This is an optimization exercise on Yosys and OpenROAD, whose aim is small area and few clock cycles per item, not a production implementation. Where RTL was checked, it was by simulation tests only, not by an equivalence proof against the original. The series may have gaps, and a smaller design here may also do less where the tests do not look. Function not checked in run 2: the RTL went through the layout flow alone.

### Metal 3, run 1

(3 px per um) Cells faint in the background.
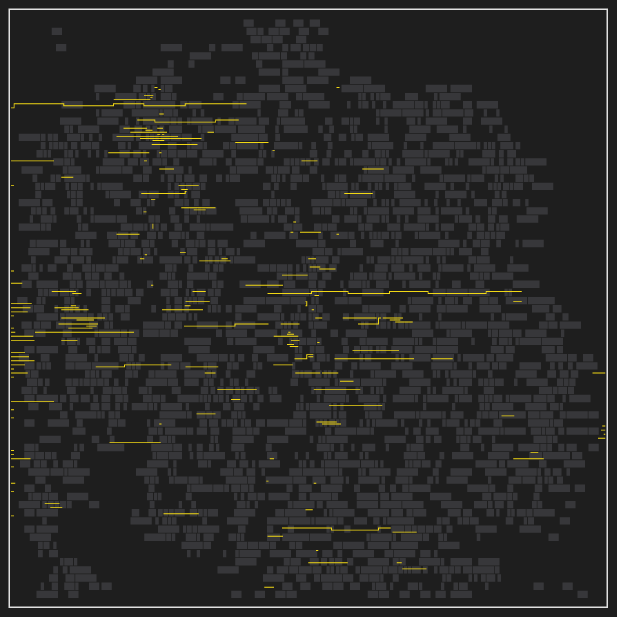
### Congestion heat map, run 1

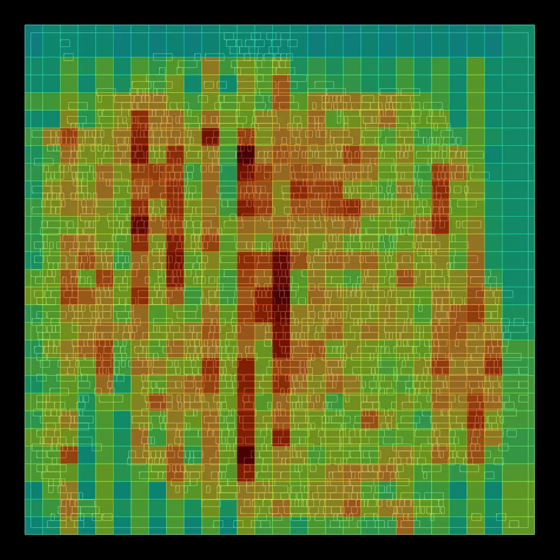
### Routing view, run 1

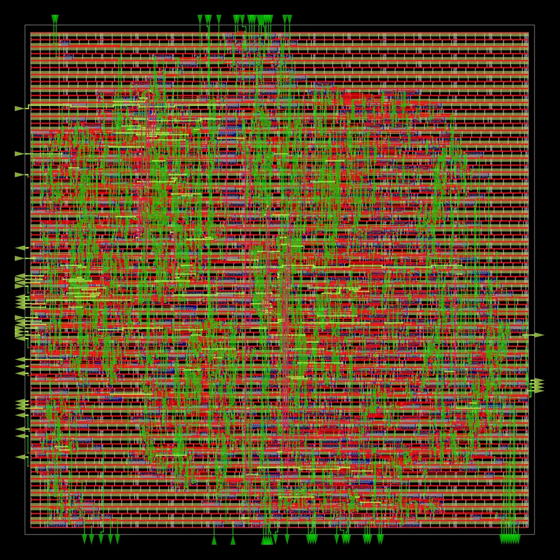
==> design.v <==
module MyDesign (dut_run, dut_busy, reset_b, clk, dut_sram_write_address,
		 dut_sram_write_data, dut_sram_write_enable, 
		 dut_sram_read_address,	sram_dut_read_data,
		 dut_wmem_read_address, wmem_dut_read_data);
input clk;
input signed [15:0] sram_dut_read_data, wmem_dut_read_data;
input dut_run, reset_b;
output signed [15:0] dut_sram_write_data;
output [11:0] dut_sram_write_address;
output dut_sram_write_enable;
wire signed [15:0] dut_sram_write_data;
wire [11:0] dut_sram_write_address;
wire dut_sram_write_enable;
output [11:0] dut_sram_read_address, dut_wmem_read_address;
output dut_busy;
wire [11:0] dut_sram_read_address, dut_wmem_read_address;
wire dut_busy;
reg signed [15:0] input_stage1, weight_stage1;
reg enable_write_stage1, select_adder_stage1; 
reg [2:0] select_input, select_weight;
reg signed [7:0] input_mul_1, input_mul_2, weight_mul_1, weight_mul_2;
wire signed [15:0] output_mul_1, output_mul_2;
reg signed [15:0] output_mul_1_stage2, output_mul_2_stage2;
reg select_adder_stage2, enable_write_stage2; 
wire signed [15:0] adder_input_1, adder_input_2, adder_input_3;
wire signed [16:0] output_adder;
reg enable_write_stage3; 
reg signed [16:0] output_adder_stage3;
reg [11:0] register_address_input, register_address_weight, register_address_output;
reg [1:0] address_input_select, address_weight_select, address_output_select;
reg [11:0] address_input, address_weight, address_output;
reg [3:0] control_input_shift;
reg [7:0] count_input_column, count_weight_column, count_input_row, count_weight_row;
reg [7:0] size_input, size_weight;
reg busy;
reg size_input_control, size_weight_control;
reg [1:0] input_column_control, weight_column_control;
reg [1:0] input_row_control, weight_row_control;
reg [7:0] input_column_subtract, weight_column_subtract;
wire [7:0] size_input_mux_output, size_weight_mux_output;
reg [7:0] count_input_column_mux_output, count_input_row_mux_output;
reg [7:0] count_weight_column_mux_output, count_weight_row_mux_output;
reg [3:0] bits_input, bits_weight;
reg bits_input_control, bits_weight_control;
wire [3:0] bits_input_mux_output, bits_weight_mux_output;
reg register_busy;
parameter [3:0]	
	S0 = 4'b0000,
	S1 = 4'b0001,
	S2 = 4'b0010,
	S3 = 4'b0011,
	S4 = 4'b0100,
	S5 = 4'b0101,
	S6 = 4'b0110,
	S7 = 4'b0111,
	S8 = 4'b1000,
	S9 = 4'b1001,
	S10 = 4'b1010,
	S11 = 4'b1011,
	S12 = 4'b1100,
	S13 = 4'b1101;
reg [3:0]  current_state_input, current_state_weight, next_state_input, next_state_weight; 
reg[2:0] select_input_control, select_weight_control;
reg adder_control, enable_write_control;
always @ (posedge clk)
begin 
	if(!reset_b)
	begin 
		input_stage1 <= 16'b0;
		weight_stage1 <= 16'b0;
		enable_write_stage1 <= 1'b0;
		select_adder_stage1 <= 1'b0;
		select_input <= 3'b0;
		select_weight <= 3'b0;
	end
	else 
	begin
		input_stage1 <= sram_dut_read_data;
		weight_stage1 <=wmem_dut_read_data;
		select_adder_stage1 <= adder_control;
		select_input <= select_input_control;
		select_weight <= select_weight_control;
		enable_write_stage1 <= enable_write_control; 
	end
end
always @ (*)
begin
	case(select_input)
		3'b000: begin
			input_mul_1 = 8'b0;
			input_mul_2 = 8'b0;
			end 
		3'b001: begin 
			input_mul_1 = {{6{input_stage1[1]}},input_stage1[1:0]};
			input_mul_2 = {{6{input_stage1[3]}},input_stage1[3:2]};
			end
		3'b010: begin 
			input_mul_1 = {{6{input_stage1[5]}},input_stage1[5:4]};
			input_mul_2 = {{6{input_stage1[7]}},input_stage1[7:6]};
			end
		3'b011: begin 
			input_mul_1 = {{6{input_stage1[9]}},input_stage1[9:8]};	
			input_mul_2 = {{6{input_stage1[11]}},input_stage1[11:10]};
			end
		3'b100: begin 
			input_mul_1 = {{6{input_stage1[13]}},input_stage1[13:12]};
			input_mul_2 = {{6{input_stage1[15]}},input_stage1[15:14]};
			end
		3'b101: begin 
			input_mul_1 = {{4{input_stage1[3]}},input_stage1[3:0]};
			input_mul_2 = {{4{input_stage1[7]}},input_stage1[7:4]};
			end 
		3'b110: begin 
			input_mul_1 = {{4{input_stage1[11]}},input_stage1[11:8]};
			input_mul_2 = {{4{input_stage1[15]}},input_stage1[15:12]};
 			end 
		3'b111:begin 
			input_mul_1 = input_stage1[7:0];
			input_mul_2 = input_stage1[15:8];
			end
	endcase
	case(select_weight)
		3'b000: begin 
			weight_mul_1 = 8'b0;
			weight_mul_2 = 8'b0;
			end
		3'b001: begin 
			weight_mul_1 = {{6{weight_stage1[1]}},weight_stage1[1:0]};
			weight_mul_2 = {{6{weight_stage1[3]}},weight_stage1[3:2]};
			end
		3'b010: begin 
			weight_mul_1 = {{6{weight_stage1[5]}},weight_stage1[5:4]};
			weight_mul_2 = {{6{weight_stage1[7]}},weight_stage1[7:6]};
			end
		3'b011: begin 
			weight_mul_1 = {{6{weight_stage1[9]}},weight_stage1[9:8]};
			weight_mul_2 = {{6{weight_stage1[11]}},weight_stage1[11:10]};
			end
		3'b100: begin 
			weight_mul_1 = {{6{weight_stage1[13]}},weight_stage1[13:12]};
			weight_mul_2 = {{6{weight_stage1[15]}},weight_stage1[15:14]};
			end
		3'b101: begin 
			weight_mul_1 = {{4{weight_stage1[3]}},weight_stage1[3:0]};
			weight_mul_2 = {{4{weight_stage1[7]}},weight_stage1[7:4]};
			end 
		3'b110: begin 
			weight_mul_1 = {{4{weight_stage1[11]}},weight_stage1[11:8]};
			weight_mul_2 = {{4{weight_stage1[15]}},weight_stage1[15:12]};
 			end 
		3'b111:begin 
			weight_mul_1 = weight_stage1[7:0];
			weight_mul_2 = weight_stage1[15:8];
			end
	endcase
end
assign output_mul_1 = input_mul_1 * weight_mul_1;
assign output_mul_2 = input_mul_2 * weight_mul_2;
always @ (posedge clk)
begin 
	if(!reset_b)
	begin
		select_adder_stage2 <= 1'b0;
		enable_write_stage2 <= 1'b0;
		output_mul_1_stage2 <= 16'b0;
		output_mul_2_stage2 <= 16'b0; 
	end 
	else
	begin
		select_adder_stage2 <= select_adder_stage1;
		enable_write_stage2 <= enable_write_stage1;
		output_mul_1_stage2 <= output_mul_1;
		output_mul_2_stage2 <= output_mul_2; 
	end 
end
assign adder_input_1 = output_mul_1_stage2;
assign adder_input_2 = output_mul_2_stage2;
assign adder_input_3 = select_adder_stage2? output_adder_stage3 : 16'b0;
assign output_adder = (adder_input_1+adder_input_2)+adder_input_3; 
always @ (posedge clk)
begin 
	if(!reset_b)
	begin
		enable_write_stage3 <= 1'b0;
		output_adder_stage3 <= 17'b0;
	end 
	else 
	begin
		enable_write_stage3 <= enable_write_stage2;
		output_adder_stage3 <= output_adder; 
	end	
end 
assign dut_sram_write_address = register_address_output;
assign dut_sram_write_enable = enable_write_stage3;
assign dut_sram_write_data = output_adder_stage3[15:0];
always @ (posedge clk)
begin
	if(!reset_b)
	begin 
		register_address_weight <= 12'b0;
		register_address_input <= 12'b0;
		register_address_output <= 12'b111111111111;
	end
	else
	begin
		register_address_weight <=address_weight;
		register_address_input <= address_input;
		register_address_output <= address_output; 
	end
end 
always @ (*)
begin 
	address_weight = register_address_weight;
	case(address_weight_select)
	2'b00: address_weight = register_address_weight;
	2'b01: address_weight = register_address_weight+12'b1;
	2'b10: address_weight = 12'b0;
	endcase 
end
always @ (*)
begin 
	case(address_input_select)
	2'b00: address_input = register_address_input;
	2'b01: address_input = register_address_input+12'b1;
	2'b10: address_input = (register_address_input+12'b1)-(size_input>>control_input_shift);
	2'b11: address_input = 12'b0;
	endcase
end
assign dut_sram_read_address = address_input;
assign dut_wmem_read_address = address_weight;
always @ (*)
begin
	address_output = register_address_output;
	case(address_output_select)
	2'b00: address_output = register_address_output;
	2'b01: address_output = register_address_output+12'b1;
	2'b10: address_output = 12'hfff;
	endcase
end 
assign size_input_mux_output = size_input_control?sram_dut_read_data:size_input;
assign size_weight_mux_output = size_weight_control?wmem_dut_read_data:size_weight;
always @ (posedge clk)
begin
	if(!reset_b)
	begin 
		size_input <= 8'b0;
		size_weight <= 8'b0;
	end 
	else
	begin
		size_input <= size_input_mux_output;
		size_weight <= size_weight_mux_output; 
	end
end
always @ (posedge clk)
begin
	if(!reset_b)
	begin 
		count_input_column <= 8'b0;
		count_input_row <= 8'b0;
		count_weight_column <= 8'b0;
		count_weight_row <= 8'b0;
	end 
	else
	begin 
	 	count_input_column <= count_input_column_mux_output;
		count_input_row <= count_input_row_mux_output;
		count_weight_column <= count_weight_column_mux_output;
		count_weight_row <= count_weight_row_mux_output;
	end 
end 
always @ (*)
begin 
	case(input_column_control)
		2'b00: count_input_column_mux_output = size_input_mux_output;
		2'b01: count_input_column_mux_output = count_input_column;
		2'b10: count_input_column_mux_output = count_input_column - input_column_subtract;
		2'b11: count_input_column_mux_output = count_input_column;
	endcase
	case(input_row_control)
		2'b00: count_input_row_mux_output = size_input_mux_output;
		2'b01: count_input_row_mux_output = count_input_row;
		2'b10: count_input_row_mux_output = count_input_row - 8'b1;
		2'b11: count_input_row_mux_output = count_input_row;
	endcase
end
always @ (*)
begin 
	case(weight_column_control)
		2'b00: count_weight_column_mux_output = size_weight_mux_output;
		2'b01: count_weight_column_mux_output = count_weight_column;
		2'b10: count_weight_column_mux_output = count_weight_column - weight_column_subtract;
		2'b11: count_weight_column_mux_output = count_weight_column;
	endcase
	case(weight_row_control)
		2'b00: count_weight_row_mux_output = size_weight_mux_output;
		2'b01: count_weight_row_mux_output = count_weight_row;
		2'b10: count_weight_row_mux_output = count_weight_row - 8'b1;
		2'b11: count_weight_row_mux_output = count_weight_row;
	endcase
end
always @(posedge clk)
begin 
	if(!reset_b)
	begin
		bits_input <= 4'b0;
		bits_weight <= 4'b0; 
	end
	else
	begin
		bits_input <= bits_input_mux_output;
		bits_weight <= bits_weight_mux_output; 
	end
end 
assign bits_input_mux_output = bits_input_control?sram_dut_read_data:bits_input;
assign bits_weight_mux_output = bits_weight_control?wmem_dut_read_data:bits_weight;
always @ (posedge clk)
begin 
	if(!reset_b)
	begin
		current_state_input <= S0;
		current_state_weight <= S0;
	end
	else
	begin 
		current_state_input <= next_state_input;
		current_state_weight <= next_state_weight;
	end
end 
always @ (posedge clk)
begin
	if(!reset_b)
		register_busy <= 1'b0;
	else
		register_busy <= busy; 
end
always @ (*)
begin
	input_column_subtract = 4'b0;
	control_input_shift = 4'b0;
	bits_input_control = 1'b0;
	input_column_control = 2'b0;
	input_row_control = 2'b0;
	size_input_control = 1'b0;
	address_input_select = 2'b0;
	address_output_select = 2'b0;
	adder_control = 1'b0;
	select_input_control = 3'b0;
	enable_write_control = 1'b0;
	next_state_input = S0;
	weight_column_subtract = 4'b0;
	bits_weight_control = 1'b0;
	weight_column_control = 2'b0;
	weight_row_control = 2'b0;
	size_weight_control = 1'b0;
	address_weight_select = 1'b0;
	select_weight_control = 3'b0;
	next_state_weight = S0;
	busy = 1'b1;
	case(current_state_input)  
		S0:
			begin
				if(dut_run)
				begin 
					address_input_select = 2'b11;
					address_output_select = 2'b10;
					next_state_input = S1;
				end
				else
				begin 
					busy = 1'b0;
					next_state_input = S0;
				end 
			end
		S1:
			begin
				size_input_control = 1'b1;
				address_input_select = 2'b1;
				next_state_input = S2;
				if(sram_dut_read_data[7:0]==8'hff)
				begin 
					next_state_input=S10;
				end	
			end
		S2: 
			begin
				bits_input_control = 1'b1;
				input_column_control = 2'b1;
				input_row_control = 2'b1;
				address_input_select = 2'b1;
				if(sram_dut_read_data[3:0]== 4'b0010)
					next_state_input = S3;
				else if(sram_dut_read_data[3:0]==4'b0100)
					next_state_input = S7;
				else if(sram_dut_read_data[3:0]==4'b1000)
					next_state_input = S9;
			end
		S3:
			begin 
				input_column_control = 2'b1;
				input_row_control = 2'b1;
				select_input_control = 3'b1;
				if(count_input_column == size_input)
					adder_control=1'b0;
				else
					adder_control=1'b1;
				next_state_input=S4;		
			end
		S4:
			begin
				input_column_control = 2'b1;
				input_row_control = 2'b1;
				adder_control=1'b1;
				select_input_control = 3'b10;
				next_state_input = S5;			 
			end
		S5:
			begin 
				input_column_control = 2'b1;
				input_row_control = 2'b1;
				adder_control=1'b1;
				select_input_control = 3'b11;
				next_state_input = S6;
			end
		S6:
			begin
				input_column_subtract = 8'b1000;
				control_input_shift = 8'b11;
				adder_control = 1'b1;
				select_input_control = 3'b100;
				address_input_select = 2'b01;
				next_state_input = S3;
				input_row_control = 2'b1;
				if(count_input_column == 8'b1000)
				begin 
					input_column_control = 2'b00;
					enable_write_control = 1'b1;
					address_output_select = 2'b1;
					if(count_input_row == 8'b1)
					begin
						next_state_input=S1; 
					end
					else
					begin
						address_input_select = 2'b10;
						input_row_control = 2'b10; 
					end
				end
				else
					input_column_control = 2'b10; 
			end
		S7:
			begin
				input_column_control = 2'b1;
				input_row_control = 2'b1;
				select_input_control = 3'b101;
				if(count_input_column == size_input)
					adder_control = 1'b0;
				else
					adder_control = 1'b1;
				next_state_input = S8;
			end	
		S8: 
			begin 
				input_column_subtract = 8'b0100;
				control_input_shift = 8'b10;
				adder_control = 1'b1;
				select_input_control = 3'b110;
				address_input_select = 2'b01;
				next_state_input = S7;
				input_row_control = 2'b1;
				if(count_input_column == 8'b0100)
				begin 
					input_column_control = 2'b00;
					enable_write_control = 1'b1;
					address_output_select = 2'b01;			
					if(count_input_row == 8'b1)
					begin
						next_state_input = S1; 
					end
					else
					begin 
						address_input_select = 2'b10;
						input_row_control = 2'b10;		
					end
				end 
				else
					input_column_control = 2'b10;
			end
		S9:
			begin 
				input_column_subtract = 8'b0010;
				control_input_shift = 8'b001;
				if(count_input_column == size_input)
					adder_control = 1'b0;
				else 
					adder_control = 1'b1;
				select_input_control = 3'b111;
				address_input_select = 2'b01;
				next_state_input = S9;
				input_row_control = 2'b1;
				if(count_input_column == 8'b0010)
				begin 
					input_column_control = 2'b00;
					enable_write_control = 1'b1;
					address_output_select = 2'b1;
					if(count_input_row == 8'b1)
						next_state_input = S1;
					else
					begin 
						address_input_select = 2'b10;
						input_row_control = 2'b10;
					end
				end
				else 
					input_column_control = 2'b10;
			end
		S10: 
			begin 
			next_state_input = S11;
			end
		S11: 
			begin 
				busy = 1'b0;
				next_state_input = S0; 
			end
		default : next_state_input = S0;
	endcase
	case(current_state_weight) 
	S0: begin
			if(dut_run)
			begin
				address_weight_select = 2'b10;
				next_state_weight = S1; 
			end 
			else
			begin 
				next_state_weight = S0;
			end 
	     end 
	S1:
		begin
			size_weight_control = 1'b1;
			address_weight_select = 1'b1;
			next_state_weight = S2;
			if(sram_dut_read_data[7:0]==8'hff)
				next_state_weight = S10;
		end
	S2:
		begin 
			bits_weight_control = 1'b1;
			weight_column_control = 2'b1;
			weight_row_control = 2'b1;
			address_weight_select = 1'b1;
			if(wmem_dut_read_data[3:0]==4'b1000)
				next_state_weight = S9;
			else if(wmem_dut_read_data[3:0] == 4'b0100)
				next_state_weight = S7;
			else 
				next_state_weight = S3;
		end
	S3: 	
		begin 
			weight_column_control = 2'b1;
			weight_row_control = 2'b1;
			select_weight_control = 3'b1;
			next_state_weight = S4;
		end
	S4: 
		begin 
			weight_column_control = 2'b1;
			weight_row_control = 2'b1;
			select_weight_control = 3'b10;
			next_state_weight = S5;
		end
	S5: 
		begin 
			weight_column_control = 2'b1;
			weight_row_control = 2'b1;
			select_weight_control = 3'b11;
			next_state_weight = S6;
		end 
	S6: 
		begin 
			weight_column_subtract = 8'b1000;
			address_weight_select = 1'b1;
			next_state_weight = S3;
			select_weight_control = 3'b100;
			if(count_weight_column==8'b1000)
			begin 
				weight_column_control = 2'b00;
				weight_row_control = 2'b10;
				if(count_weight_row==8'b1)
					next_state_weight = S1;
			end
			else
			begin
				weight_column_control = 2'b10;
				weight_row_control = 2'b01;
			end
		end
	S7: 
		begin 
			weight_column_control = 2'b01;
			weight_row_control = 2'b01;
			select_weight_control = 3'b101;
			next_state_weight = S8;
		end
	S8: 
		begin 
			weight_column_subtract = 8'b0100;
			address_weight_select = 1'b1;
			select_weight_control = 3'b110;
			next_state_weight = S7;
			if(count_weight_column==8'b0100)
			begin
				weight_column_control=2'b00;
				weight_row_control = 2'b10;
				if(count_weight_row==8'b1)
					next_state_weight = S1; 
			end
			else
			begin
				weight_column_control = 2'b10;
				weight_row_control = 2'b01; 
			end
		end
	S9: 
		begin 
			weight_column_subtract = 8'b0010;
			address_weight_select = 1'b1;
			select_weight_control = 3'b111;
			next_state_weight = S9;
			if(count_weight_column==8'b0010)
			begin
				weight_column_control=2'b00;
				weight_row_control = 2'b10;
				if(count_weight_row==8'b1)
					next_state_weight = S1; 
			end
			else
			begin
				weight_column_control = 2'b10;
				weight_row_control = 2'b01; 
			end
		end
	S10: next_state_weight = S11;
	S11: next_state_weight = S0;
	default: next_state_weight = S0;	
	endcase
end
assign dut_busy = register_busy;
endmodule
==> run.sh <==
#!/bin/bash
# synth_recipe.tcl (not shown) runs the flow's synth.tcl, then flattens the netlist and writes it again
# the make line also repeats each setting of config.mk as NAME=value (left out here)
make -C /OpenROAD-flow-scripts/flow DESIGN_CONFIG=/design/flow/config.mk WORK_HOME=/design/flow/orfs CLKGATE_MAP_FILE= SYNTH_SCRIPT=/design/flow/synth_recipe.tcl finish
==> config.mk <==
export PLATFORM = sky130hd
export DESIGN_NAME = MyDesign
export DESIGN_NICKNAME = MyDesign
export VERILOG_FILES = /design/flow/design.v
export SDC_FILE = /design/flow/constraint.sdc
export NUM_CORES = 4
export LEC_CHECK = 0
export CAP_MARGIN = 20
export CORE_MARGIN = 2
export CORE_UTILIZATION = 40
export SLEW_MARGIN = 20
==> constraint.sdc <==
create_clock -name core_clock -period 6.0 [get_ports {clk}]
set_input_delay 1.2000 -clock core_clock [delete_from_list [all_inputs] [get_ports {clk}]]
set_output_delay 1.2000 -clock core_clock [all_outputs]
set_load 0.01 [all_outputs]
==> qor.log, run 1 <==
[route] DRT iter0 DRCs 763
[cells_and_area] leading cell type in the layout, fill and taps excluded sky130_fd_sc_hd__nor2_1
[floorplan] number of placed I/O pins 89
[yosys] post-synthesis instance total 1791
[place] dpl hpwl 30.25 mm
[clocking] insertion delay to the later sink of the worst-skew pair 0.47 ns
[route] Routed Antenna Nets 0
[yosys] number of enable flip-flop cells after synthesis 0
[worst_hold_path] hold path endpoint select_adder_stage2$_SDFF_PN0_
[worst_setup_path] Critical Path Sink Type register
[sta] final-report max-slew violation count 0
[global_route] global route total overflow 0
[worst_setup_path] critical path launch point type register
[cells_and_area] multi-input gate share of total cell area 60.66%
[sta] final critical-path required period 5.674 ns
[cells_and_area] number of buffers outside the clock class in the layout 134
[cells_and_area] post-layout instance area 17480 sq um
[status] outcome no timing/DRC/antenna violations
[route] TritonRoute pass-1 iters 5
[global_route] initial antenna violation count 0
[cells_and_area] area grow syn2layout 15.08%
[cells_and_area] non-clock buffer share of cell area 7.000%
[worst_setup_path] Reg2Reg Setup Slack 0.33 ns
[yosys] simple-gate share of the synthesized area 20.86%
[global_route] wire length of the first global-routing pass 62.71 mm
[run] MaxCap Viol Count 0
[yosys] leading cell type by number of instances after synthesis sky130_fd_sc_hd__nor2_1
[cells_and_area] invs w/o clock 198
[clocking] TritonCTS clock tree yes
[worst_setup_path] maximum single-stage delay on the critical path 0.55 ns
[cells_and_area] Sequential cell area 3691 sq um
[clocking] clock edge transition at the registers on the reported setup and hold paths 0.07 ns
[cells_and_area] Seq cells 184
[clocking] CTS H-tree depth 4
[cells_and_area] number of nets in the finished design 2143
[worst_hold_path] launch instance of the worst min-delay path select_adder_stage1$_SDFF_PN0_
[yosys] combinational family with the most area after synthesis adder cells
[worst_setup_path] end of the worst register-to-register path output_mul_2_stage2[15]$_SDFF_PN0_
[yosys] Synthesis Warnings 1
[sta] Final setup violation count 0
[sta] final count of hold timing violations 0
[cells_and_area] clock tree cell share of total cell area 3.307%
[yosys] area share of fa/ha/maj cells after synthesis 24.88%
[sta] Final WS setup 0.3257 ns
[worst_setup_path] Arrival @ worst endpoint 6.01 ns
[yosys] number of distinct standard cells referenced by the synthesized netlist 88
[floorplan] Initial Utilization 40.52%
[worst_setup_path] Reg-to-Reg Start select_weight[0]$_SDFF_PN0_
[cells_and_area] count of multi-input gates 1349
[yosys] area share of the leading cell type in the synthesized netlist 24.25%
[worst_setup_path] delay-heaviest family, CP adder cells
[route] sum of routed wire length over all layers 38.03 mm
[yosys] Post-synth ARST share 0%
[place] final RePlAce weighted congestion 0.9121
[yosys] most common flop cell mapped by yosys sky130_fd_sc_hd__dfxtp_1
[floorplan] Core Rows 71
[yosys] most instantiated cells after synthesis sky130_fd_sc_hd__nor2_1, sky130_fd_sc_hd__inv_1, sky130_fd_sc_hd__dfxtp_1, sky130_fd_sc_hd__fa_1, sky130_fd_sc_hd__nand2_1
[clocking] CTS Hold Buffers Added 0
[yosys] fraction of the mapped netlist area in compound gates 14.14%
[worst_setup_path] highest net fanout along the worst path 12
[global_route] via count of the first global-routing pass 12500
Testbench counts for the RTL of run 1, summed over its fixed seeds: cycles 154,234, macs 306,944.
## Picture notes: 'Metal 3'
share of all routed wire: 3.0%
longest straight run: 32.7 um
wire length on this layer: 1130 um

## Picture notes: 'Congestion heat map'
overall global routing resource usage: 19.97%
Avg WL per Cell: 15.80 um
Post-Route Utilization: 46.63%
met2 usage in global routing: 35.21%

## Picture notes: 'Routing view'
met3 wirelength from detailed routing: 1.133 mm
top sig layer: met4
met1 wire length: 17.12 mm
overall via count from detail_route: 12460

==> run 1: what timing repair did <==
item / 4_1_cts / 5_1_grt
setup buffers: 0 / 0
gates resized for setup: 1 / 25
setup endpoints to repair: 1 / 10
==> run 1: stage by stage <==
step	setup TNS [ns]	hold slack (ns)	utilization, %	cells
after global routing	0	0.4591	46.63	2407
after detailed placement	-0.004208	0.4218	44.82	2376
final	0	0.4364	46.63	2407
after floorplan	0	0.4119	-	1791
after global placement	0	0.4203	44.82	2376
after CTS	0	0.4389	46.38	2407
==> run 1: metal layers <==
layer,vias to the layer above,global-route usage (%)
met5,-,0
met4,0,6.882
met3,54,2.950
met2,254,35.21
met1,5986,24.84
li1,6168,-
==> run 1: sequential cells by signal, indices dropped and copies added (netlist names), 12 cells and up <==
register / flops
input_stage1: 16
output_mul_1_stage2: 16
register_address_weight: 12
output_adder_stage3: 16
weight_stage1: 16
register_address_input: 12
output_mul_2_stage2: 16
register_address_output: 12
### Port wiring, run 1

(2 px per um)
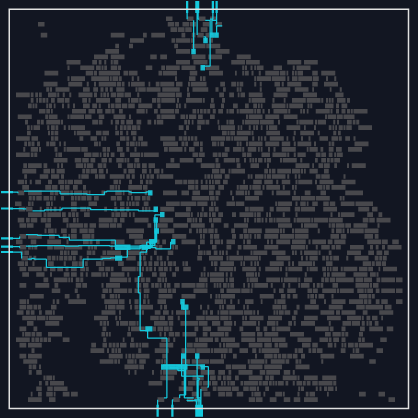

## Run 2: files that changed since run 1, shown whole
==> design.v <==
module MyDesign (dut_run, dut_busy, reset_b, clk, dut_sram_write_address,
		 dut_sram_write_data, dut_sram_write_enable,
		 dut_sram_read_address,	sram_dut_read_data,
		 dut_wmem_read_address, wmem_dut_read_data);
input clk;
input signed [15:0] sram_dut_read_data, wmem_dut_read_data;
input dut_run, reset_b;
output signed [15:0] dut_sram_write_data;
output [11:0] dut_sram_write_address;
output dut_sram_write_enable;
output [11:0] dut_sram_read_address, dut_wmem_read_address;
output dut_busy;
localparam [2:0] IDLE = 3'd0, HDR = 3'd1, SZ = 3'd2, PR = 3'd3, RUN = 3'd4;
reg [2:0] st;
reg [11:0] xa, wa, xb, oa;
reg [6:0] col;           
reg [7:0] row;           
reg [4:0] s8;            
reg [1:0] ph;            
reg x4, x8, w4, w8;      
reg lc, we, first_c;
reg [1:0] ph_c;
reg [21:0] acc;
wire [21:0] acc_next;
wire [15:0] X = sram_dut_read_data;
wire [15:0] Wd = wmem_dut_read_data;
wire ix4 = (st == PR) ? X[2] : x4;
wire ix8 = (st == PR) ? X[3] : x8;
wire iw4 = (st == PR) ? Wd[2] : w4;
wire iw8 = (st == PR) ? Wd[3] : w8;
wire ib8 = ix8 | iw8;
wire ib4 = ~ib8 & (ix4 | iw4);
wire ixn = ib8 ? ~ix8 : (ib4 & ~ix4);   
wire iwn = ib8 ? ~iw8 : (ib4 & ~iw4);
wire ir4 = ib8 & ((~ix4 & ~ix8) | (~iw4 & ~iw8));  
wire nlast = ~(ixn | iwn) | (ir4 ? (ph == 2'd3) : ph[0]);
wire [6:0] lh = ib8 ? 7'd1 : ib4 ? 7'd2 : 7'd4;    
wire row_end = (col == lh);
wire layer_end = row_end & (row == 8'd1);
wire stepping = (st == PR) | (st == RUN);
wire is_end = &X[7:0];
always @(posedge clk) begin
	if (!reset_b) begin
		st <= IDLE;
		xa <= 12'd0;
		wa <= 12'd0;
		lc <= 1'b0;
		we <= 1'b0;
	end else begin
		lc <= stepping & row_end;
		we <= lc;
		case (st)
		IDLE: if (dut_run) begin
			st <= SZ;
			xa <= xa + 12'd1;
			wa <= wa + 12'd1;
		end
		HDR: begin
			st <= SZ;
			xa <= xa + 12'd1;
			wa <= wa + 12'd1;
		end
		SZ: if (is_end) begin
			st <= IDLE;
			xa <= 12'd0;
			wa <= 12'd0;
		end else begin
			st <= PR;
			xa <= xa + 12'd1;
			wa <= wa + 12'd1;
		end
		default: begin  
			st <= layer_end ? HDR : RUN;
			if (row_end & ~layer_end)
				xa <= xb;
			else if (~ixn | nlast)
				xa <= xa + 12'd1;
			if (~iwn | nlast)
				wa <= wa + 12'd1;
		end
		endcase
	end
end
always @(posedge clk) begin
	if (st == SZ) begin
		s8 <= X[7:3];
		row <= X[7:0];
		col <= X[7:1];
	end else begin
		if (row_end) begin
			col <= {s8, 2'b00};
			row <= row - 8'd1;
		end else
			col <= col - lh;
	end
	if (st == SZ)
		xb <= xa + 12'd1;
	if (st == PR) begin
		x4 <= X[2];
		x8 <= X[3];
		w4 <= Wd[2];
		w8 <= Wd[3];
	end
	ph <= stepping ? ph + 2'd1 : 2'd0;
	ph_c <= ph;
	first_c <= lc | (st == PR);
	oa <= (st == IDLE) ? 12'd0 : oa + {11'd0, we};
	acc <= acc_next;
end
wire m8 = x8 | w8;
wire m4 = ~m8 & (x4 | w4);
wire m2 = ~m8 & ~m4;
wire [21:0] acc_in = first_c ? 22'd0 : acc;
reg [15:0] xo, wo;
integer l, n;
always @(*) begin
	xo = 16'd0;
	wo = 16'd0;
	if (m8) begin
		for (l = 0; l < 2; l = l + 1) begin
			if (x8) xo[8*l +: 8] = X[8*l +: 8];
			else if (x4) begin n = 2*ph_c[0] + l; xo[8*l +: 8] = {{4{X[4*n+3]}}, X[4*n +: 4]}; end
			else begin n = 2*ph_c + l; xo[8*l +: 8] = {{6{X[2*n+1]}}, X[2*n +: 2]}; end
			if (w8) wo[8*l +: 8] = Wd[8*l +: 8];
			else if (w4) begin n = 2*ph_c[0] + l; wo[8*l +: 8] = {{4{Wd[4*n+3]}}, Wd[4*n +: 4]}; end
			else begin n = 2*ph_c + l; wo[8*l +: 8] = {{6{Wd[2*n+1]}}, Wd[2*n +: 2]}; end
		end
	end else if (m4) begin
		for (l = 0; l < 4; l = l + 1) begin
			if (x4) xo[4*l +: 4] = X[4*l +: 4];
			else begin n = 4*ph_c[0] + l; xo[4*l +: 4] = {{2{X[2*n+1]}}, X[2*n +: 2]}; end
			if (w4) wo[4*(2*(l/2) + 1 - (l%2)) +: 4] = Wd[4*l +: 4];
			else begin n = 4*ph_c[0] + l; wo[4*(2*(l/2) + 1 - (l%2)) +: 4] = {{2{Wd[2*n+1]}}, Wd[2*n +: 2]}; end
		end
	end else begin
		for (l = 0; l < 8; l = l + 1) begin
			xo[2*l +: 2] = X[2*l +: 2];
			wo[2*(4*(l/4) + 3 - (l%4)) +: 2] = Wd[2*l +: 2];
		end
	end
end
  wire mo_82 = m8 | m2;
  wire mo_42 = m4 | m2;
  wire mo_84 = m8 | m4;
  wire pp_0_0_0 = (xo[0] & wo[0]) & m8;
  wire pp_0_0_1 = (xo[0] & wo[1]) & m8;
  wire pp_0_0_2 = (xo[0] & wo[2]) & m8;
  wire pp_0_0_3 = (xo[0] & wo[3]) & m8;
  wire pp_0_0_4 = (xo[0] & wo[4]) & mo_84;
  wire pp_0_0_5 = (xo[0] & wo[5]) & mo_84;
  wire pp_0_0_6 = (xo[0] & wo[6]);
  wire pp_0_0_7 = ~(xo[0] & wo[7]);
  wire pp_0_1_0 = (xo[1] & wo[0]) & m8;
  wire pp_0_1_1 = (xo[1] & wo[1]) & m8;
  wire pp_0_1_2 = (xo[1] & wo[2]) & m8;
  wire pp_0_1_3 = (xo[1] & wo[3]) & m8;
  wire pp_0_1_4 = (xo[1] & wo[4]) & mo_84;
  wire pp_0_1_5 = (xo[1] & wo[5]) & mo_84;
  wire pp_0_1_6 = (xo[1] & wo[6]) ? mo_84 : m2;
  wire pp_0_1_7 = (xo[1] & wo[7]) ? m2 : mo_84;
  wire pp_0_2_0 = (xo[2] & wo[0]) & m8;
  wire pp_0_2_1 = (xo[2] & wo[1]) & m8;
  wire pp_0_2_2 = (xo[2] & wo[2]) & m8;
  wire pp_0_2_3 = (xo[2] & wo[3]) & m8;
  wire pp_0_2_4 = (xo[2] & wo[4]);
  wire pp_0_2_5 = (xo[2] & wo[5]) ? mo_84 : m2;
  wire pp_0_2_6 = (xo[2] & wo[6]) & mo_84;
  wire pp_0_2_7 = ~(xo[2] & wo[7]) & mo_84;
  wire pp_0_3_0 = (xo[3] & wo[0]) & m8;
  wire pp_0_3_1 = (xo[3] & wo[1]) & m8;
  wire pp_0_3_2 = (xo[3] & wo[2]) & m8;
  wire pp_0_3_3 = (xo[3] & wo[3]) & m8;
  wire pp_0_3_4 = (xo[3] & wo[4]) ? m8 : mo_42;
  wire pp_0_3_5 = (xo[3] & wo[5]) ? mo_82 : m4;
  wire pp_0_3_6 = (xo[3] & wo[6]) ? m8 : m4;
  wire pp_0_3_7 = (xo[3] & wo[7]) ? m4 : m8;
  wire pp_0_4_0 = (xo[4] & wo[0]) & mo_84;
  wire pp_0_4_1 = (xo[4] & wo[1]) & mo_84;
  wire pp_0_4_2 = (xo[4] & wo[2]);
  wire pp_0_4_3 = (xo[4] & wo[3]) ? m8 : mo_42;
  wire pp_0_4_4 = (xo[4] & wo[4]) & m8;
  wire pp_0_4_5 = (xo[4] & wo[5]) & m8;
  wire pp_0_4_6 = (xo[4] & wo[6]) & m8;
  wire pp_0_4_7 = ~(xo[4] & wo[7]) & m8;
  wire pp_0_5_0 = (xo[5] & wo[0]) & mo_84;
  wire pp_0_5_1 = (xo[5] & wo[1]) & mo_84;
  wire pp_0_5_2 = (xo[5] & wo[2]) ? mo_84 : m2;
  wire pp_0_5_3 = (xo[5] & wo[3]) ? mo_82 : m4;
  wire pp_0_5_4 = (xo[5] & wo[4]) & m8;
  wire pp_0_5_5 = (xo[5] & wo[5]) & m8;
  wire pp_0_5_6 = (xo[5] & wo[6]) & m8;
  wire pp_0_5_7 = ~(xo[5] & wo[7]) & m8;
  wire pp_0_6_0 = (xo[6] & wo[0]);
  wire pp_0_6_1 = (xo[6] & wo[1]) ? mo_84 : m2;
  wire pp_0_6_2 = (xo[6] & wo[2]) & mo_84;
  wire pp_0_6_3 = (xo[6] & wo[3]) ? m8 : m4;
  wire pp_0_6_4 = (xo[6] & wo[4]) & m8;
  wire pp_0_6_5 = (xo[6] & wo[5]) & m8;
  wire pp_0_6_6 = (xo[6] & wo[6]) & m8;
  wire pp_0_6_7 = ~(xo[6] & wo[7]) & m8;
  wire pp_0_7_0 = ~(xo[7] & wo[0]);
  wire pp_0_7_1 = (xo[7] & wo[1]) ? m2 : mo_84;
  wire pp_0_7_2 = ~(xo[7] & wo[2]) & mo_84;
  wire pp_0_7_3 = (xo[7] & wo[3]) ? m4 : m8;
  wire pp_0_7_4 = ~(xo[7] & wo[4]) & m8;
  wire pp_0_7_5 = ~(xo[7] & wo[5]) & m8;
  wire pp_0_7_6 = ~(xo[7] & wo[6]) & m8;
  wire pp_0_7_7 = (xo[7] & wo[7]) & m8;
  wire pp_1_0_0 = (xo[8] & wo[8]) & m8;
  wire pp_1_0_1 = (xo[8] & wo[9]) & m8;
  wire pp_1_0_2 = (xo[8] & wo[10]) & m8;
  wire pp_1_0_3 = (xo[8] & wo[11]) & m8;
  wire pp_1_0_4 = (xo[8] & wo[12]) & mo_84;
  wire pp_1_0_5 = (xo[8] & wo[13]) & mo_84;
  wire pp_1_0_6 = (xo[8] & wo[14]);
  wire pp_1_0_7 = ~(xo[8] & wo[15]);
  wire pp_1_1_0 = (xo[9] & wo[8]) & m8;
  wire pp_1_1_1 = (xo[9] & wo[9]) & m8;
  wire pp_1_1_2 = (xo[9] & wo[10]) & m8;
  wire pp_1_1_3 = (xo[9] & wo[11]) & m8;
  wire pp_1_1_4 = (xo[9] & wo[12]) & mo_84;
  wire pp_1_1_5 = (xo[9] & wo[13]) & mo_84;
  wire pp_1_1_6 = (xo[9] & wo[14]) ? mo_84 : m2;
  wire pp_1_1_7 = (xo[9] & wo[15]) ? m2 : mo_84;
  wire pp_1_2_0 = (xo[10] & wo[8]) & m8;
  wire pp_1_2_1 = (xo[10] & wo[9]) & m8;
  wire pp_1_2_2 = (xo[10] & wo[10]) & m8;
  wire pp_1_2_3 = (xo[10] & wo[11]) & m8;
  wire pp_1_2_4 = (xo[10] & wo[12]);
  wire pp_1_2_5 = (xo[10] & wo[13]) ? mo_84 : m2;
  wire pp_1_2_6 = (xo[10] & wo[14]) & mo_84;
  wire pp_1_2_7 = ~(xo[10] & wo[15]) & mo_84;
  wire pp_1_3_0 = (xo[11] & wo[8]) & m8;
  wire pp_1_3_1 = (xo[11] & wo[9]) & m8;
  wire pp_1_3_2 = (xo[11] & wo[10]) & m8;
  wire pp_1_3_3 = (xo[11] & wo[11]) & m8;
  wire pp_1_3_4 = (xo[11] & wo[12]) ? m8 : mo_42;
  wire pp_1_3_5 = (xo[11] & wo[13]) ? mo_82 : m4;
  wire pp_1_3_6 = (xo[11] & wo[14]) ? m8 : m4;
  wire pp_1_3_7 = (xo[11] & wo[15]) ? m4 : m8;
  wire pp_1_4_0 = (xo[12] & wo[8]) & mo_84;
  wire pp_1_4_1 = (xo[12] & wo[9]) & mo_84;
  wire pp_1_4_2 = (xo[12] & wo[10]);
  wire pp_1_4_3 = (xo[12] & wo[11]) ? m8 : mo_42;
  wire pp_1_4_4 = (xo[12] & wo[12]) & m8;
  wire pp_1_4_5 = (xo[12] & wo[13]) & m8;
  wire pp_1_4_6 = (xo[12] & wo[14]) & m8;
  wire pp_1_4_7 = ~(xo[12] & wo[15]) & m8;
  wire pp_1_5_0 = (xo[13] & wo[8]) & mo_84;
  wire pp_1_5_1 = (xo[13] & wo[9]) & mo_84;
  wire pp_1_5_2 = (xo[13] & wo[10]) ? mo_84 : m2;
  wire pp_1_5_3 = (xo[13] & wo[11]) ? mo_82 : m4;
  wire pp_1_5_4 = (xo[13] & wo[12]) & m8;
  wire pp_1_5_5 = (xo[13] & wo[13]) & m8;
  wire pp_1_5_6 = (xo[13] & wo[14]) & m8;
  wire pp_1_5_7 = ~(xo[13] & wo[15]) & m8;
  wire pp_1_6_0 = (xo[14] & wo[8]);
  wire pp_1_6_1 = (xo[14] & wo[9]) ? mo_84 : m2;
  wire pp_1_6_2 = (xo[14] & wo[10]) & mo_84;
  wire pp_1_6_3 = (xo[14] & wo[11]) ? m8 : m4;
  wire pp_1_6_4 = (xo[14] & wo[12]) & m8;
  wire pp_1_6_5 = (xo[14] & wo[13]) & m8;
  wire pp_1_6_6 = (xo[14] & wo[14]) & m8;
  wire pp_1_6_7 = ~(xo[14] & wo[15]) & m8;
  wire pp_1_7_0 = ~(xo[15] & wo[8]);
  wire pp_1_7_1 = (xo[15] & wo[9]) ? m2 : mo_84;
  wire pp_1_7_2 = ~(xo[15] & wo[10]) & mo_84;
  wire pp_1_7_3 = (xo[15] & wo[11]) ? m4 : m8;
  wire pp_1_7_4 = ~(xo[15] & wo[12]) & m8;
  wire pp_1_7_5 = ~(xo[15] & wo[13]) & m8;
  wire pp_1_7_6 = ~(xo[15] & wo[14]) & m8;
  wire pp_1_7_7 = (xo[15] & wo[15]) & m8;
  wire k_9 = m8;
  wire k_10 = m4;
  wire k_11 = m2;
  wire k_12 = m2;
  wire k_13 = mo_42;
  wire k_14 = mo_42;
  wire k_15 = mo_42;
  wire k_16 = 1'b1;
  wire k_17 = 1'b1;
  wire k_18 = 1'b1;
  wire k_19 = 1'b1;
  wire k_20 = 1'b1;
  wire k_21 = 1'b1;
  wire t1 = pp_0_0_6 ^ pp_0_1_5 ^ pp_0_2_4;
  wire t2 = (pp_0_0_6 & pp_0_1_5) | (pp_0_0_6 & pp_0_2_4) | (pp_0_1_5 & pp_0_2_4);
  wire t3 = pp_0_0_7 ^ pp_0_1_6 ^ pp_0_2_5;
  wire t4 = (pp_0_0_7 & pp_0_1_6) | (pp_0_0_7 & pp_0_2_5) | (pp_0_1_6 & pp_0_2_5);
  wire t5 = pp_0_3_4 ^ pp_0_4_3 ^ pp_0_5_2;
  wire t6 = (pp_0_3_4 & pp_0_4_3) | (pp_0_3_4 & pp_0_5_2) | (pp_0_4_3 & pp_0_5_2);
  wire t7 = pp_0_6_1 ^ pp_0_7_0;
  wire t8 = pp_0_6_1 & pp_0_7_0;
  wire t9 = pp_0_1_7 ^ pp_0_2_6 ^ pp_0_3_5;
  wire t10 = (pp_0_1_7 & pp_0_2_6) | (pp_0_1_7 & pp_0_3_5) | (pp_0_2_6 & pp_0_3_5);
  wire t11 = pp_0_4_4 ^ pp_0_5_3 ^ pp_0_6_2;
  wire t12 = (pp_0_4_4 & pp_0_5_3) | (pp_0_4_4 & pp_0_6_2) | (pp_0_5_3 & pp_0_6_2);
  wire t13 = pp_0_7_1 ^ pp_1_1_7;
  wire t14 = pp_0_7_1 & pp_1_1_7;
  wire t15 = pp_0_2_7 ^ pp_0_3_6 ^ pp_0_4_5;
  wire t16 = (pp_0_2_7 & pp_0_3_6) | (pp_0_2_7 & pp_0_4_5) | (pp_0_3_6 & pp_0_4_5);
  wire t17 = pp_0_5_4 ^ pp_0_6_3 ^ pp_0_7_2;
  wire t18 = (pp_0_5_4 & pp_0_6_3) | (pp_0_5_4 & pp_0_7_2) | (pp_0_6_3 & pp_0_7_2);
  wire t19 = pp_0_3_7 ^ pp_0_4_6;
  wire t20 = pp_0_3_7 & pp_0_4_6;
  wire t21 = pp_0_0_4 ^ pp_0_1_3 ^ pp_0_2_2;
  wire t22 = (pp_0_0_4 & pp_0_1_3) | (pp_0_0_4 & pp_0_2_2) | (pp_0_1_3 & pp_0_2_2);
  wire t23 = pp_0_0_5 ^ pp_0_1_4 ^ pp_0_2_3;
  wire t24 = (pp_0_0_5 & pp_0_1_4) | (pp_0_0_5 & pp_0_2_3) | (pp_0_1_4 & pp_0_2_3);
  wire t25 = pp_0_3_2 ^ pp_0_4_1 ^ pp_0_5_0;
  wire t26 = (pp_0_3_2 & pp_0_4_1) | (pp_0_3_2 & pp_0_5_0) | (pp_0_4_1 & pp_0_5_0);
  wire t27 = pp_1_0_5 ^ pp_1_1_4;
  wire t28 = pp_1_0_5 & pp_1_1_4;
  wire t29 = pp_0_3_3 ^ pp_0_4_2 ^ pp_0_5_1;
  wire t30 = (pp_0_3_3 & pp_0_4_2) | (pp_0_3_3 & pp_0_5_1) | (pp_0_4_2 & pp_0_5_1);
  wire t31 = pp_0_6_0 ^ pp_1_0_6 ^ pp_1_1_5;
  wire t32 = (pp_0_6_0 & pp_1_0_6) | (pp_0_6_0 & pp_1_1_5) | (pp_1_0_6 & pp_1_1_5);
  wire t33 = pp_1_2_4 ^ pp_1_3_3 ^ pp_1_4_2;
  wire t34 = (pp_1_2_4 & pp_1_3_3) | (pp_1_2_4 & pp_1_4_2) | (pp_1_3_3 & pp_1_4_2);
  wire t35 = pp_1_5_1 ^ pp_1_6_0;
  wire t36 = pp_1_5_1 & pp_1_6_0;
  wire t37 = pp_1_0_7 ^ pp_1_1_6 ^ pp_1_2_5;
  wire t38 = (pp_1_0_7 & pp_1_1_6) | (pp_1_0_7 & pp_1_2_5) | (pp_1_1_6 & pp_1_2_5);
  wire t39 = pp_1_3_4 ^ pp_1_4_3 ^ pp_1_5_2;
  wire t40 = (pp_1_3_4 & pp_1_4_3) | (pp_1_3_4 & pp_1_5_2) | (pp_1_4_3 & pp_1_5_2);
  wire t41 = pp_1_6_1 ^ pp_1_7_0 ^ acc_in[7];
  wire t42 = (pp_1_6_1 & pp_1_7_0) | (pp_1_6_1 & acc_in[7]) | (pp_1_7_0 & acc_in[7]);
  wire t43 = t2 ^ t3 ^ t5;
  wire t44 = (t2 & t3) | (t2 & t5) | (t3 & t5);
  wire t45 = pp_1_2_6 ^ pp_1_3_5 ^ pp_1_4_4;
  wire t46 = (pp_1_2_6 & pp_1_3_5) | (pp_1_2_6 & pp_1_4_4) | (pp_1_3_5 & pp_1_4_4);
  wire t47 = pp_1_5_3 ^ pp_1_6_2 ^ pp_1_7_1;
  wire t48 = (pp_1_5_3 & pp_1_6_2) | (pp_1_5_3 & pp_1_7_1) | (pp_1_6_2 & pp_1_7_1);
  wire t49 = acc_in[8] ^ t4 ^ t6;
  wire t50 = (acc_in[8] & t4) | (acc_in[8] & t6) | (t4 & t6);
  wire t51 = t8 ^ t9 ^ t11;
  wire t52 = (t8 & t9) | (t8 & t11) | (t9 & t11);
  wire t53 = pp_1_2_7 ^ pp_1_3_6 ^ pp_1_4_5;
  wire t54 = (pp_1_2_7 & pp_1_3_6) | (pp_1_2_7 & pp_1_4_5) | (pp_1_3_6 & pp_1_4_5);
  wire t55 = pp_1_5_4 ^ pp_1_6_3 ^ pp_1_7_2;
  wire t56 = (pp_1_5_4 & pp_1_6_3) | (pp_1_5_4 & pp_1_7_2) | (pp_1_6_3 & pp_1_7_2);
  wire t57 = k_9 ^ acc_in[9] ^ t10;
  wire t58 = (k_9 & acc_in[9]) | (k_9 & t10) | (acc_in[9] & t10);
  wire t59 = t12 ^ t14 ^ t15;
  wire t60 = (t12 & t14) | (t12 & t15) | (t14 & t15);
  wire t61 = pp_0_5_5 ^ pp_0_6_4 ^ pp_0_7_3;
  wire t62 = (pp_0_5_5 & pp_0_6_4) | (pp_0_5_5 & pp_0_7_3) | (pp_0_6_4 & pp_0_7_3);
  wire t63 = pp_1_3_7 ^ pp_1_4_6 ^ pp_1_5_5;
  wire t64 = (pp_1_3_7 & pp_1_4_6) | (pp_1_3_7 & pp_1_5_5) | (pp_1_4_6 & pp_1_5_5);
  wire t65 = pp_1_6_4 ^ pp_1_7_3 ^ k_10;
  wire t66 = (pp_1_6_4 & pp_1_7_3) | (pp_1_6_4 & k_10) | (pp_1_7_3 & k_10);
  wire t67 = acc_in[10] ^ t16 ^ t18;
  wire t68 = (acc_in[10] & t16) | (acc_in[10] & t18) | (t16 & t18);
  wire t69 = pp_0_4_7 ^ pp_0_5_6 ^ pp_0_6_5;
  wire t70 = (pp_0_4_7 & pp_0_5_6) | (pp_0_4_7 & pp_0_6_5) | (pp_0_5_6 & pp_0_6_5);
  wire t71 = pp_0_7_4 ^ pp_1_4_7 ^ pp_1_5_6;
  wire t72 = (pp_0_7_4 & pp_1_4_7) | (pp_0_7_4 & pp_1_5_6) | (pp_1_4_7 & pp_1_5_6);
  wire t73 = pp_1_6_5 ^ pp_1_7_4 ^ k_11;
  wire t74 = (pp_1_6_5 & pp_1_7_4) | (pp_1_6_5 & k_11) | (pp_1_7_4 & k_11);
  wire t75 = pp_0_5_7 ^ pp_0_6_6 ^ pp_0_7_5;
  wire t76 = (pp_0_5_7 & pp_0_6_6) | (pp_0_5_7 & pp_0_7_5) | (pp_0_6_6 & pp_0_7_5);
  wire t77 = pp_0_0_2 ^ pp_0_1_1;
  wire t78 = pp_0_0_2 & pp_0_1_1;
  wire t79 = pp_0_0_3 ^ pp_0_1_2 ^ pp_0_2_1;
  wire t80 = (pp_0_0_3 & pp_0_1_2) | (pp_0_0_3 & pp_0_2_1) | (pp_0_1_2 & pp_0_2_1);
  wire t81 = pp_0_3_0 ^ pp_1_0_3 ^ pp_1_1_2;
  wire t82 = (pp_0_3_0 & pp_1_0_3) | (pp_0_3_0 & pp_1_1_2) | (pp_1_0_3 & pp_1_1_2);
  wire t83 = pp_0_3_1 ^ pp_0_4_0 ^ pp_1_0_4;
  wire t84 = (pp_0_3_1 & pp_0_4_0) | (pp_0_3_1 & pp_1_0_4) | (pp_0_4_0 & pp_1_0_4);
  wire t85 = pp_1_1_3 ^ pp_1_2_2 ^ pp_1_3_1;
  wire t86 = (pp_1_1_3 & pp_1_2_2) | (pp_1_1_3 & pp_1_3_1) | (pp_1_2_2 & pp_1_3_1);
  wire t87 = pp_1_4_0 ^ acc_in[4];
  wire t88 = pp_1_4_0 & acc_in[4];
  wire t89 = pp_1_2_3 ^ pp_1_3_2 ^ pp_1_4_1;
  wire t90 = (pp_1_2_3 & pp_1_3_2) | (pp_1_2_3 & pp_1_4_1) | (pp_1_3_2 & pp_1_4_1);
  wire t91 = pp_1_5_0 ^ acc_in[5] ^ t22;
  wire t92 = (pp_1_5_0 & acc_in[5]) | (pp_1_5_0 & t22) | (acc_in[5] & t22);
  wire t93 = t23 ^ t25 ^ t27;
  wire t94 = (t23 & t25) | (t23 & t27) | (t25 & t27);
  wire t95 = acc_in[6] ^ t1 ^ t24;
  wire t96 = (acc_in[6] & t1) | (acc_in[6] & t24) | (t1 & t24);
  wire t97 = t26 ^ t28 ^ t29;
  wire t98 = (t26 & t28) | (t26 & t29) | (t28 & t29);
  wire t99 = t31 ^ t33 ^ t35;
  wire t100 = (t31 & t33) | (t31 & t35) | (t33 & t35);
  wire t101 = t7 ^ t30 ^ t32;
  wire t102 = (t7 & t30) | (t7 & t32) | (t30 & t32);
  wire t103 = t34 ^ t36 ^ t37;
  wire t104 = (t34 & t36) | (t34 & t37) | (t36 & t37);
  wire t105 = t39 ^ t41 ^ t43;
  wire t106 = (t39 & t41) | (t39 & t43) | (t41 & t43);
  wire t107 = t13 ^ t38 ^ t40;
  wire t108 = (t13 & t38) | (t13 & t40) | (t38 & t40);
  wire t109 = t42 ^ t44 ^ t45;
  wire t110 = (t42 & t44) | (t42 & t45) | (t44 & t45);
  wire t111 = t47 ^ t49 ^ t51;
  wire t112 = (t47 & t49) | (t47 & t51) | (t49 & t51);
  wire t113 = t17 ^ t46 ^ t48;
  wire t114 = (t17 & t46) | (t17 & t48) | (t46 & t48);
  wire t115 = t50 ^ t52 ^ t53;
  wire t116 = (t50 & t52) | (t50 & t53) | (t52 & t53);
  wire t117 = t55 ^ t57 ^ t59;
  wire t118 = (t55 & t57) | (t55 & t59) | (t57 & t59);
  wire t119 = t19 ^ t54 ^ t56;
  wire t120 = (t19 & t54) | (t19 & t56) | (t54 & t56);
  wire t121 = t58 ^ t60 ^ t61;
  wire t122 = (t58 & t60) | (t58 & t61) | (t60 & t61);
  wire t123 = t63 ^ t65 ^ t67;
  wire t124 = (t63 & t65) | (t63 & t67) | (t65 & t67);
  wire t125 = acc_in[11] ^ t20 ^ t62;
  wire t126 = (acc_in[11] & t20) | (acc_in[11] & t62) | (t20 & t62);
  wire t127 = t64 ^ t66 ^ t68;
  wire t128 = (t64 & t66) | (t64 & t68) | (t66 & t68);
  wire t129 = t69 ^ t71 ^ t73;
  wire t130 = (t69 & t71) | (t69 & t73) | (t71 & t73);
  wire t131 = pp_1_5_7 ^ pp_1_6_6 ^ pp_1_7_5;
  wire t132 = (pp_1_5_7 & pp_1_6_6) | (pp_1_5_7 & pp_1_7_5) | (pp_1_6_6 & pp_1_7_5);
  wire t133 = k_12 ^ acc_in[12] ^ t70;
  wire t134 = (k_12 & acc_in[12]) | (k_12 & t70) | (acc_in[12] & t70);
  wire t135 = t72 ^ t74 ^ t75;
  wire t136 = (t72 & t74) | (t72 & t75) | (t74 & t75);
  wire t137 = pp_0_6_7 ^ pp_0_7_6 ^ pp_1_6_7;
  wire t138 = (pp_0_6_7 & pp_0_7_6) | (pp_0_6_7 & pp_1_6_7) | (pp_0_7_6 & pp_1_6_7);
  wire t139 = pp_1_7_6 ^ k_13 ^ acc_in[13];
  wire t140 = (pp_1_7_6 & k_13) | (pp_1_7_6 & acc_in[13]) | (k_13 & acc_in[13]);
  wire t141 = pp_0_0_1 ^ pp_0_1_0;
  wire t142 = pp_0_0_1 & pp_0_1_0;
  wire t143 = pp_0_2_0 ^ pp_1_0_2 ^ pp_1_1_1;
  wire t144 = (pp_0_2_0 & pp_1_0_2) | (pp_0_2_0 & pp_1_1_1) | (pp_1_0_2 & pp_1_1_1);
  wire t145 = pp_1_2_0 ^ acc_in[2];
  wire t146 = pp_1_2_0 & acc_in[2];
  wire t147 = pp_1_2_1 ^ pp_1_3_0 ^ acc_in[3];
  wire t148 = (pp_1_2_1 & pp_1_3_0) | (pp_1_2_1 & acc_in[3]) | (pp_1_3_0 & acc_in[3]);
  wire t149 = t78 ^ t79 ^ t81;
  wire t150 = (t78 & t79) | (t78 & t81) | (t79 & t81);
  wire t151 = t21 ^ t80 ^ t82;
  wire t152 = (t21 & t80) | (t21 & t82) | (t80 & t82);
  wire t153 = t83 ^ t85 ^ t87;
  wire t154 = (t83 & t85) | (t83 & t87) | (t85 & t87);
  wire t155 = t84 ^ t86 ^ t88;
  wire t156 = (t84 & t86) | (t84 & t88) | (t86 & t88);
  wire t157 = t89 ^ t91 ^ t93;
  wire t158 = (t89 & t91) | (t89 & t93) | (t91 & t93);
  wire t159 = t90 ^ t92 ^ t94;
  wire t160 = (t90 & t92) | (t90 & t94) | (t92 & t94);
  wire t161 = t95 ^ t97 ^ t99;
  wire t162 = (t95 & t97) | (t95 & t99) | (t97 & t99);
  wire t163 = t96 ^ t98 ^ t100;
  wire t164 = (t96 & t98) | (t96 & t100) | (t98 & t100);
  wire t165 = t101 ^ t103 ^ t105;
  wire t166 = (t101 & t103) | (t101 & t105) | (t103 & t105);
  wire t167 = t102 ^ t104 ^ t106;
  wire t168 = (t102 & t104) | (t102 & t106) | (t104 & t106);
  wire t169 = t107 ^ t109 ^ t111;
  wire t170 = (t107 & t109) | (t107 & t111) | (t109 & t111);
  wire t171 = t108 ^ t110 ^ t112;
  wire t172 = (t108 & t110) | (t108 & t112) | (t110 & t112);
  wire t173 = t113 ^ t115 ^ t117;
  wire t174 = (t113 & t115) | (t113 & t117) | (t115 & t117);
  wire t175 = t114 ^ t116 ^ t118;
  wire t176 = (t114 & t116) | (t114 & t118) | (t116 & t118);
  wire t177 = t119 ^ t121 ^ t123;
  wire t178 = (t119 & t121) | (t119 & t123) | (t121 & t123);
  wire t179 = t120 ^ t122 ^ t124;
  wire t180 = (t120 & t122) | (t120 & t124) | (t122 & t124);
  wire t181 = t125 ^ t127 ^ t129;
  wire t182 = (t125 & t127) | (t125 & t129) | (t127 & t129);
  wire t183 = t126 ^ t128 ^ t130;
  wire t184 = (t126 & t128) | (t126 & t130) | (t128 & t130);
  wire t185 = t131 ^ t133 ^ t135;
  wire t186 = (t131 & t133) | (t131 & t135) | (t133 & t135);
  wire t187 = t76 ^ t132 ^ t134;
  wire t188 = (t76 & t132) | (t76 & t134) | (t132 & t134);
  wire t189 = t136 ^ t137 ^ t139;
  wire t190 = (t136 & t137) | (t136 & t139) | (t137 & t139);
  wire t191 = pp_0_7_7 ^ pp_1_7_7 ^ k_14;
  wire t192 = (pp_0_7_7 & pp_1_7_7) | (pp_0_7_7 & k_14) | (pp_1_7_7 & k_14);
  wire t193 = acc_in[14] ^ t138 ^ t140;
  wire t194 = (acc_in[14] & t138) | (acc_in[14] & t140) | (t138 & t140);
  wire t195 = pp_1_0_1 ^ pp_1_1_0;
  wire t196 = pp_1_0_1 & pp_1_1_0;
  wire t197 = t77 ^ t142 ^ t143;
  wire t198 = (t77 & t142) | (t77 & t143) | (t142 & t143);
  wire t199 = t144 ^ t146 ^ t147;
  wire t200 = (t144 & t146) | (t144 & t147) | (t146 & t147);
  wire t201 = t148 ^ t150 ^ t151;
  wire t202 = (t148 & t150) | (t148 & t151) | (t150 & t151);
  wire t203 = t152 ^ t154 ^ t155;
  wire t204 = (t152 & t154) | (t152 & t155) | (t154 & t155);
  wire t205 = t156 ^ t158 ^ t159;
  wire t206 = (t156 & t158) | (t156 & t159) | (t158 & t159);
  wire t207 = t160 ^ t162 ^ t163;
  wire t208 = (t160 & t162) | (t160 & t163) | (t162 & t163);
  wire t209 = t164 ^ t166 ^ t167;
  wire t210 = (t164 & t166) | (t164 & t167) | (t166 & t167);
  wire t211 = t168 ^ t170 ^ t171;
  wire t212 = (t168 & t170) | (t168 & t171) | (t170 & t171);
  wire t213 = t172 ^ t174 ^ t175;
  wire t214 = (t172 & t174) | (t172 & t175) | (t174 & t175);
  wire t215 = t176 ^ t178 ^ t179;
  wire t216 = (t176 & t178) | (t176 & t179) | (t178 & t179);
  wire t217 = t180 ^ t182 ^ t183;
  wire t218 = (t180 & t182) | (t180 & t183) | (t182 & t183);
  wire t219 = t184 ^ t186 ^ t187;
  wire t220 = (t184 & t186) | (t184 & t187) | (t186 & t187);
  wire t221 = t188 ^ t190 ^ t191;
  wire t222 = (t188 & t190) | (t188 & t191) | (t190 & t191);
  wire t223 = k_15 ^ acc_in[15] ^ t192;
  wire t224 = (k_15 & acc_in[15]) | (k_15 & t192) | (acc_in[15] & t192);
  wire t225 = pp_0_0_0 ^ pp_1_0_0;
  wire t226 = pp_0_0_0 & pp_1_0_0;
  wire t227 = acc_in[1] ^ t141 ^ t195;
  wire t228 = (acc_in[1] & t141) | (acc_in[1] & t195) | (t141 & t195);
  wire t229 = t145 ^ t196 ^ t197;
  wire t230 = (t145 & t196) | (t145 & t197) | (t196 & t197);
  wire t231 = t149 ^ t198 ^ t199;
  wire t232 = (t149 & t198) | (t149 & t199) | (t198 & t199);
  wire t233 = t153 ^ t200 ^ t201;
  wire t234 = (t153 & t200) | (t153 & t201) | (t200 & t201);
  wire t235 = t157 ^ t202 ^ t203;
  wire t236 = (t157 & t202) | (t157 & t203) | (t202 & t203);
  wire t237 = t161 ^ t204 ^ t205;
  wire t238 = (t161 & t204) | (t161 & t205) | (t204 & t205);
  wire t239 = t165 ^ t206 ^ t207;
  wire t240 = (t165 & t206) | (t165 & t207) | (t206 & t207);
  wire t241 = t169 ^ t208 ^ t209;
  wire t242 = (t169 & t208) | (t169 & t209) | (t208 & t209);
  wire t243 = t173 ^ t210 ^ t211;
  wire t244 = (t173 & t210) | (t173 & t211) | (t210 & t211);
  wire t245 = t177 ^ t212 ^ t213;
  wire t246 = (t177 & t212) | (t177 & t213) | (t212 & t213);
  wire t247 = t181 ^ t214 ^ t215;
  wire t248 = (t181 & t214) | (t181 & t215) | (t214 & t215);
  wire t249 = t185 ^ t216 ^ t217;
  wire t250 = (t185 & t216) | (t185 & t217) | (t216 & t217);
  wire t251 = t189 ^ t218 ^ t219;
  wire t252 = (t189 & t218) | (t189 & t219) | (t218 & t219);
  wire t253 = t193 ^ t220 ^ t221;
  wire t254 = (t193 & t220) | (t193 & t221) | (t220 & t221);
  wire t255 = t194 ^ t222 ^ t223;
  wire t256 = (t194 & t222) | (t194 & t223) | (t222 & t223);
  wire t257 = k_16 ^ acc_in[16] ^ t224;
  wire t258 = (k_16 & acc_in[16]) | (k_16 & t224) | (acc_in[16] & t224);
  wire t259 = k_17 ^ acc_in[17];
  wire t260 = k_17 & acc_in[17];
  wire t261 = k_18 ^ acc_in[18];
  wire t262 = k_18 & acc_in[18];
  wire t263 = k_19 ^ acc_in[19];
  wire t264 = k_19 & acc_in[19];
  wire t265 = k_20 ^ acc_in[20];
  wire t266 = k_20 & acc_in[20];
  wire t267 = k_21 ^ acc_in[21];
  wire t268 = k_21 & acc_in[21];
  wire [21:0] row_a = {t266, t264, t262, t260, t258, t256, t254, t252, t250, t248, t246, t244, t242, t240, t238, t236, t234, t232, t230, t228, t226, acc_in[0]};
  wire [21:0] row_b = {t267, t265, t263, t261, t259, t257, t255, t253, t251, t249, t247, t245, t243, t241, t239, t237, t235, t233, t231, t229, t227, t225};
  assign acc_next = row_a + row_b;
assign dut_sram_read_address = xa;
assign dut_wmem_read_address = wa;
assign dut_sram_write_address = oa;
assign dut_sram_write_enable = we;
assign dut_sram_write_data = m8 ? acc[15:0] : m4 ? acc[19:4] : acc[21:6];
assign dut_busy = (st != IDLE);
endmodule
### Port wiring, run 2

(3 px per um)
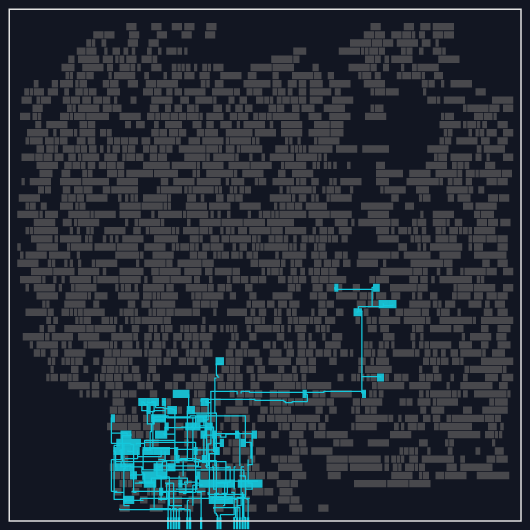
legend:
  cyan:
    port: wmem_dut_read_data
    direction: input
    edge: bottom
    end_cells: 62
    buffers: 37
    wire: 1450 um

### Sequential cells grouped by signal name, run 2

(3 px per um) Other sequential cells in the stronger gray, the rest of the logic in the fainter gray.
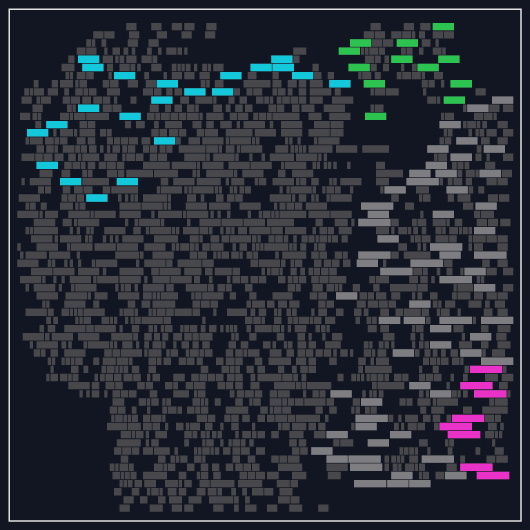
legend:
  cyan:
    signal: acc
    sequential_cells: 22
  magenta:
    signal: row
    sequential_cells: 8
    where: bottom right
  green:
    signal: wa
    sequential_cells: 12
    where: top right
not colored: 62

==> run 2 against run 1 <==
  * The layout now fails its checks (setup timing)
  * Clock skew is 0.0045 ns higher
  * Synthesized cell count is 28% lower
  * First-iteration DRC count grew 0.66%
  * Area after synthesis fell by 27%
  * Global-route usage up 4.2 points
  * Via count shrank 18%
  * Register-to-register slack lost 0.84 ns
  * Hold slack got worse by 0.071 ns
  * Routed wire length decreased by 12%
  * Cell area decreased by 14%
==> qor.log, run 2 <==
[status] outcome failed layout checks
[status] checks failing in the layout checks setup timing
[worst_hold_path] hold path endpoint ph_c[1]$_DFF_P_
[yosys] number of distinct standard cells referenced by the synthesized netlist 73 [-17%]
[cells_and_area] non-clock buffer share of cell area 19.49% [+12 points]
[cells_and_area] post-layout instance area 15040 sq um [-14%]
[yosys] area share of the leading cell type in the synthesized netlist 21.58% [-2.7 points]
[clocking] TritonCTS clock tree yes
[cells_and_area] largest register by flop count acc
[global_route] initial antenna violation count 0 [unchanged]
[clocking] clock edge transition at the registers on the reported setup and hold paths 0.08 ns [about the same]
[worst_setup_path] Arrival @ worst endpoint 7.00 ns [+0.99 ns]
[worst_hold_path] launch instance of the worst min-delay path ph[1]$_SDFF_PN0_
[route] Avg WL per Cell 17.31 um [+9.5%]
[cells_and_area] leading cell type in the layout, fill and taps excluded sky130_fd_sc_hd__buf_4
[cells_and_area] number of buffers outside the clock class in the layout 354 [+160%]
[sta] final-report max-slew violation count 0 [unchanged]
[clocking] CTS H-tree depth 3 [-1]
[worst_setup_path] Reg-to-Reg Start ph_c[0]$_DFF_P_
[sta] smallest hold slack 0.3654 ns [-0.07103 ns]
[yosys] combinational family with the most area after synthesis adder cells
[worst_setup_path] Critical Path Sink Type register
[yosys] most instantiated cells after synthesis sky130_fd_sc_hd__nand2_1, sky130_fd_sc_hd__inv_1, sky130_fd_sc_hd__fa_1, sky130_fd_sc_hd__nor2_1, sky130_fd_sc_hd__dfxtp_1
[route] DRT iter0 DRCs 768 [+0.66%]
[yosys] post-synthesis instance total 1285 [-28%]
[yosys] most common flop cell mapped by yosys sky130_fd_sc_hd__dfxtp_1
[floorplan] number of placed I/O pins 89 [unchanged]
[worst_setup_path] highest net fanout along the worst path 5 [-7]
[cells_and_area] final std cells w/o fill 1942 [-19%]
[route] overall via count from detail_route 10220 [-18%]
[cells_and_area] multi-input gate share of total cell area 56.51% [-4.2 points]
[route] top sig layer met4
[clocking] CTS Hold Buffers Added 0 [unchanged]
[global_route] wire length of the first global-routing pass 55.18 mm [-12%]
[sta] Final setup violation count 14 [+14]
[sta] Final WS setup -0.7496 ns [-1.075 ns]
[cells_and_area] count of multi-input gates 978 [-28%]
[route] Routed Antenna Nets 0 [unchanged]
[cells_and_area] number of nets in the finished design 1793 [-16%]
[route] sum of routed wire length over all layers 33.61 mm [-12%]
[clocking] number of gates resized after CTS 140 [+139]
### Congestion heat map, run 2

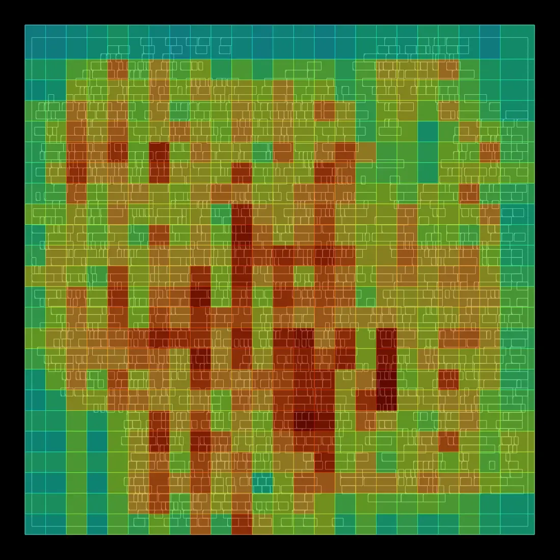
overall global routing resource usage: 24.21%
busiest layer in global routing: met2
met2 usage in global routing: 42.42%

-- run 2: cell count changes after synthesis, moves of 11 or more --
cell / previous run / this run
sky130_fd_sc_hd__xor2_1: 44 / 27
sky130_fd_sc_hd__clkbuf_1: 49 / 34
sky130_fd_sc_hd__inv_1: 195 / 147
sky130_fd_sc_hd__o21a_1: 16 / 5
sky130_fd_sc_hd__nand2_1: 105 / 159
sky130_fd_sc_hd__a21oi_1: 95 / 72
sky130_fd_sc_hd__edfxtp_1: 0 / 25
sky130_fd_sc_hd__fa_1: 130 / 119
sky130_fd_sc_hd__nor3_1: 48 / 20
sky130_fd_sc_hd__dfxtp_1: 184 / 79
sky130_fd_sc_hd__ha_1: 94 / 43
sky130_fd_sc_hd__nor2_1: 235 / 103
sky130_fd_sc_hd__or2_2: 19 / 5
sky130_fd_sc_hd__and2_1: 73 / 11
-- run 2: logic make-up after synthesis --
kind of cell    count (synthesis)
compound gates                261
xor+xnor                       80
fa+ha+maj                     162
buf+inv                       203
flops                         104
mux                            49
simple gates                  426
### Metal 3, run 2

(3 px per um) Cells faint in the background.
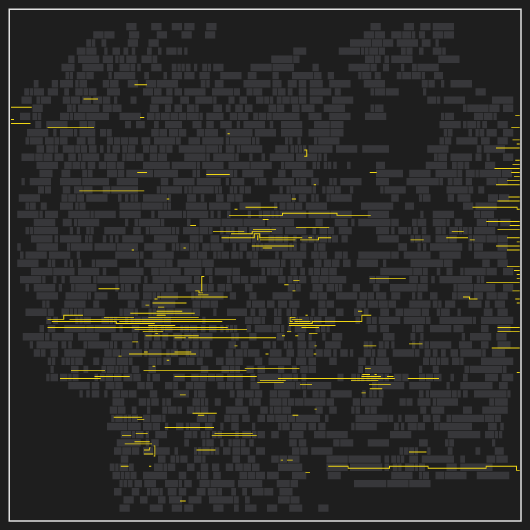

## Run 3: large edit since run 2, in outline
design.v: 563 -> 569 lines; modules unchanged: 0
  MyDesign: edited, 563 -> 569 lines
--- a/config.mk
+++ b/config.mk
@@ -8,4 +8,4 @@
 export CAP_MARGIN = 20
 export CORE_MARGIN = 2
-export CORE_UTILIZATION = 40
+export CORE_UTILIZATION = 70
 export SLEW_MARGIN = 20
### Metal 3, run 3

(4 px per um) Cells faint in the background.
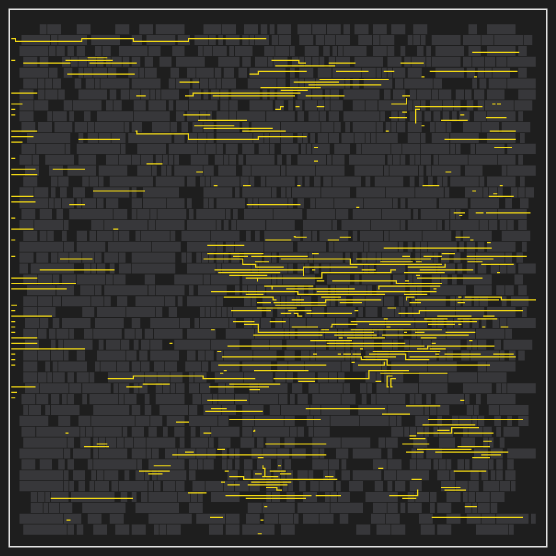
share of all routed wire: 8.6%
longest straight run: 49.0 um
main direction: horizontal

### Congestion heat map, run 3

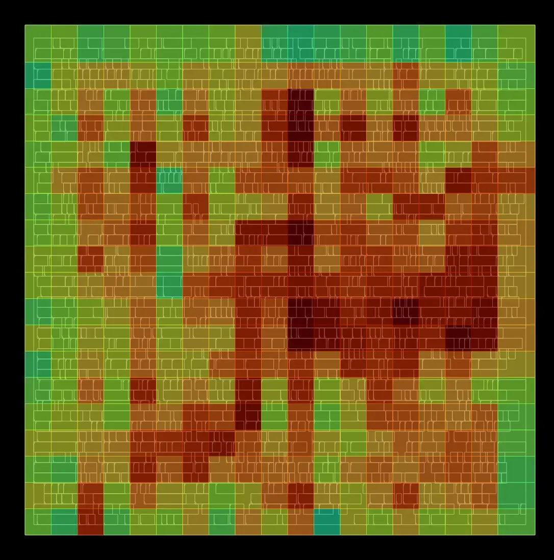
overall global routing resource usage: 36.09%
met2 usage in global routing: 59.97%
global-route track usage on met3: 5.933%
Post-Route Utilization: 83.00%

### Port wiring, run 3

(4 px per um)
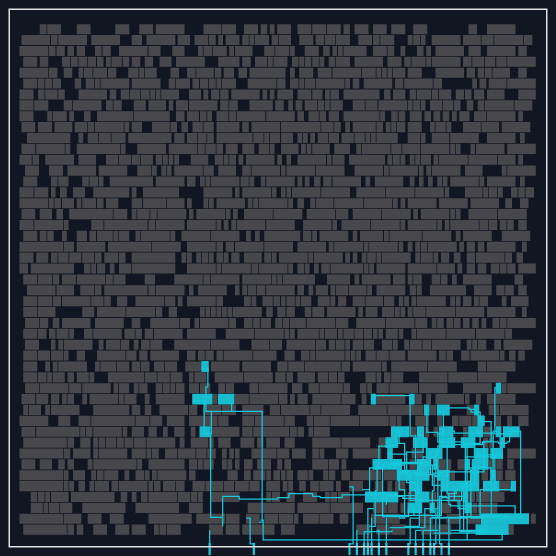
legend:
  cyan:
    port: wmem_dut_read_data
    direction: input
    edge: bottom
    end_cells: 53
    buffers: 16
    wire: 1160 um

==> run 3 against run 2 <==
  * Now clean on timing, DRC and antenna
  * Setup slack better by 0.92 ns
  * Hold slack better by 0.0097 ns
  * Clock-buffer cell count is 7 higher
  * Die area is 38% lower
  * Sequential share of layout area is 6.5 points higher
  * Critical path depth is 3 lower
  * Area after synthesis is 7.2% higher
  * Synthesized cell count is 3.0% higher
==> qor.log, run 3 <==
[sta] setup repair after global routing missed its margin true
[route] DRC Markers 0
[yosys] number of enable flip-flop cells after synthesis 25
[yosys] post-synthesis instance total 1323 [+3.0%]
[place] Placed Cells incl. Taps 1593
[yosys] most instantiated cells after synthesis sky130_fd_sc_hd__inv_1, sky130_fd_sc_hd__nand2_1, sky130_fd_sc_hd__fa_1, sky130_fd_sc_hd__dfxtp_1, sky130_fd_sc_hd__o21ai_0
[worst_setup_path] type of the worst setup path reg2reg
[cells_and_area] final std cells w/o fill 1630 [-16%]
[route] sum of routed wire length over all layers 31.42 mm [-6.5%]
[worst_setup_path] Crit path top cell by count sky130_fd_sc_hd__fa_1
[sta] smallest hold slack 0.3751 ns [+0.009713 ns]
[global_route] global route total overflow 0
[place] worst slack at placement 0.06857 ns
[global_route] busiest layer in global routing met2
[sta] Final setup violation count 0 [-14]
[cells_and_area] flip-flop count of the largest register, all copies and words added 22
[route] TritonRoute pass-1 iters 9
[sta] final setup skew 0.009510 ns
[route] met1 wire length 12.06 mm
[clocking] TritonCTS clock tree yes
[worst_hold_path] launch instance of the worst min-delay path first_c$_DFF_P_
[floorplan] number of placed I/O pins 89 [unchanged]
[yosys] most common flop cell mapped by yosys sky130_fd_sc_hd__dfxtp_1
[clocking] CTS buffer count 17
[yosys] number of distinct standard cells referenced by the synthesized netlist 75 [+2.7%]
[clocking] # clock sinks 138
[clocking] Setup Fix Bufs, Post-CTS 0
[yosys] netlist area before placement 11830 sq um
[cells_and_area] post-layout instance area 13720 sq um [-8.8%]
[sta] actual slew at the worst max-slew pin 0.9873 ns
[worst_setup_path] depth of the worst register-to-register path 21
[cells_and_area] n_diodes 0
[cells_and_area] fillers 1041
[clocking] clock edge transition at the registers on the reported setup and hold paths 0.07 ns [about the same]
[sta] Final WS setup 0.1729 ns [+0.9225 ns]
[worst_setup_path] Crit path depth 21
[worst_setup_path] maximum single-stage delay on the critical path 0.57 ns
[sta] Slew HR 33.57%
[worst_setup_path] highest net fanout along the worst path 17 [+12]
[route] vias per std cell 6.311
[worst_setup_path] critical path launch point type register
[route] top sig layer met4
[cells_and_area] number of nets in the finished design 1594 [-11%]
[cells_and_area] Sequential cell area 3013 sq um
[worst_setup_path] Reg-to-Reg Start w8$_DFF_P_
[yosys] Post-synth ARST share 0%
[clocking] maximum number of buffers from clock root to sink 2
[global_route] global-route met1 utilization 46.01%
[sta] final-report max-slew violation count 0 [unchanged]
[floorplan] Initial Utilization 71.58%
[global_route] via count of the first global-routing pass 10210
[clocking] CTS Hold Buffers Added 0 [unchanged]
[yosys] Synth Area per Inst 8.941 sq um
[status] outcome no timing/DRC/antenna violations
[route] Routed Antenna Nets 0 [unchanged]
[floorplan] x dimension of the die 134.0 um
[global_route] largest net degree at the start of global routing 58
[worst_setup_path] startpoint of the most critical setup path w8$_DFF_P_
[yosys] Yosys top cell by area sky130_fd_sc_hd__fa_1
[worst_setup_path] delay-heaviest family, CP adder cells
[route] overall via count from detail_route 10290 [+0.68%]
[yosys] cell types with the largest area share after synthesis sky130_fd_sc_hd__fa_1, sky130_fd_sc_hd__dfxtp_1, sky130_fd_sc_hd__edfxtp_1
[route] DRT iter0 DRCs 976 [+27%]
[global_route] wire length of the first global-routing pass 51.07 mm [-7.4%]
[yosys] register bit count reported by yosys 138
[cells_and_area] area grow syn2layout 15.95%
[clocking] CTS H-tree depth 4 [+1]
[worst_setup_path] buffer and inverter count on the worst path 5
[clocking] number of gates resized after CTS 2 [-99%]
[sta] Post-Route Setup TNS 0 ns
[floorplan] height of the chip 134.0 um
[worst_setup_path] end of the worst register-to-register path acc[21]$_DFF_P_
[yosys] Synthesis Warnings 1
[yosys] area share of the leading cell type in the synthesized netlist 19.80% [-1.8 points]
[route] Avg WL per Cell 19.28 um [+11%]
[worst_setup_path] Critical Path Sink Type register
[worst_setup_path] Crit path required time 6.35 ns
[worst_setup_path] Arrival @ worst endpoint 6.18 ns [-0.82 ns]
[floorplan] full die area 17950 sq um
[yosys] part of the Yosys area used for sequential elements 25.47%
[run] MaxCap Viol Count 0
[yosys] leading cell type by number of instances after synthesis sky130_fd_sc_hd__inv_1
[sta] final critical-path required period 5.827 ns
[sta] timing-limited maximum frequency 171.6 MHz
[place] dpl hpwl 22.64 mm
[worst_hold_path] hold path endpoint first_t$_DFF_P_
[floorplan] core footprint 16520 sq um
[cells_and_area] multi-input logic area 8050 sq um
[route] met2 routed WL 15.21 mm
[global_route] initial antenna violation count 0 [unchanged]
[cells_and_area] largest register by flop count acc
[place] number of buffers inserted by port buffering 88
[cells_and_area] leading cell type in the layout, fill and taps excluded sky130_fd_sc_hd__inv_1
[route] met3 wirelength from detailed routing 2.696 mm
Testbench counts for the RTL of run 3, summed over its fixed seeds: cycles 117,674, macs 306,944.
## run 3: cell count changes after synthesis, moves of 8 or more
cell,delta
sky130_fd_sc_hd__and3_1,+37
sky130_fd_sc_hd__nand3_1,+21
sky130_fd_sc_hd__a21o_1,-13
sky130_fd_sc_hd__a211oi_2,-9
sky130_fd_sc_hd__nor2_1,-50
sky130_fd_sc_hd__nand2_1,-14
sky130_fd_sc_hd__xor2_1,-8
sky130_fd_sc_hd__clkbuf_1,+18
sky130_fd_sc_hd__buf_2,-8
sky130_fd_sc_hd__dfxtp_1,+34
## run 3: cell families (layout without fill, tap and decap cells)
group | count (synthesis) | in the layout | synth area share (%)
AOI/OAI and AO/OA | 260 | 260 | 14.24
xor gates and xnor gates | 70 | 70 | 5.183
adders and majority gates | 162 | 162 | 24.56
buffers and inverters | 221 | 308 | 7.341
DFF | 138 | 138 | 25.47
muxes | 54 | 54 | 5.532
and+or+nand+nor | 418 | 418 | 17.68
## run 3: layout make-up
type	instances	share of cell area [%]
multi-input combinational	964	58.69
sequential	138	21.97
timing repair buffer	124	8.666
inverter	152	4.187
clock buffer	17	3.102
tap	220	2.007
clock inverter	15	1.377
### Sequential cells grouped by signal name, run 3

(4 px per um) Other sequential cells in the stronger gray, the rest of the logic in the fainter gray.
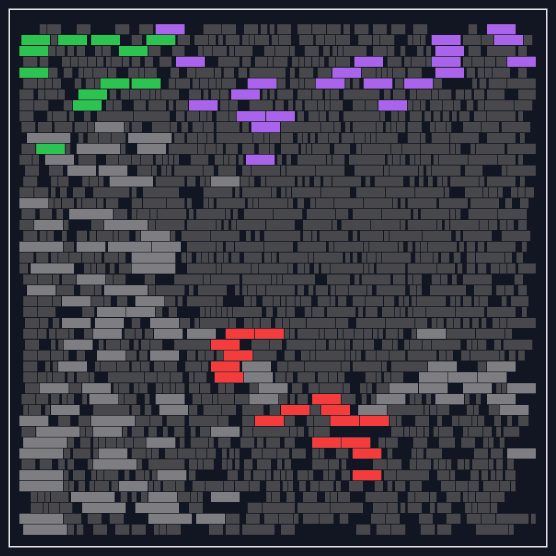

==> run 3 -> run 4 <==
--- a/config.mk
+++ b/config.mk
@@ -9,3 +9,3 @@
 export CORE_MARGIN = 2
-export CORE_UTILIZATION = 70
+export CORE_UTILIZATION = 40
 export SLEW_MARGIN = 20
### Sequential cells grouped by signal name, run 4

(3 px per um) Other sequential cells in the stronger gray, the rest of the logic in the fainter gray.
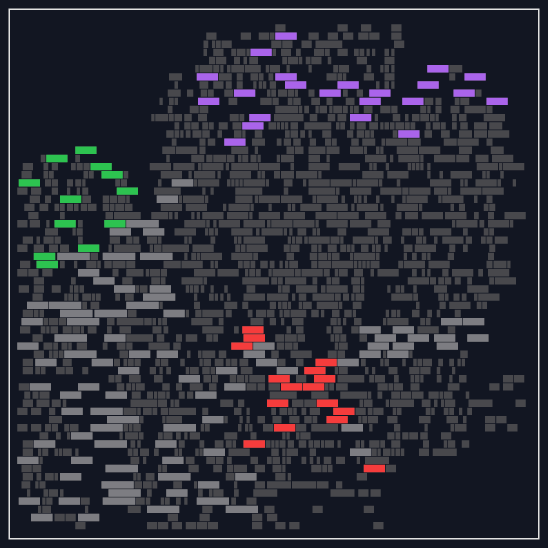
legend:
  red:
    signal: xo_r
    sequential_cells: 16
  green:
    signal: wa
    sequential_cells: 12
  purple:
    signal: acc
    sequential_cells: 22

### Cell area per tile, run 4

(2 px per um) 18 x 18 tiles, from black (low) to pale yellow (high), 0 to 100% covered.
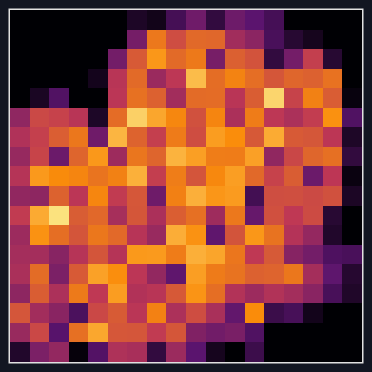
mean over tiles: 44%
emptiest ninth of the die: top left
tiles over 75% full: 11%
densest ninth of the die: middle
nearly empty tiles: 15%

### Metal 3, run 4

(3 px per um) Cells faint in the background.
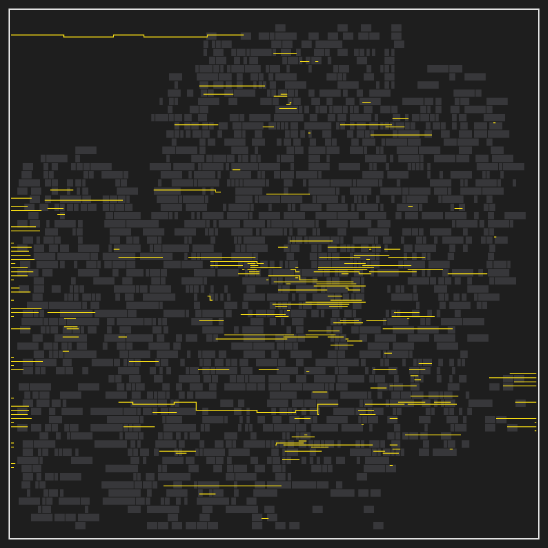
longest straight run: 39.1 um
share of all routed wire: 5.1%
wire length on this layer: 1630 um

==> run 4 against run 3 <==
  * Highest routed layer unchanged
  * Critical endpoint is now acc[14]$_DFF_P_
  * Non-clock buffer count increased by 9
==> qor.log, run 4 <==
[route] vias per std cell 5.510 [-13%]
[cells_and_area] Sequential cell area 3013 sq um [unchanged]
[yosys] Synth Area per Inst 8.941 sq um [unchanged]
[sta] actual slew at the worst max-slew pin 0.8729 ns [-0.1144 ns]
[clocking] Setup Fix Bufs, Post-CTS 0 [unchanged]
[yosys] combinational family with the most area after synthesis adder cells
[yosys] Synthesis Warnings 1 [unchanged]
[worst_setup_path] depth of the worst register-to-register path 20 [-4.8%]
[worst_setup_path] type of the worst setup path reg2reg
[worst_setup_path] critical path launch point type register
[yosys] netlist area before placement 11830 sq um [unchanged]
[global_route] wire length of the first global-routing pass 51.78 mm [+1.4%]
[sta] timing-limited maximum frequency 171.9 MHz [+0.17%]
[worst_setup_path] highest net fanout along the worst path 7 [-10]
[clocking] CTS buffer count 17 [unchanged]
[route] DRT iter0 DRCs 733 [-25%]
[status] outcome no timing/DRC/antenna violations
[floorplan] Initial Utilization 40.88% [-31 points]
[floorplan] number of placed I/O pins 89 [unchanged]
[place] number of buffers inserted by port buffering 88 [unchanged]
[yosys] simple-gate share of the synthesized area 17.68% [unchanged]
[worst_setup_path] Critical Path Sink Type register
[clocking] clock edge transition at the registers on the reported setup and hold paths 0.07 ns [about the same]
[yosys] area share of fa/ha/maj cells after synthesis 24.56% [unchanged]
[route] met1 wire length 14.16 mm [+17%]
[yosys] cell types with the largest area share after synthesis sky130_fd_sc_hd__fa_1, sky130_fd_sc_hd__dfxtp_1, sky130_fd_sc_hd__edfxtp_1
[yosys] register bit count reported by yosys 138 [unchanged]
[yosys] portion of netlist area occupied by mux cells 5.532% [unchanged]
[sta] final setup skew 0.02206 ns [+0.01255 ns]
[worst_setup_path] Crit path top cell by count sky130_fd_sc_hd__fa_1
[cells_and_area] largest register by flop count acc
[sta] Slew HR 41.27% [+7.7 points]
[clocking] CTS H-tree depth 4 [unchanged]
[cells_and_area] flip-flop count of the largest register, all copies and words added 22 [unchanged]
[route] Avg WL per Cell 17.83 um [-7.5%]
[cells_and_area] final std cells w/o fill 1804 [+11%]
[cells_and_area] area grow syn2layout 18.14%
[route] overall via count from detail_route 9940 [-3.4%]
[global_route] largest net degree at the start of global routing 68 [+17%]
[clocking] CTS Hold Buffers Added 0 [unchanged]
[worst_setup_path] Crit path required time 6.32 ns [-0.03 ns]
[route] Routed Antenna Nets 0 [unchanged]
[cells_and_area] fillers 2785 [+170%]
[route] met2 routed WL 15.69 mm [+3.2%]
[place] dpl hpwl 24.02 mm [+6.1%]
[floorplan] height of the chip 176.0 um [+31%]
[cells_and_area] n_diodes 0 [unchanged]
[cells_and_area] post-layout instance area 13970 sq um [+1.9%]
[route] TritonRoute pass-1 iters 5 [-4]
[yosys] leading cell type by number of instances after synthesis sky130_fd_sc_hd__inv_1
[yosys] xor and xnor area share after synthesis 5.183% [unchanged]
[yosys] Post-synth ARST share 0% [unchanged]
[sta] Final setup violation count 0 [unchanged]
[yosys] number of distinct standard cells referenced by the synthesized netlist 75 [unchanged]
[place] Placed Cells incl. Taps 1765 [+11%]
[global_route] global route total overflow 0 [unchanged]
[sta] final critical-path required period 5.817 ns [-0.009979 ns]
[global_route] via count of the first global-routing pass 9816 [-3.8%]
[yosys] number of enable flip-flop cells after synthesis 25 [unchanged]
[global_route] global-route met1 utilization 28.51% [-18 points]
[sta] Post-Route Setup TNS 0 ns [unchanged]
[global_route] overall global routing resource usage 21.14% [-15 points]
[yosys] most common flop cell mapped by yosys sky130_fd_sc_hd__dfxtp_1
[clocking] number of gates resized after CTS 1 [-1]
[clocking] TritonCTS clock tree yes
[cells_and_area] number of nets in the finished design 1604 [+0.63%]
[cells_and_area] multi-input logic area 8024 sq um [-0.33%]
[global_route] busiest layer in global routing met2
[route] DRC Markers 0 [unchanged]
[global_route] met2 usage in global routing 35.56% [-24 points]
[sta] final-report max-slew violation count 0 [unchanged]
[worst_setup_path] Crit path depth 20 [-4.8%]
[yosys] fraction of the mapped netlist area in compound gates 14.24% [unchanged]
[floorplan] core footprint 28940 sq um [+75%]
[place] worst slack at placement -0.08297 ns [-0.1515 ns]
[global_route] global-route track usage on met3 2.821% [-3.1 points]
## run 4: cell count changes in the layout (fill, tap and decap cells not counted), moves of 2 or more
| cell | change |
|---|---|
| sky130_fd_sc_hd__xnor2_1 | +2 |
| sky130_fd_sc_hd__ha_1 | +2 |
| sky130_fd_sc_hd__buf_4 | +8 |
| sky130_fd_sc_hd__fa_1 | +3 |
| sky130_fd_sc_hd__inv_6 | -3 |
| sky130_fd_sc_hd__fa_2 | -3 |
| sky130_fd_sc_hd__xnor2_2 | -2 |
| sky130_fd_sc_hd__inv_8 | +2 |
## run 4: worst paths after layout
| path | start | to | slack [ns] |
|---|---|---|---|
| setup / recovery | w8$_DFF_P_ | acc[14]$_DFF_P_ | 0.18 |
| hold / removal | first_c$_DFF_P_ | first_t$_DFF_P_ | 0.33 |
| setup reg to reg | w8$_DFF_P_ | acc[14]$_DFF_P_ | 0.18 |
| hold reg to reg | first_c$_DFF_P_ | first_t$_DFF_P_ | 0.33 |
## run 4: layout make-up
type                            instances  area share, %
Tap cell                              384          3.438
Sequential cell                       138          21.56
Timing Repair Buffer                  133          9.043
Multi-Input combinational cell        965          57.42
Clock buffer                           17          3.044
Inverter                              152          4.110
Clock inverter                         15          1.388
### Congestion heat map, run 4

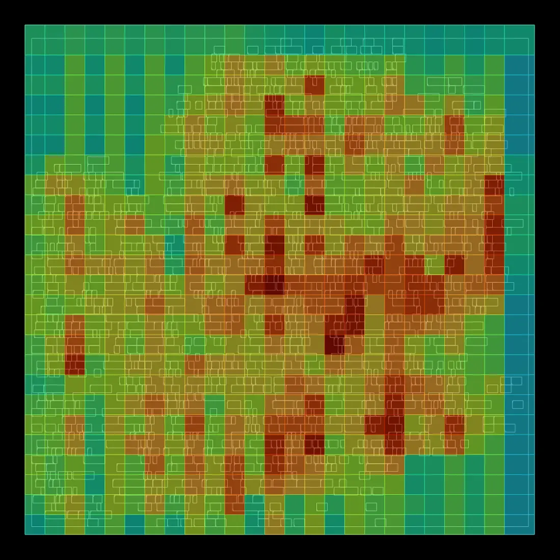

==> run 5: too many edits to list; what changed since run 4 <==
design.v: 569 -> 581 lines; modules unchanged: 0
  MyDesign: edited, 569 -> 569 lines
  mpnn_fa: new, 6 lines
  mpnn_ha: new, 6 lines
==> module mpnn_ha as of run 5 <==
module mpnn_ha (a, b, s, co);
input a, b;
output s, co;
assign s = a ^ b;
assign co = a & b;
endmodule
==> module mpnn_fa as of run 5 <==
module mpnn_fa (a, b, c, s, co);
input a, b, c;
output s, co;
assign s = a ^ b ^ c;
assign co = (a & b) | (a & c) | (b & c);
endmodule
--- a/config.mk
+++ b/config.mk
@@ -9,3 +9,6 @@
 export CORE_MARGIN = 2
 export CORE_UTILIZATION = 40
+export CTS_BUF_LIST = sky130_fd_sc_hd__clkbuf_8
 export SLEW_MARGIN = 20
+export SYNTH_HIERARCHICAL = 1
+export SYNTH_MINIMUM_KEEP_SIZE = 0
### Congestion heat map, run 5

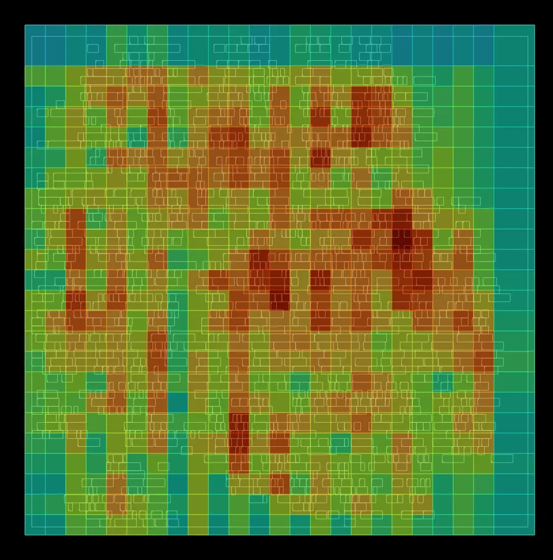
global-route track usage on met3: 3.204%
met2 usage in global routing: 35.77%
global-route met1 utilization: 28.70%

### Port wiring, run 5

(3 px per um)
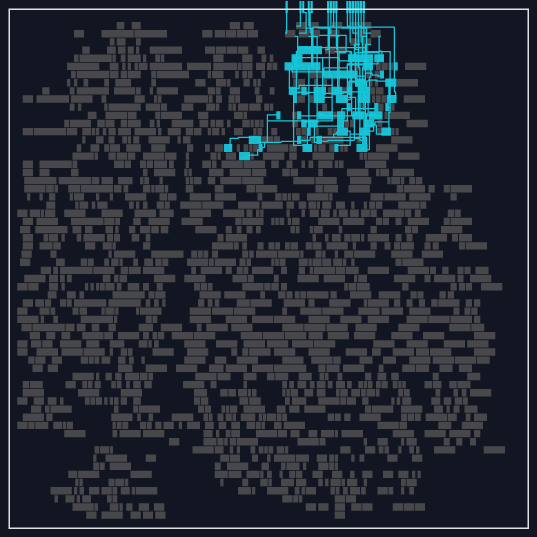
legend:
  cyan:
    port: wmem_dut_read_data
    direction: input
    edge: top
    end_cells: 53
    buffers: 16
    wire: 1190 um

==> run 5 against run 4 <==
  * Still clean on timing, DRC and antenna
  * Via count down 7.0%
  * Setup slack better by 0.11 ns
  * Routed wire length down 5.2%
  * Cell count down 7.6%
  * Sequential share of layout area up 1.5 points
  * Synthesized cell count down 9.8%
  * Flip-flop and latch count unchanged
  * Largest cell class unchanged
  * Highest routed layer unchanged
==> qor.log, run 5 <==
[status] outcome no timing/DRC/antenna violations
[global_route] largest net degree at the start of global routing 36 [-47%]
[global_route] wire length of the first global-routing pass 49.02 mm [-5.3%]
[cells_and_area] flip-flop count of the largest register, all copies and words added 22 [unchanged]
[place] Placed Cells incl. Taps 1634 [-7.4%]
[place] worst slack at placement 0.2254 ns [+0.3083 ns]
[yosys] most common flop cell mapped by yosys sky130_fd_sc_hd__dfxtp_1
[worst_setup_path] depth of the worst register-to-register path 15 [-25%]
[sta] Slew HR 48.08% [+6.8 points]
[floorplan] height of the chip 172.5 um [-2.0%]
[global_route] global route total overflow 0 [unchanged]
[worst_setup_path] type of the worst setup path reg2reg
[worst_setup_path] Reg-to-Reg Start x8$_DFF_P_
[yosys] Synth Area per Inst 9.509 sq um [+6.4%]
[route] TritonRoute pass-1 iters 7 [+2]
[clocking] CTS H-tree depth 4 [unchanged]
[cells_and_area] post-layout instance area 13090 sq um [-6.4%]
[yosys] Post-synth ARST share 0% [unchanged]
[worst_setup_path] Crit path depth 15 [-25%]
[route] overall via count from detail_route 9249 [-7.0%]
[yosys] number of distinct standard cells referenced by the synthesized netlist 69 [-8.0%]
[route] Routed Antenna Nets 0 [unchanged]
[yosys] register bit count reported by yosys 138 [unchanged]
[sta] Post-Route Setup TNS 0 ns [unchanged]
[worst_setup_path] highest net fanout along the worst path 28 [+21]
[sta] final-report max-slew violation count 0 [unchanged]
[worst_setup_path] startpoint of the most critical setup path x8$_DFF_P_
[yosys] number of enable flip-flop cells after synthesis 25 [unchanged]
[route] met2 routed WL 15.22 mm [-3.0%]
[global_route] via count of the first global-routing pass 9156 [-6.7%]
[route] DRT iter0 DRCs 707 [-3.5%]
[cells_and_area] area grow syn2layout 15.26%
[cells_and_area] n_diodes 0 [unchanged]
[place] dpl hpwl 23.52 mm [-2.1%]
[clocking] CTS Hold Buffers Added 0 [unchanged]
[sta] final setup skew 0.02408 ns [+0.002017 ns]
[worst_hold_path] launch instance of the worst min-delay path first_c$_DFF_P_
[sta] final critical-path required period 5.707 ns [-0.1104 ns]
[global_route] busiest layer in global routing met2
[route] DRC Markers 0 [unchanged]
Testbench counts for the RTL of run 5, summed over its fixed seeds: cycles 117,674, macs 306,944.
### Cell area per tile, run 5

(2 px per um) 17 x 17 tiles, from black (low) to pale yellow (high), 0 to 100% covered.
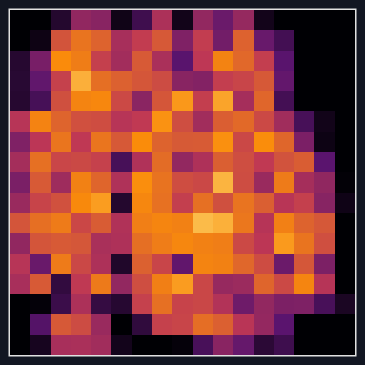
fullest tile: 85%
emptiest ninth of the die: top right
densest ninth of the die: middle

[run 5: cell count changes after synthesis, sizes merged, moves of 6 or more]
cell,previous run,this run
a22oi,9,2
nand2b,25,10
nand2,145,131
o21ai,75,84
and3,50,83
nor2b,20,32
and2,7,13
xor2,19,13
a21o,7,13
nand3,56,24
inv,149,33
clkbuf,52,46
[run 5: logic make-up after synthesis]
| logic type | after synthesis | synth area share (%) |
|---|---|---|
| simple gates | 414 | 18.73 |
| flops | 138 | 26.54 |
| compound gates | 260 | 14.34 |
| mux | 53 | 5.565 |
| fa+ha+maj | 167 | 26.34 |
| xor+xnor | 67 | 5.169 |
| buf+inv | 94 | 3.284 |
| other cells | 1 | 0.03303 |
[run 5: area by class of cell]
class | count | area (sq um)
Timing Repair Buffer | 115 | 1084
Clock buffer | 18 | 247.7
Multi-Input combinational cell | 967 | 8006
Tap cell | 378 | 473.0
Sequential cell | 138 | 3013
Clock inverter | 14 | 123.9
Inverter | 36 | 138.9
Fill cell | 2701 | 14770
### Metal 3, run 5

(3 px per um) Cells faint in the background.
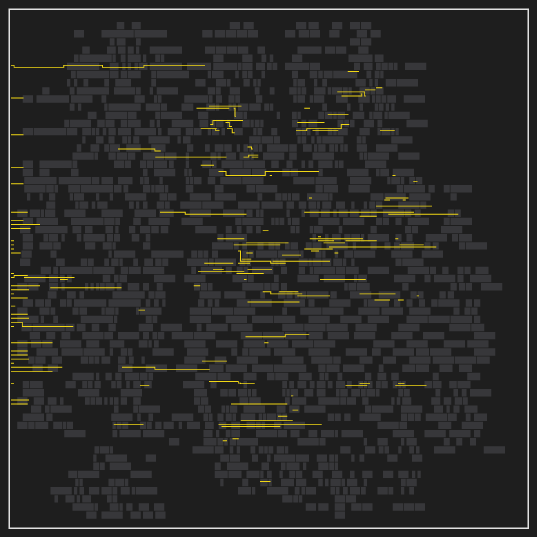

==> run 5 -> run 6 <==
--- a/config.mk
+++ b/config.mk
@@ -10,3 +10,2 @@
 export CORE_UTILIZATION = 40
-export CTS_BUF_LIST = sky130_fd_sc_hd__clkbuf_8
 export SLEW_MARGIN = 20
### Metal 3, run 6

(3 px per um) Cells faint in the background.
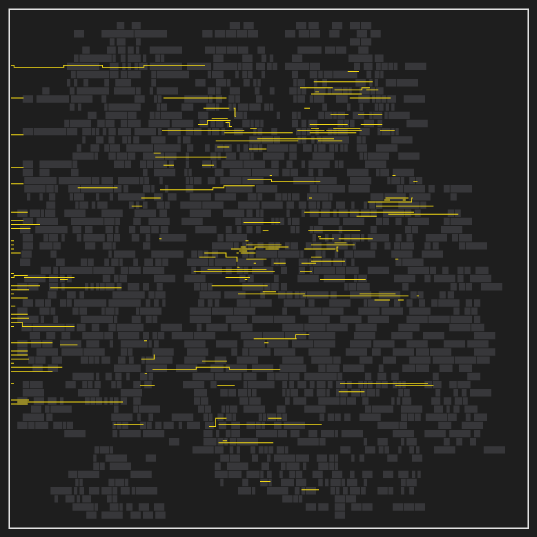
longest straight run: 36.3 um
share of all routed wire: 4.8%
wire length on this layer: 1460 um

### Sequential cells grouped by signal name, run 6

(3 px per um) Other sequential cells in the stronger gray, the rest of the logic in the fainter gray.
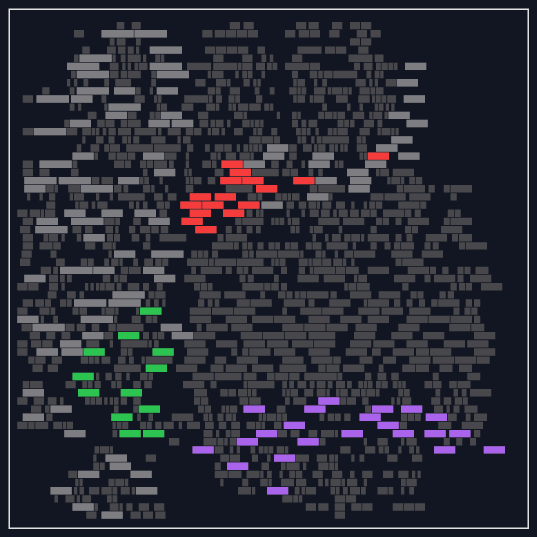
legend:
  green:
    signal: wa
    sequential_cells: 12
    where: bottom left
  purple:
    signal: acc
    sequential_cells: 22
  red:
    signal: xo_r
    sequential_cells: 16

### Cell area per tile, run 6

(2 px per um) 17 x 17 tiles, from black (low) to pale yellow (high), 0 to 100% covered.
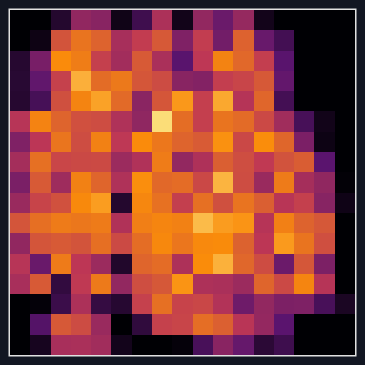
fullest tile: 93%
mean over tiles: 43%
tiles over 75% full: 5.5%

==> run 6 against run 5 <==
  * Synthesized cell count is the same
  * Hold slack lost 0.0026 ns
  * Non-clock buffer count is the same
  * Area after synthesis is the same
  * Maximum frequency is essentially flat
  * Critical path type unchanged
  * Routed wire length grew 0.34%
  * Setup slack is essentially flat
  * Clock-buffer cell count grew 2
==> qor.log, run 6 <==
[status] outcome no timing/DRC/antenna violations
[cells_and_area] count of multi-input gates 967 [unchanged]
[yosys] fraction of the mapped netlist area in compound gates 14.34% [unchanged]
[global_route] global route total overflow 0 [unchanged]
[clocking] CTS H-tree depth 4 [unchanged]
[floorplan] count of inserted tapcells 378 [unchanged]
[cells_and_area] Seq cells 138 [unchanged]
[cells_and_area] invs w/o clock 36 [unchanged]
[yosys] register bit count reported by yosys 138 [unchanged]
[yosys] xor and xnor area share after synthesis 5.169% [unchanged]
[global_route] global-route met1 utilization 28.88% [+0.19 points]
[route] DRT iter0 DRCs 735 [+4.0%]
[sta] final setup skew 0.01845 ns [-0.005632 ns]
[route] TritonRoute pass-1 iters 5 [-2]
[cells_and_area] number of buffers outside the clock class in the layout 115 [unchanged]
[clocking] CTS Hold Buffers Added 0 [unchanged]
[cells_and_area] final-layout clock buffer total 20 [+2]
[yosys] Post-synth ARST share 0% [unchanged]
[cells_and_area] n_diodes 0 [unchanged]
[global_route] global-route track usage on met3 3.067% [-0.14 points]
[cells_and_area] multi-input logic area 8006 sq um [unchanged]
[place] worst slack at placement 0.2254 ns [unchanged]
[global_route] busiest layer in global routing met2
[route] overall via count from detail_route 9307 [+0.63%]
[sta] Slew HR 47.99% [-0.085 points]
[yosys] area share of fa/ha/maj cells after synthesis 26.34% [unchanged]
[cells_and_area] flip-flop count of the largest register, all copies and words added 22 [unchanged]
[cells_and_area] clock tree cell share of total cell area 4.240% [+1.4 points]
[worst_setup_path] startpoint of the most critical setup path x8$_DFF_P_
[yosys] most common flop cell mapped by yosys sky130_fd_sc_hd__dfxtp_1
[cells_and_area] dominant kind of cell multi-input combinational cells
[sta] final-report max-slew violation count 0 [unchanged]
[route] Routed Antenna Nets 0 [unchanged]
[route] DRC Markers 0 [unchanged]
[sta] final critical-path required period 5.706 ns [-0.0002530 ns]
[global_route] wire length of the first global-routing pass 49.19 mm [+0.35%]
run 6: cell types whose count changed in the layout (fill, tap and decap cells not counted):
cell | before | now
sky130_fd_sc_hd__inv_1 | 35 | 33
sky130_fd_sc_hd__clkbuf_8 | 18 | 1
sky130_fd_sc_hd__clkbuf_16 | 0 | 17
sky130_fd_sc_hd__clkbuf_1 | 0 | 2
run 6: kinds of logic (layout without fill, tap and decap cells):
family	after synthesis	after routing
and+or+nand+nor	414	414
AOI/OAI and AO/OA	260	260
adders and majority gates	167	167
DFF	138	138
buffers and inverters	94	183
xor gates and xnor gates	67	67
muxes	53	53
other	1	6
run 6: worst max-delay path by stage:
| stage | end | slack (ns) |
|---|---|---|
| finish | acc[18]$_DFF_P_ | 0.29 |
| global route | acc[18]$_DFF_P_ | 0.06 |
| CTS | acc[18]$_DFF_P_ | 0.19 |
| detailed placement | acc[18]$_DFF_P_ | 0.23 |
| global placement | acc[18]$_DFF_P_ | 0.32 |
| floorplan | acc[15]$_DFF_P_ | 0.07 |
run 6: layer usage:
layer  vias to the layer above  share of wire (%)
met2                       277                 50
met4                         0                1.7
met1                      4600                 44
li1                       4391                  -
met5                         -                  0
met3                        39                4.8
### Routing view, run 6

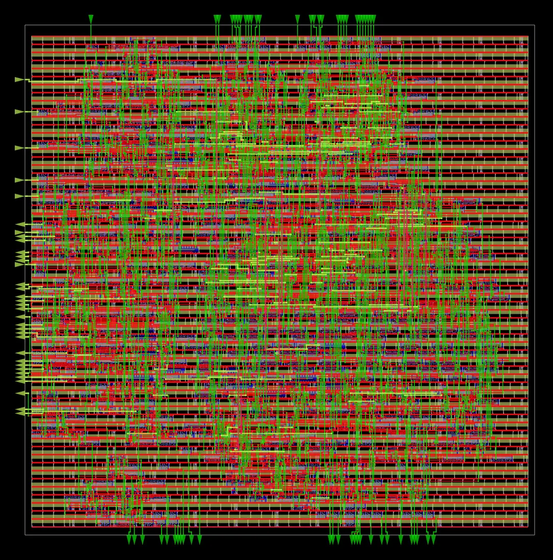

==> run 6 -> run 7 <==
==> flow/run.sh (new file) <==
#!/bin/bash
# Layout flow: the standard flow (standard.sh, all ORFS steps) with two
# changes: the port buffers that global placement puts on every input and
# output use the smallest buffer cell, and clock tree synthesis uses
# clkbuf_8 buffers and adds no dummy loads.
set -o pipefail
export BUFFER_PORTS_ARGS="-buffer_cell sky130_fd_sc_hd__buf_1"
export CTS_ARGS="-sink_clustering_enable -repair_clock_nets -buf_list sky130_fd_sc_hd__clkbuf_8 -dont_use_dummy_load"
bash standard.sh > standard.log 2>&1
==> standard.sh (new file) <==
#!/bin/bash
# synth_recipe.tcl (not shown) runs the flow's synth.tcl, then flattens the netlist and writes it again
# the make line also repeats each setting of config.mk as NAME=value (left out here)
make -C /OpenROAD-flow-scripts/flow DESIGN_CONFIG=/design/flow/config.mk WORK_HOME=/design/flow/orfs CLKGATE_MAP_FILE= SYNTH_SCRIPT=/design/flow/synth_recipe.tcl "${@:-finish}"
--- a/config.mk
+++ b/config.mk
@@ -10,2 +10,3 @@
 export CORE_UTILIZATION = 40
+export GPL_TIMING_DRIVEN = 0
 export SLEW_MARGIN = 20
removed: run.sh
### Routing view, run 7

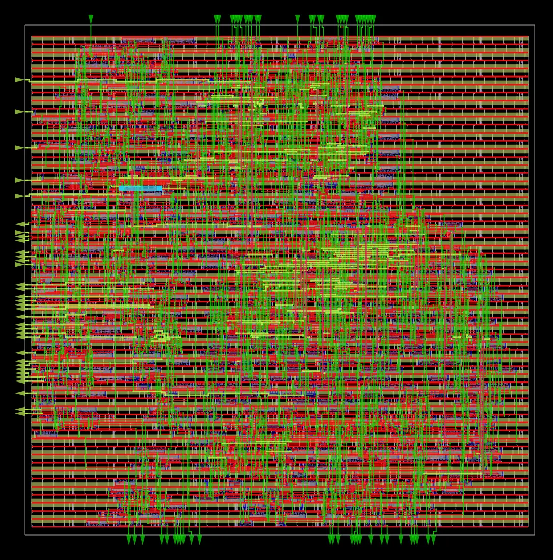
Avg WL per Cell: 18.82 um
overall global routing resource usage: 21.97%
met3 wirelength from detailed routing: 1.836 mm
met2 routed WL: 16.08 mm

### Metal 3, run 7

(3 px per um) Cells faint in the background.
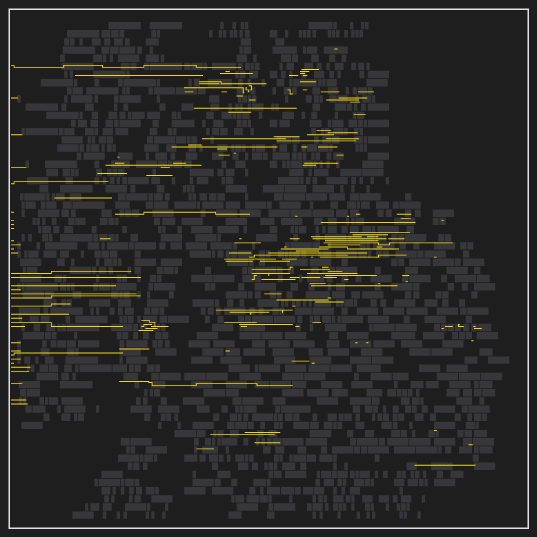
share of all routed wire: 5.8%
nets with wire on the layer: 118
main direction: horizontal
wire length on this layer: 1840 um

### Congestion heat map, run 7

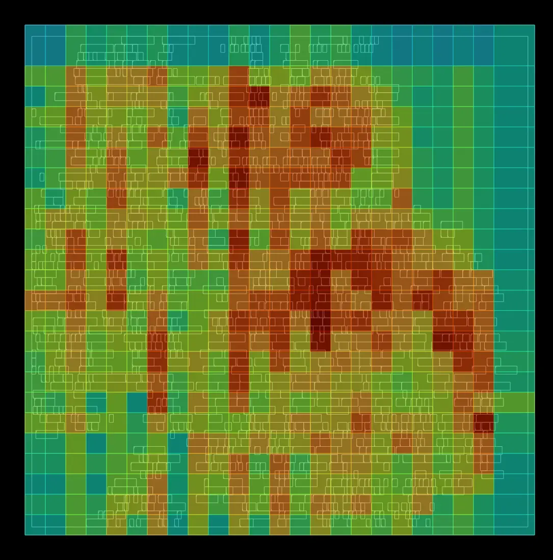
global-route track usage on met3: 4.463%
global-route met1 utilization: 27.64%
met2 usage in global routing: 37.83%
Post-Route Utilization: 45.63%

==> run 7 against run 6 <==
  * Die area did not move
  * Still clean on timing, DRC and antenna
  * Area after synthesis did not move
  * Non-clock buffer count rose by 46
  * Flip-flop and latch count did not move
  * Largest cell class unchanged
  * Synthesized cell count did not move
  * Hold slack improved by 0.042 ns
==> qor.log, run 7 <==
[floorplan] number of placed I/O pins 89
[cells_and_area] share of final-layout standard cells stronger than drive strength 1 7.652%
[clocking] CTS H-tree depth 4 [unchanged]
[yosys] Synthesis Warnings 7
[route] met1 wire length 13.28 mm [-0.90%]
[yosys] cell types with the largest area share after synthesis sky130_fd_sc_hd__fa_1, sky130_fd_sc_hd__dfxtp_1, sky130_fd_sc_hd__edfxtp_1
[sta] Final WS setup 0.1842 ns
[place] worst slack at placement -1.166 ns [-1.391 ns]
[route] top sig layer met5
[sta] timing-limited maximum frequency 171.9 MHz
[route] overall via count from detail_route 9439 [+1.4%]
[route] DRC Markers 0 [unchanged]
[place] number of buffers inserted by port buffering 88
[global_route] via count of the first global-routing pass 9491
[worst_setup_path] maximum single-stage delay on the critical path 0.58 ns
[sta] smallest hold slack 0.3705 ns
[route] DRT iter0 DRCs 700 [-4.8%]
[route] Routed Antenna Nets 0 [unchanged]
[clocking] CTS Hold Buffers Added 0 [unchanged]
[cells_and_area] commonest non-fill, non-tap cells in the layout sky130_fd_sc_hd__nand2_1, sky130_fd_sc_hd__fa_1, sky130_fd_sc_hd__dfxtp_1
[worst_setup_path] Critical Path Sink Type register
[sta] actual slew at the worst max-slew pin 0.9993 ns
[sta] Slew HR 32.87% [-15 points]
[cells_and_area] flip-flop count of the largest register, all copies and words added 22 [unchanged]
[worst_setup_path] critical-path cell with the highest stage delay sky130_fd_sc_hd__fa_2
[floorplan] core footprint 27860 sq um
[clocking] # clock sinks 138
[global_route] global route total overflow 0 [unchanged]
[yosys] combinational family with the most area after synthesis adder cells
[yosys] most common flop cell mapped by yosys sky130_fd_sc_hd__dfxtp_1
[yosys] fraction of the mapped netlist area in compound gates 14.34% [unchanged]
[global_route] wire length of the first global-routing pass 50.28 mm [+2.2%]
[cells_and_area] leading cell type in the layout, fill and taps excluded sky130_fd_sc_hd__nand2_1
[sta] final-report max-slew violation count 0 [unchanged]
[cells_and_area] area grow syn2layout 11.96%
[yosys] most instantiated cells after synthesis sky130_fd_sc_hd__nand2_1, sky130_fd_sc_hd__fa_1, sky130_fd_sc_hd__dfxtp_1, sky130_fd_sc_hd__and3_1, sky130_fd_sc_hd__o21ai_0
[clocking] maximum number of buffers from clock root to sink 2
[yosys] Post-synth ARST share 0% [unchanged]
[sta] final setup skew 0.03692 ns [+0.01847 ns]
[cells_and_area] n_diodes 0 [unchanged]
[sta] final critical-path required period 5.816 ns [+0.1093 ns]
[route] TritonRoute pass-1 iters 5 [unchanged]
[worst_hold_path] type of the worst min-delay path reg2reg
[worst_setup_path] type of the worst setup path reg2reg
[cells_and_area] post-layout instance area 12710 sq um
[global_route] busiest layer in global routing met2
[yosys] Synth Area per Inst 9.509 sq um
[yosys] register bit count reported by yosys 138 [unchanged]
[sta] Post-Route Setup TNS 0 ns
[yosys] Yosys top cell by area sky130_fd_sc_hd__fa_1
[yosys] area share of fa/ha/maj cells after synthesis 26.34% [unchanged]
[sta] final count of hold timing violations 0
[status] outcome no timing/DRC/antenna violations
[yosys] xor and xnor area share after synthesis 5.169% [unchanged]
[place] dpl hpwl 24.58 mm
## run 7: final timing paths
kind / endpoint / cells after the start / slack, ns / from
worst min register to register: ph_c[1]$_DFF_P_ / 0 / 0.37 / ph[1]$_SDFF_PP0_
worst max register to register: acc[15]$_DFF_P_ / 18 / 0.18 / w8$_DFF_P_
worst min-delay path: ph_c[1]$_DFF_P_ / 0 / 0.37 / ph[1]$_SDFF_PP0_
worst max-delay path: acc[15]$_DFF_P_ / 18 / 0.18 / w8$_DFF_P_
## run 7: cell type report
class	count	area, sq um
repair buffers	105	467.9
plain buffers	56	265.3
multi-input cells	967	8102
clock buffers	17	234.0
repair inverters	1	5.005
well taps	378	473.0
fillers	2754	15150
inverters	36	150.1
flip-flops and latches	138	3014
## run 7: logic make-up after synthesis
family | Yosys count
AOI/OAI and AO/OA | 260
xor gates and xnor gates | 67
adders and majority gates | 167
buffers and inverters | 94
DFF | 138
muxes | 53
other | 1
and+or+nand+nor | 414
## run 7: what timing repair did
item / CTS / global route
gates resized for setup: 16 / 41
setup buffers: 5 / 11
endpoints found under the setup margin: 14 / 9
gates cloned: 0 / 1
pin swaps: 3 / 3
### Cell area per tile, run 7

(2 px per um) 17 x 17 tiles, from black (low) to pale yellow (high), 0 to 100% covered.
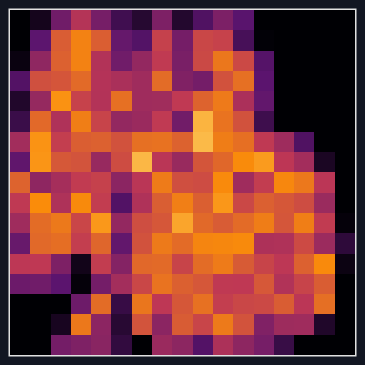

==> run 7 -> run 8 <==
--- a/config.mk
+++ b/config.mk
@@ -10,3 +10,2 @@
 export CORE_UTILIZATION = 40
-export GPL_TIMING_DRIVEN = 0
 export SLEW_MARGIN = 20
### Cell area per tile, run 8

(2 px per um) 17 x 17 tiles, from black (low) to pale yellow (high), 0 to 100% covered.
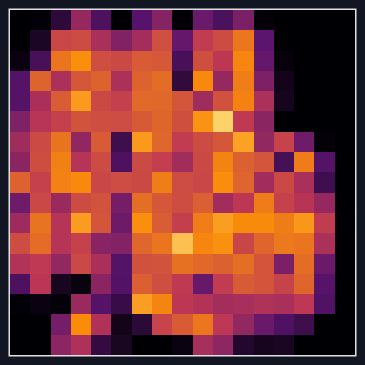
nearly empty tiles: 18%
mean over tiles: 40%
densest ninth of the die: middle
emptiest ninth of the die: top right
fullest tile: 90%
tiles over 75% full: 4.8%

### Metal 3, run 8

(3 px per um) Cells faint in the background.
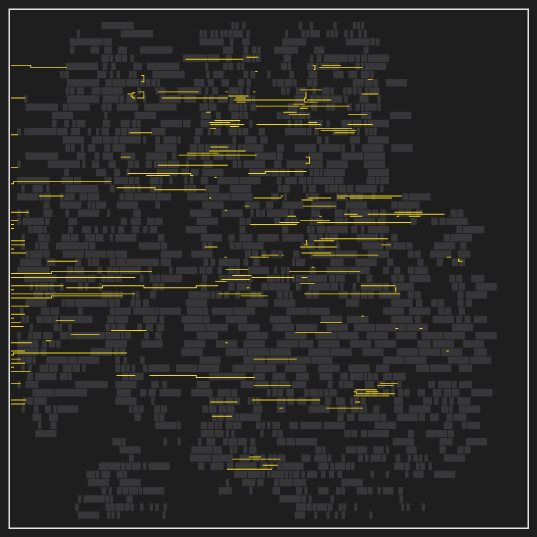
main direction: horizontal
longest straight run: 41.2 um
nets with wire on the layer: 124
wire length on this layer: 1580 um

### Sequential cells grouped by signal name, run 8

(3 px per um) Other sequential cells in the stronger gray, the rest of the logic in the fainter gray.
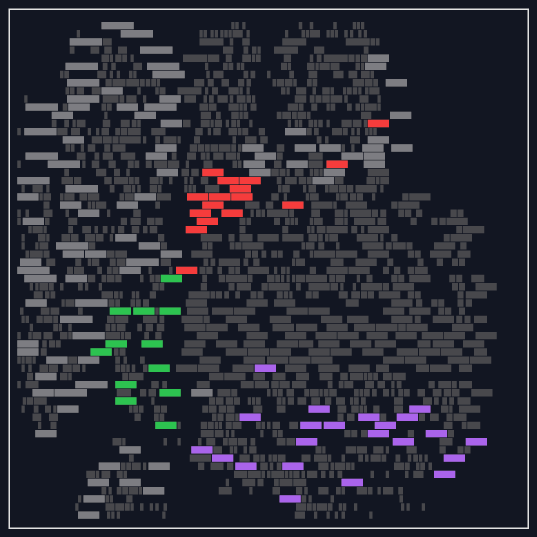
legend:
  red:
    signal: xo_r
    sequential_cells: 16
  green:
    signal: wa
    sequential_cells: 12
  purple:
    signal: acc
    sequential_cells: 22

==> run 8 against run 7 <==
  * Still clean
  * Hold slack better by 0.0026 ns
  * Register-to-register slack better by 0.13 ns
  * Clock-buffer cell count unchanged
  * Setup slack better by 0.13 ns
  * Global-route usage fell by 0.77 points
  * Critical path type unchanged
  * Highest routed layer unchanged
==> qor.log, run 8 <==
[route] DRT iter0 DRCs 808 [+15%]
[yosys] Post-synth ARST share 0% [unchanged]
[worst_hold_path] Hold Path Depth 0 [unchanged]
[worst_setup_path] Crit path depth 15 [-3]
[worst_setup_path] worst setup path end acc[18]$_DFF_P_
[clocking] maximum number of buffers from clock root to sink 2 [unchanged]
[sta] final-report max-slew violation count 0 [unchanged]
[worst_hold_path] type of the worst min-delay path reg2reg
[yosys] Yosys top cell by area sky130_fd_sc_hd__fa_1
[yosys] Synth Area per Inst 9.509 sq um [unchanged]
[route] DRC Markers 0 [unchanged]
[global_route] wire length of the first global-routing pass 48.99 mm [-2.6%]
[cells_and_area] flip-flop count of the largest register, all copies and words added 22 [unchanged]
[worst_setup_path] critical-path cell with the highest stage delay sky130_fd_sc_hd__a2111oi_1
[worst_hold_path] launch instance of the worst min-delay path ph[1]$_SDFF_PP0_
[yosys] most instantiated cells after synthesis sky130_fd_sc_hd__nand2_1, sky130_fd_sc_hd__fa_1, sky130_fd_sc_hd__dfxtp_1, sky130_fd_sc_hd__and3_1, sky130_fd_sc_hd__o21ai_0
[global_route] busiest layer in global routing met2
[place] number of buffers inserted by port buffering 88 [unchanged]
[route] TritonRoute pass-1 iters 6 [+1]
[route] Routed Antenna Nets 0 [unchanged]
[cells_and_area] post-layout instance area 12400 sq um [-2.4%]
[floorplan] number of placed I/O pins 89 [unchanged]
[route] top sig layer met5
[worst_setup_path] startpoint of the most critical setup path x8$_DFF_P_
[status] outcome no timing/DRC/antenna violations
[worst_setup_path] Critical Path Sink Type register
[cells_and_area] n_diodes 0 [unchanged]
[clocking] # clock sinks 138 [unchanged]
[worst_setup_path] Reg-to-Reg Start x8$_DFF_P_
[clocking] CTS H-tree depth 4 [unchanged]
[route] met1 wire length 12.93 mm [-2.7%]
[floorplan] core footprint 27860 sq um [unchanged]
[yosys] most common flop cell mapped by yosys sky130_fd_sc_hd__dfxtp_1
[sta] final critical-path required period 5.684 ns [-0.1318 ns]
[sta] Post-Route Setup TNS 0 ns [unchanged]
[route] overall via count from detail_route 9213 [-2.4%]
[sta] actual slew at the worst max-slew pin 1.104 ns [+0.1049 ns]
[yosys] Synthesis Warnings 7 [unchanged]
[sta] final setup skew 0.03398 ns [-0.002947 ns]
[cells_and_area] area grow syn2layout 9.235%
[cells_and_area] share of final-layout standard cells stronger than drive strength 1 6.044% [-1.6 points]
[sta] timing-limited maximum frequency 175.9 MHz [+2.3%]
[worst_hold_path] hold path endpoint ph_c[1]$_DFF_P_
==> run 8: stage by stage <==
stage / setup slack [ns] / utilization (%)
floorplan: 0.06736 / -
global placement: 0.2677 / 43.63
CTS: 0.1106 / 44.47
detailed placement: 0.1464 / 43.63
finish: 0.3161 / 44.52
global route: 0.02733 / 44.52
==> run 8: kinds of logic (layout without fill, tap and decap cells) <==
family / after synthesis / in the layout / share of synthesized area, %
simple gates: 414 / 414 / 18.73
buf+inv: 94 / 169 / 3.284
fa+ha+maj: 167 / 167 / 26.34
flops: 138 / 138 / 26.54
compound gates: 260 / 260 / 14.34
mux: 53 / 53 / 5.565
other cells: 1 / 6 / 0.03303
xor+xnor: 67 / 67 / 5.169
==> run 8: cell type report <==
type / count / area [sq um]
fillers: 2744 / 15460
well taps: 378 / 473.0
repair buffers: 116 / 544.3
multi-input cells: 967 / 8003
inverters: 36 / 135.1
clock buffers: 17 / 234.0
flip-flops and latches: 138 / 3013

==> screenshots <==
Port wiring.
(3 px per um)
panel A
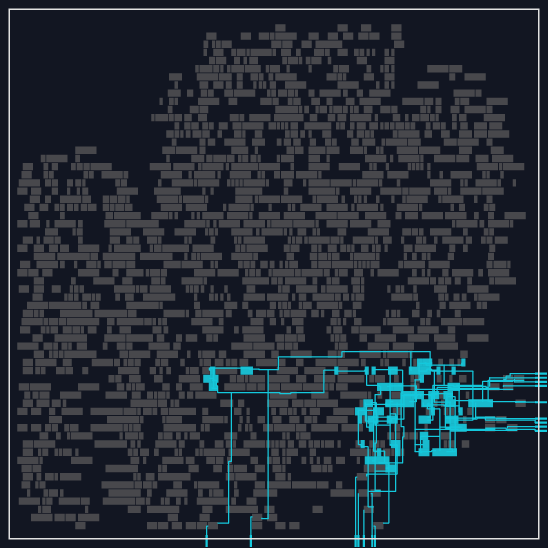
panel B
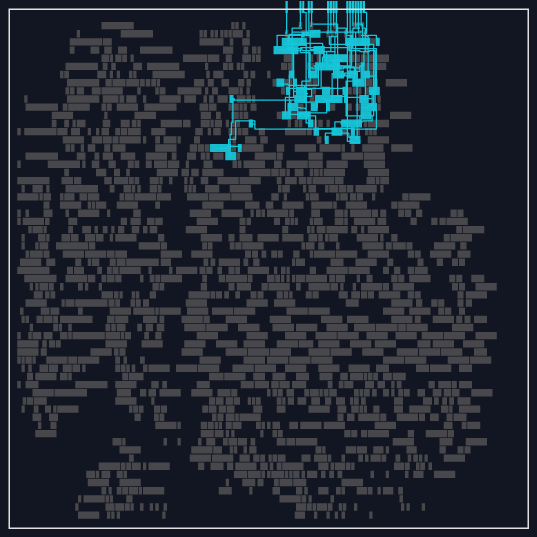
Panel B comes from run 8.
Panel A comes from run 4.

Key to panel B:
legend:
  cyan:
    port: wmem_dut_read_data
    direction: input
    edge: top
    end_cells: 53
    buffers: 16
    wire: 1120 um


==> gallery <==
Routing view.
image #1
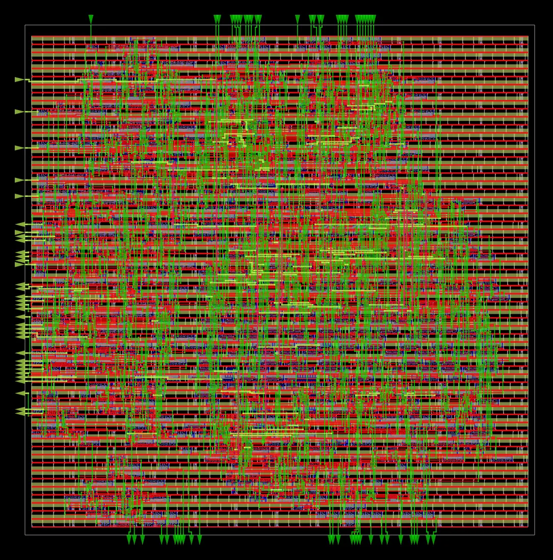
image #2
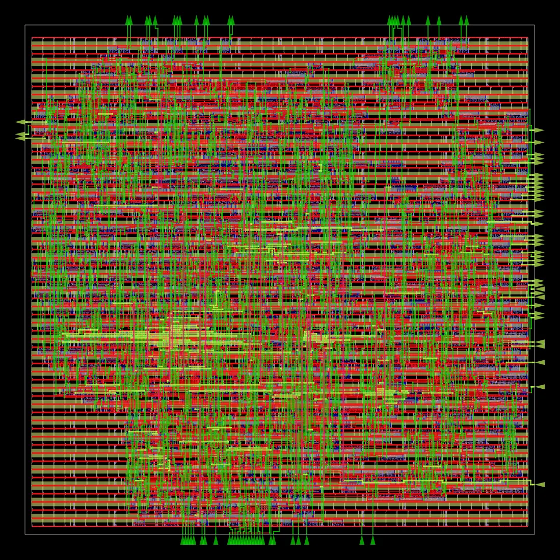
image #3
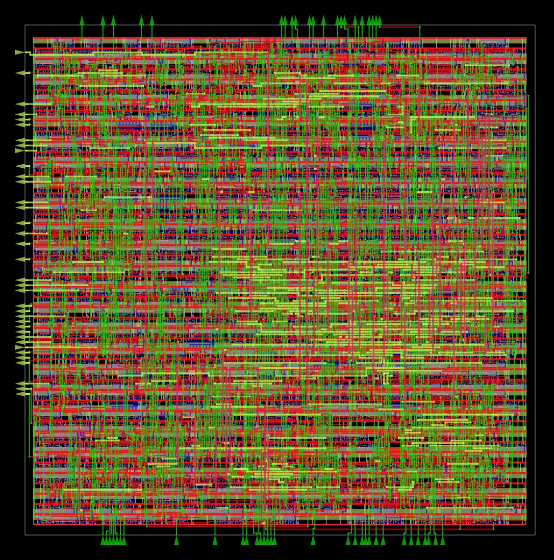
image #4
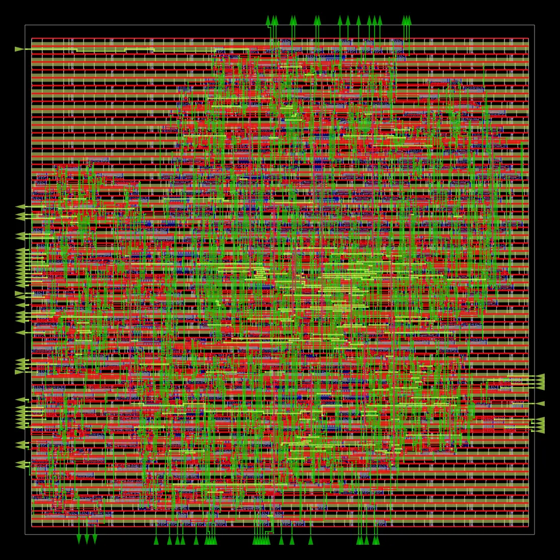
- highest track usage: image #3
For run 5, see image #1.
For run 2, see image #2.
For run 4, see image #4.
For run 3, see image #3.

[port drivers added, routing unchanged]
Ports are ideal in the flow. The routed layouts listed here were re-timed in OpenROAD.
Step 1 (the two cells are an assumption about what drives the block):
set clk [get_ports {clk}]
set_driving_cell -lib_cell sky130_fd_sc_hd__clkbuf_16 $clk
set_driving_cell -lib_cell sky130_fd_sc_hd__buf_2 [delete_from_list [all_inputs] $clk]
Step 2 adds t to the input delays and takes it off the output delays; t is the mean of the earliest and latest rising clock arrival at the registers after step 1. Input paths then give back, and output paths get back, about the clock's delay inside the block.
Slacks: ideal / step 1 / step 2; pairs: ideal / step 1.
run | t (ns) | slack for setup (ns) | worst data-port slew with drivers (ns) | pins driven straight from the clock port
run 1 | 0.505 | 0.326 / 0.290 / 0.326 | 0.06 | 1
run 2 | 0.403 | -0.750 / -0.733 / -1.137 | 0.05 | 1
run 3 | 0.478 | 0.173 / 0.173 / 0.173 | 0.05 | 1
run 4 | 0.478 | 0.183 / 0.183 / 0.183 | 0.04 | 1
run 5 | 0.490 | 0.293 / 0.293 / 0.293 | 0.03 | 1
run 6 | 0.462 | 0.294 / 0.294 / 0.294 | 0.03 | 1
run 7 | 0.473 | 0.184 / 0.184 / 0.184 | 0.06 | 1
run 8 | 0.474 | 0.316 / 0.316 / 0.316 | 0.06 | 1
The setup slack of run 2, which loses most, moves by +0.017 ns with the drivers and by -0.387 ns with both steps.
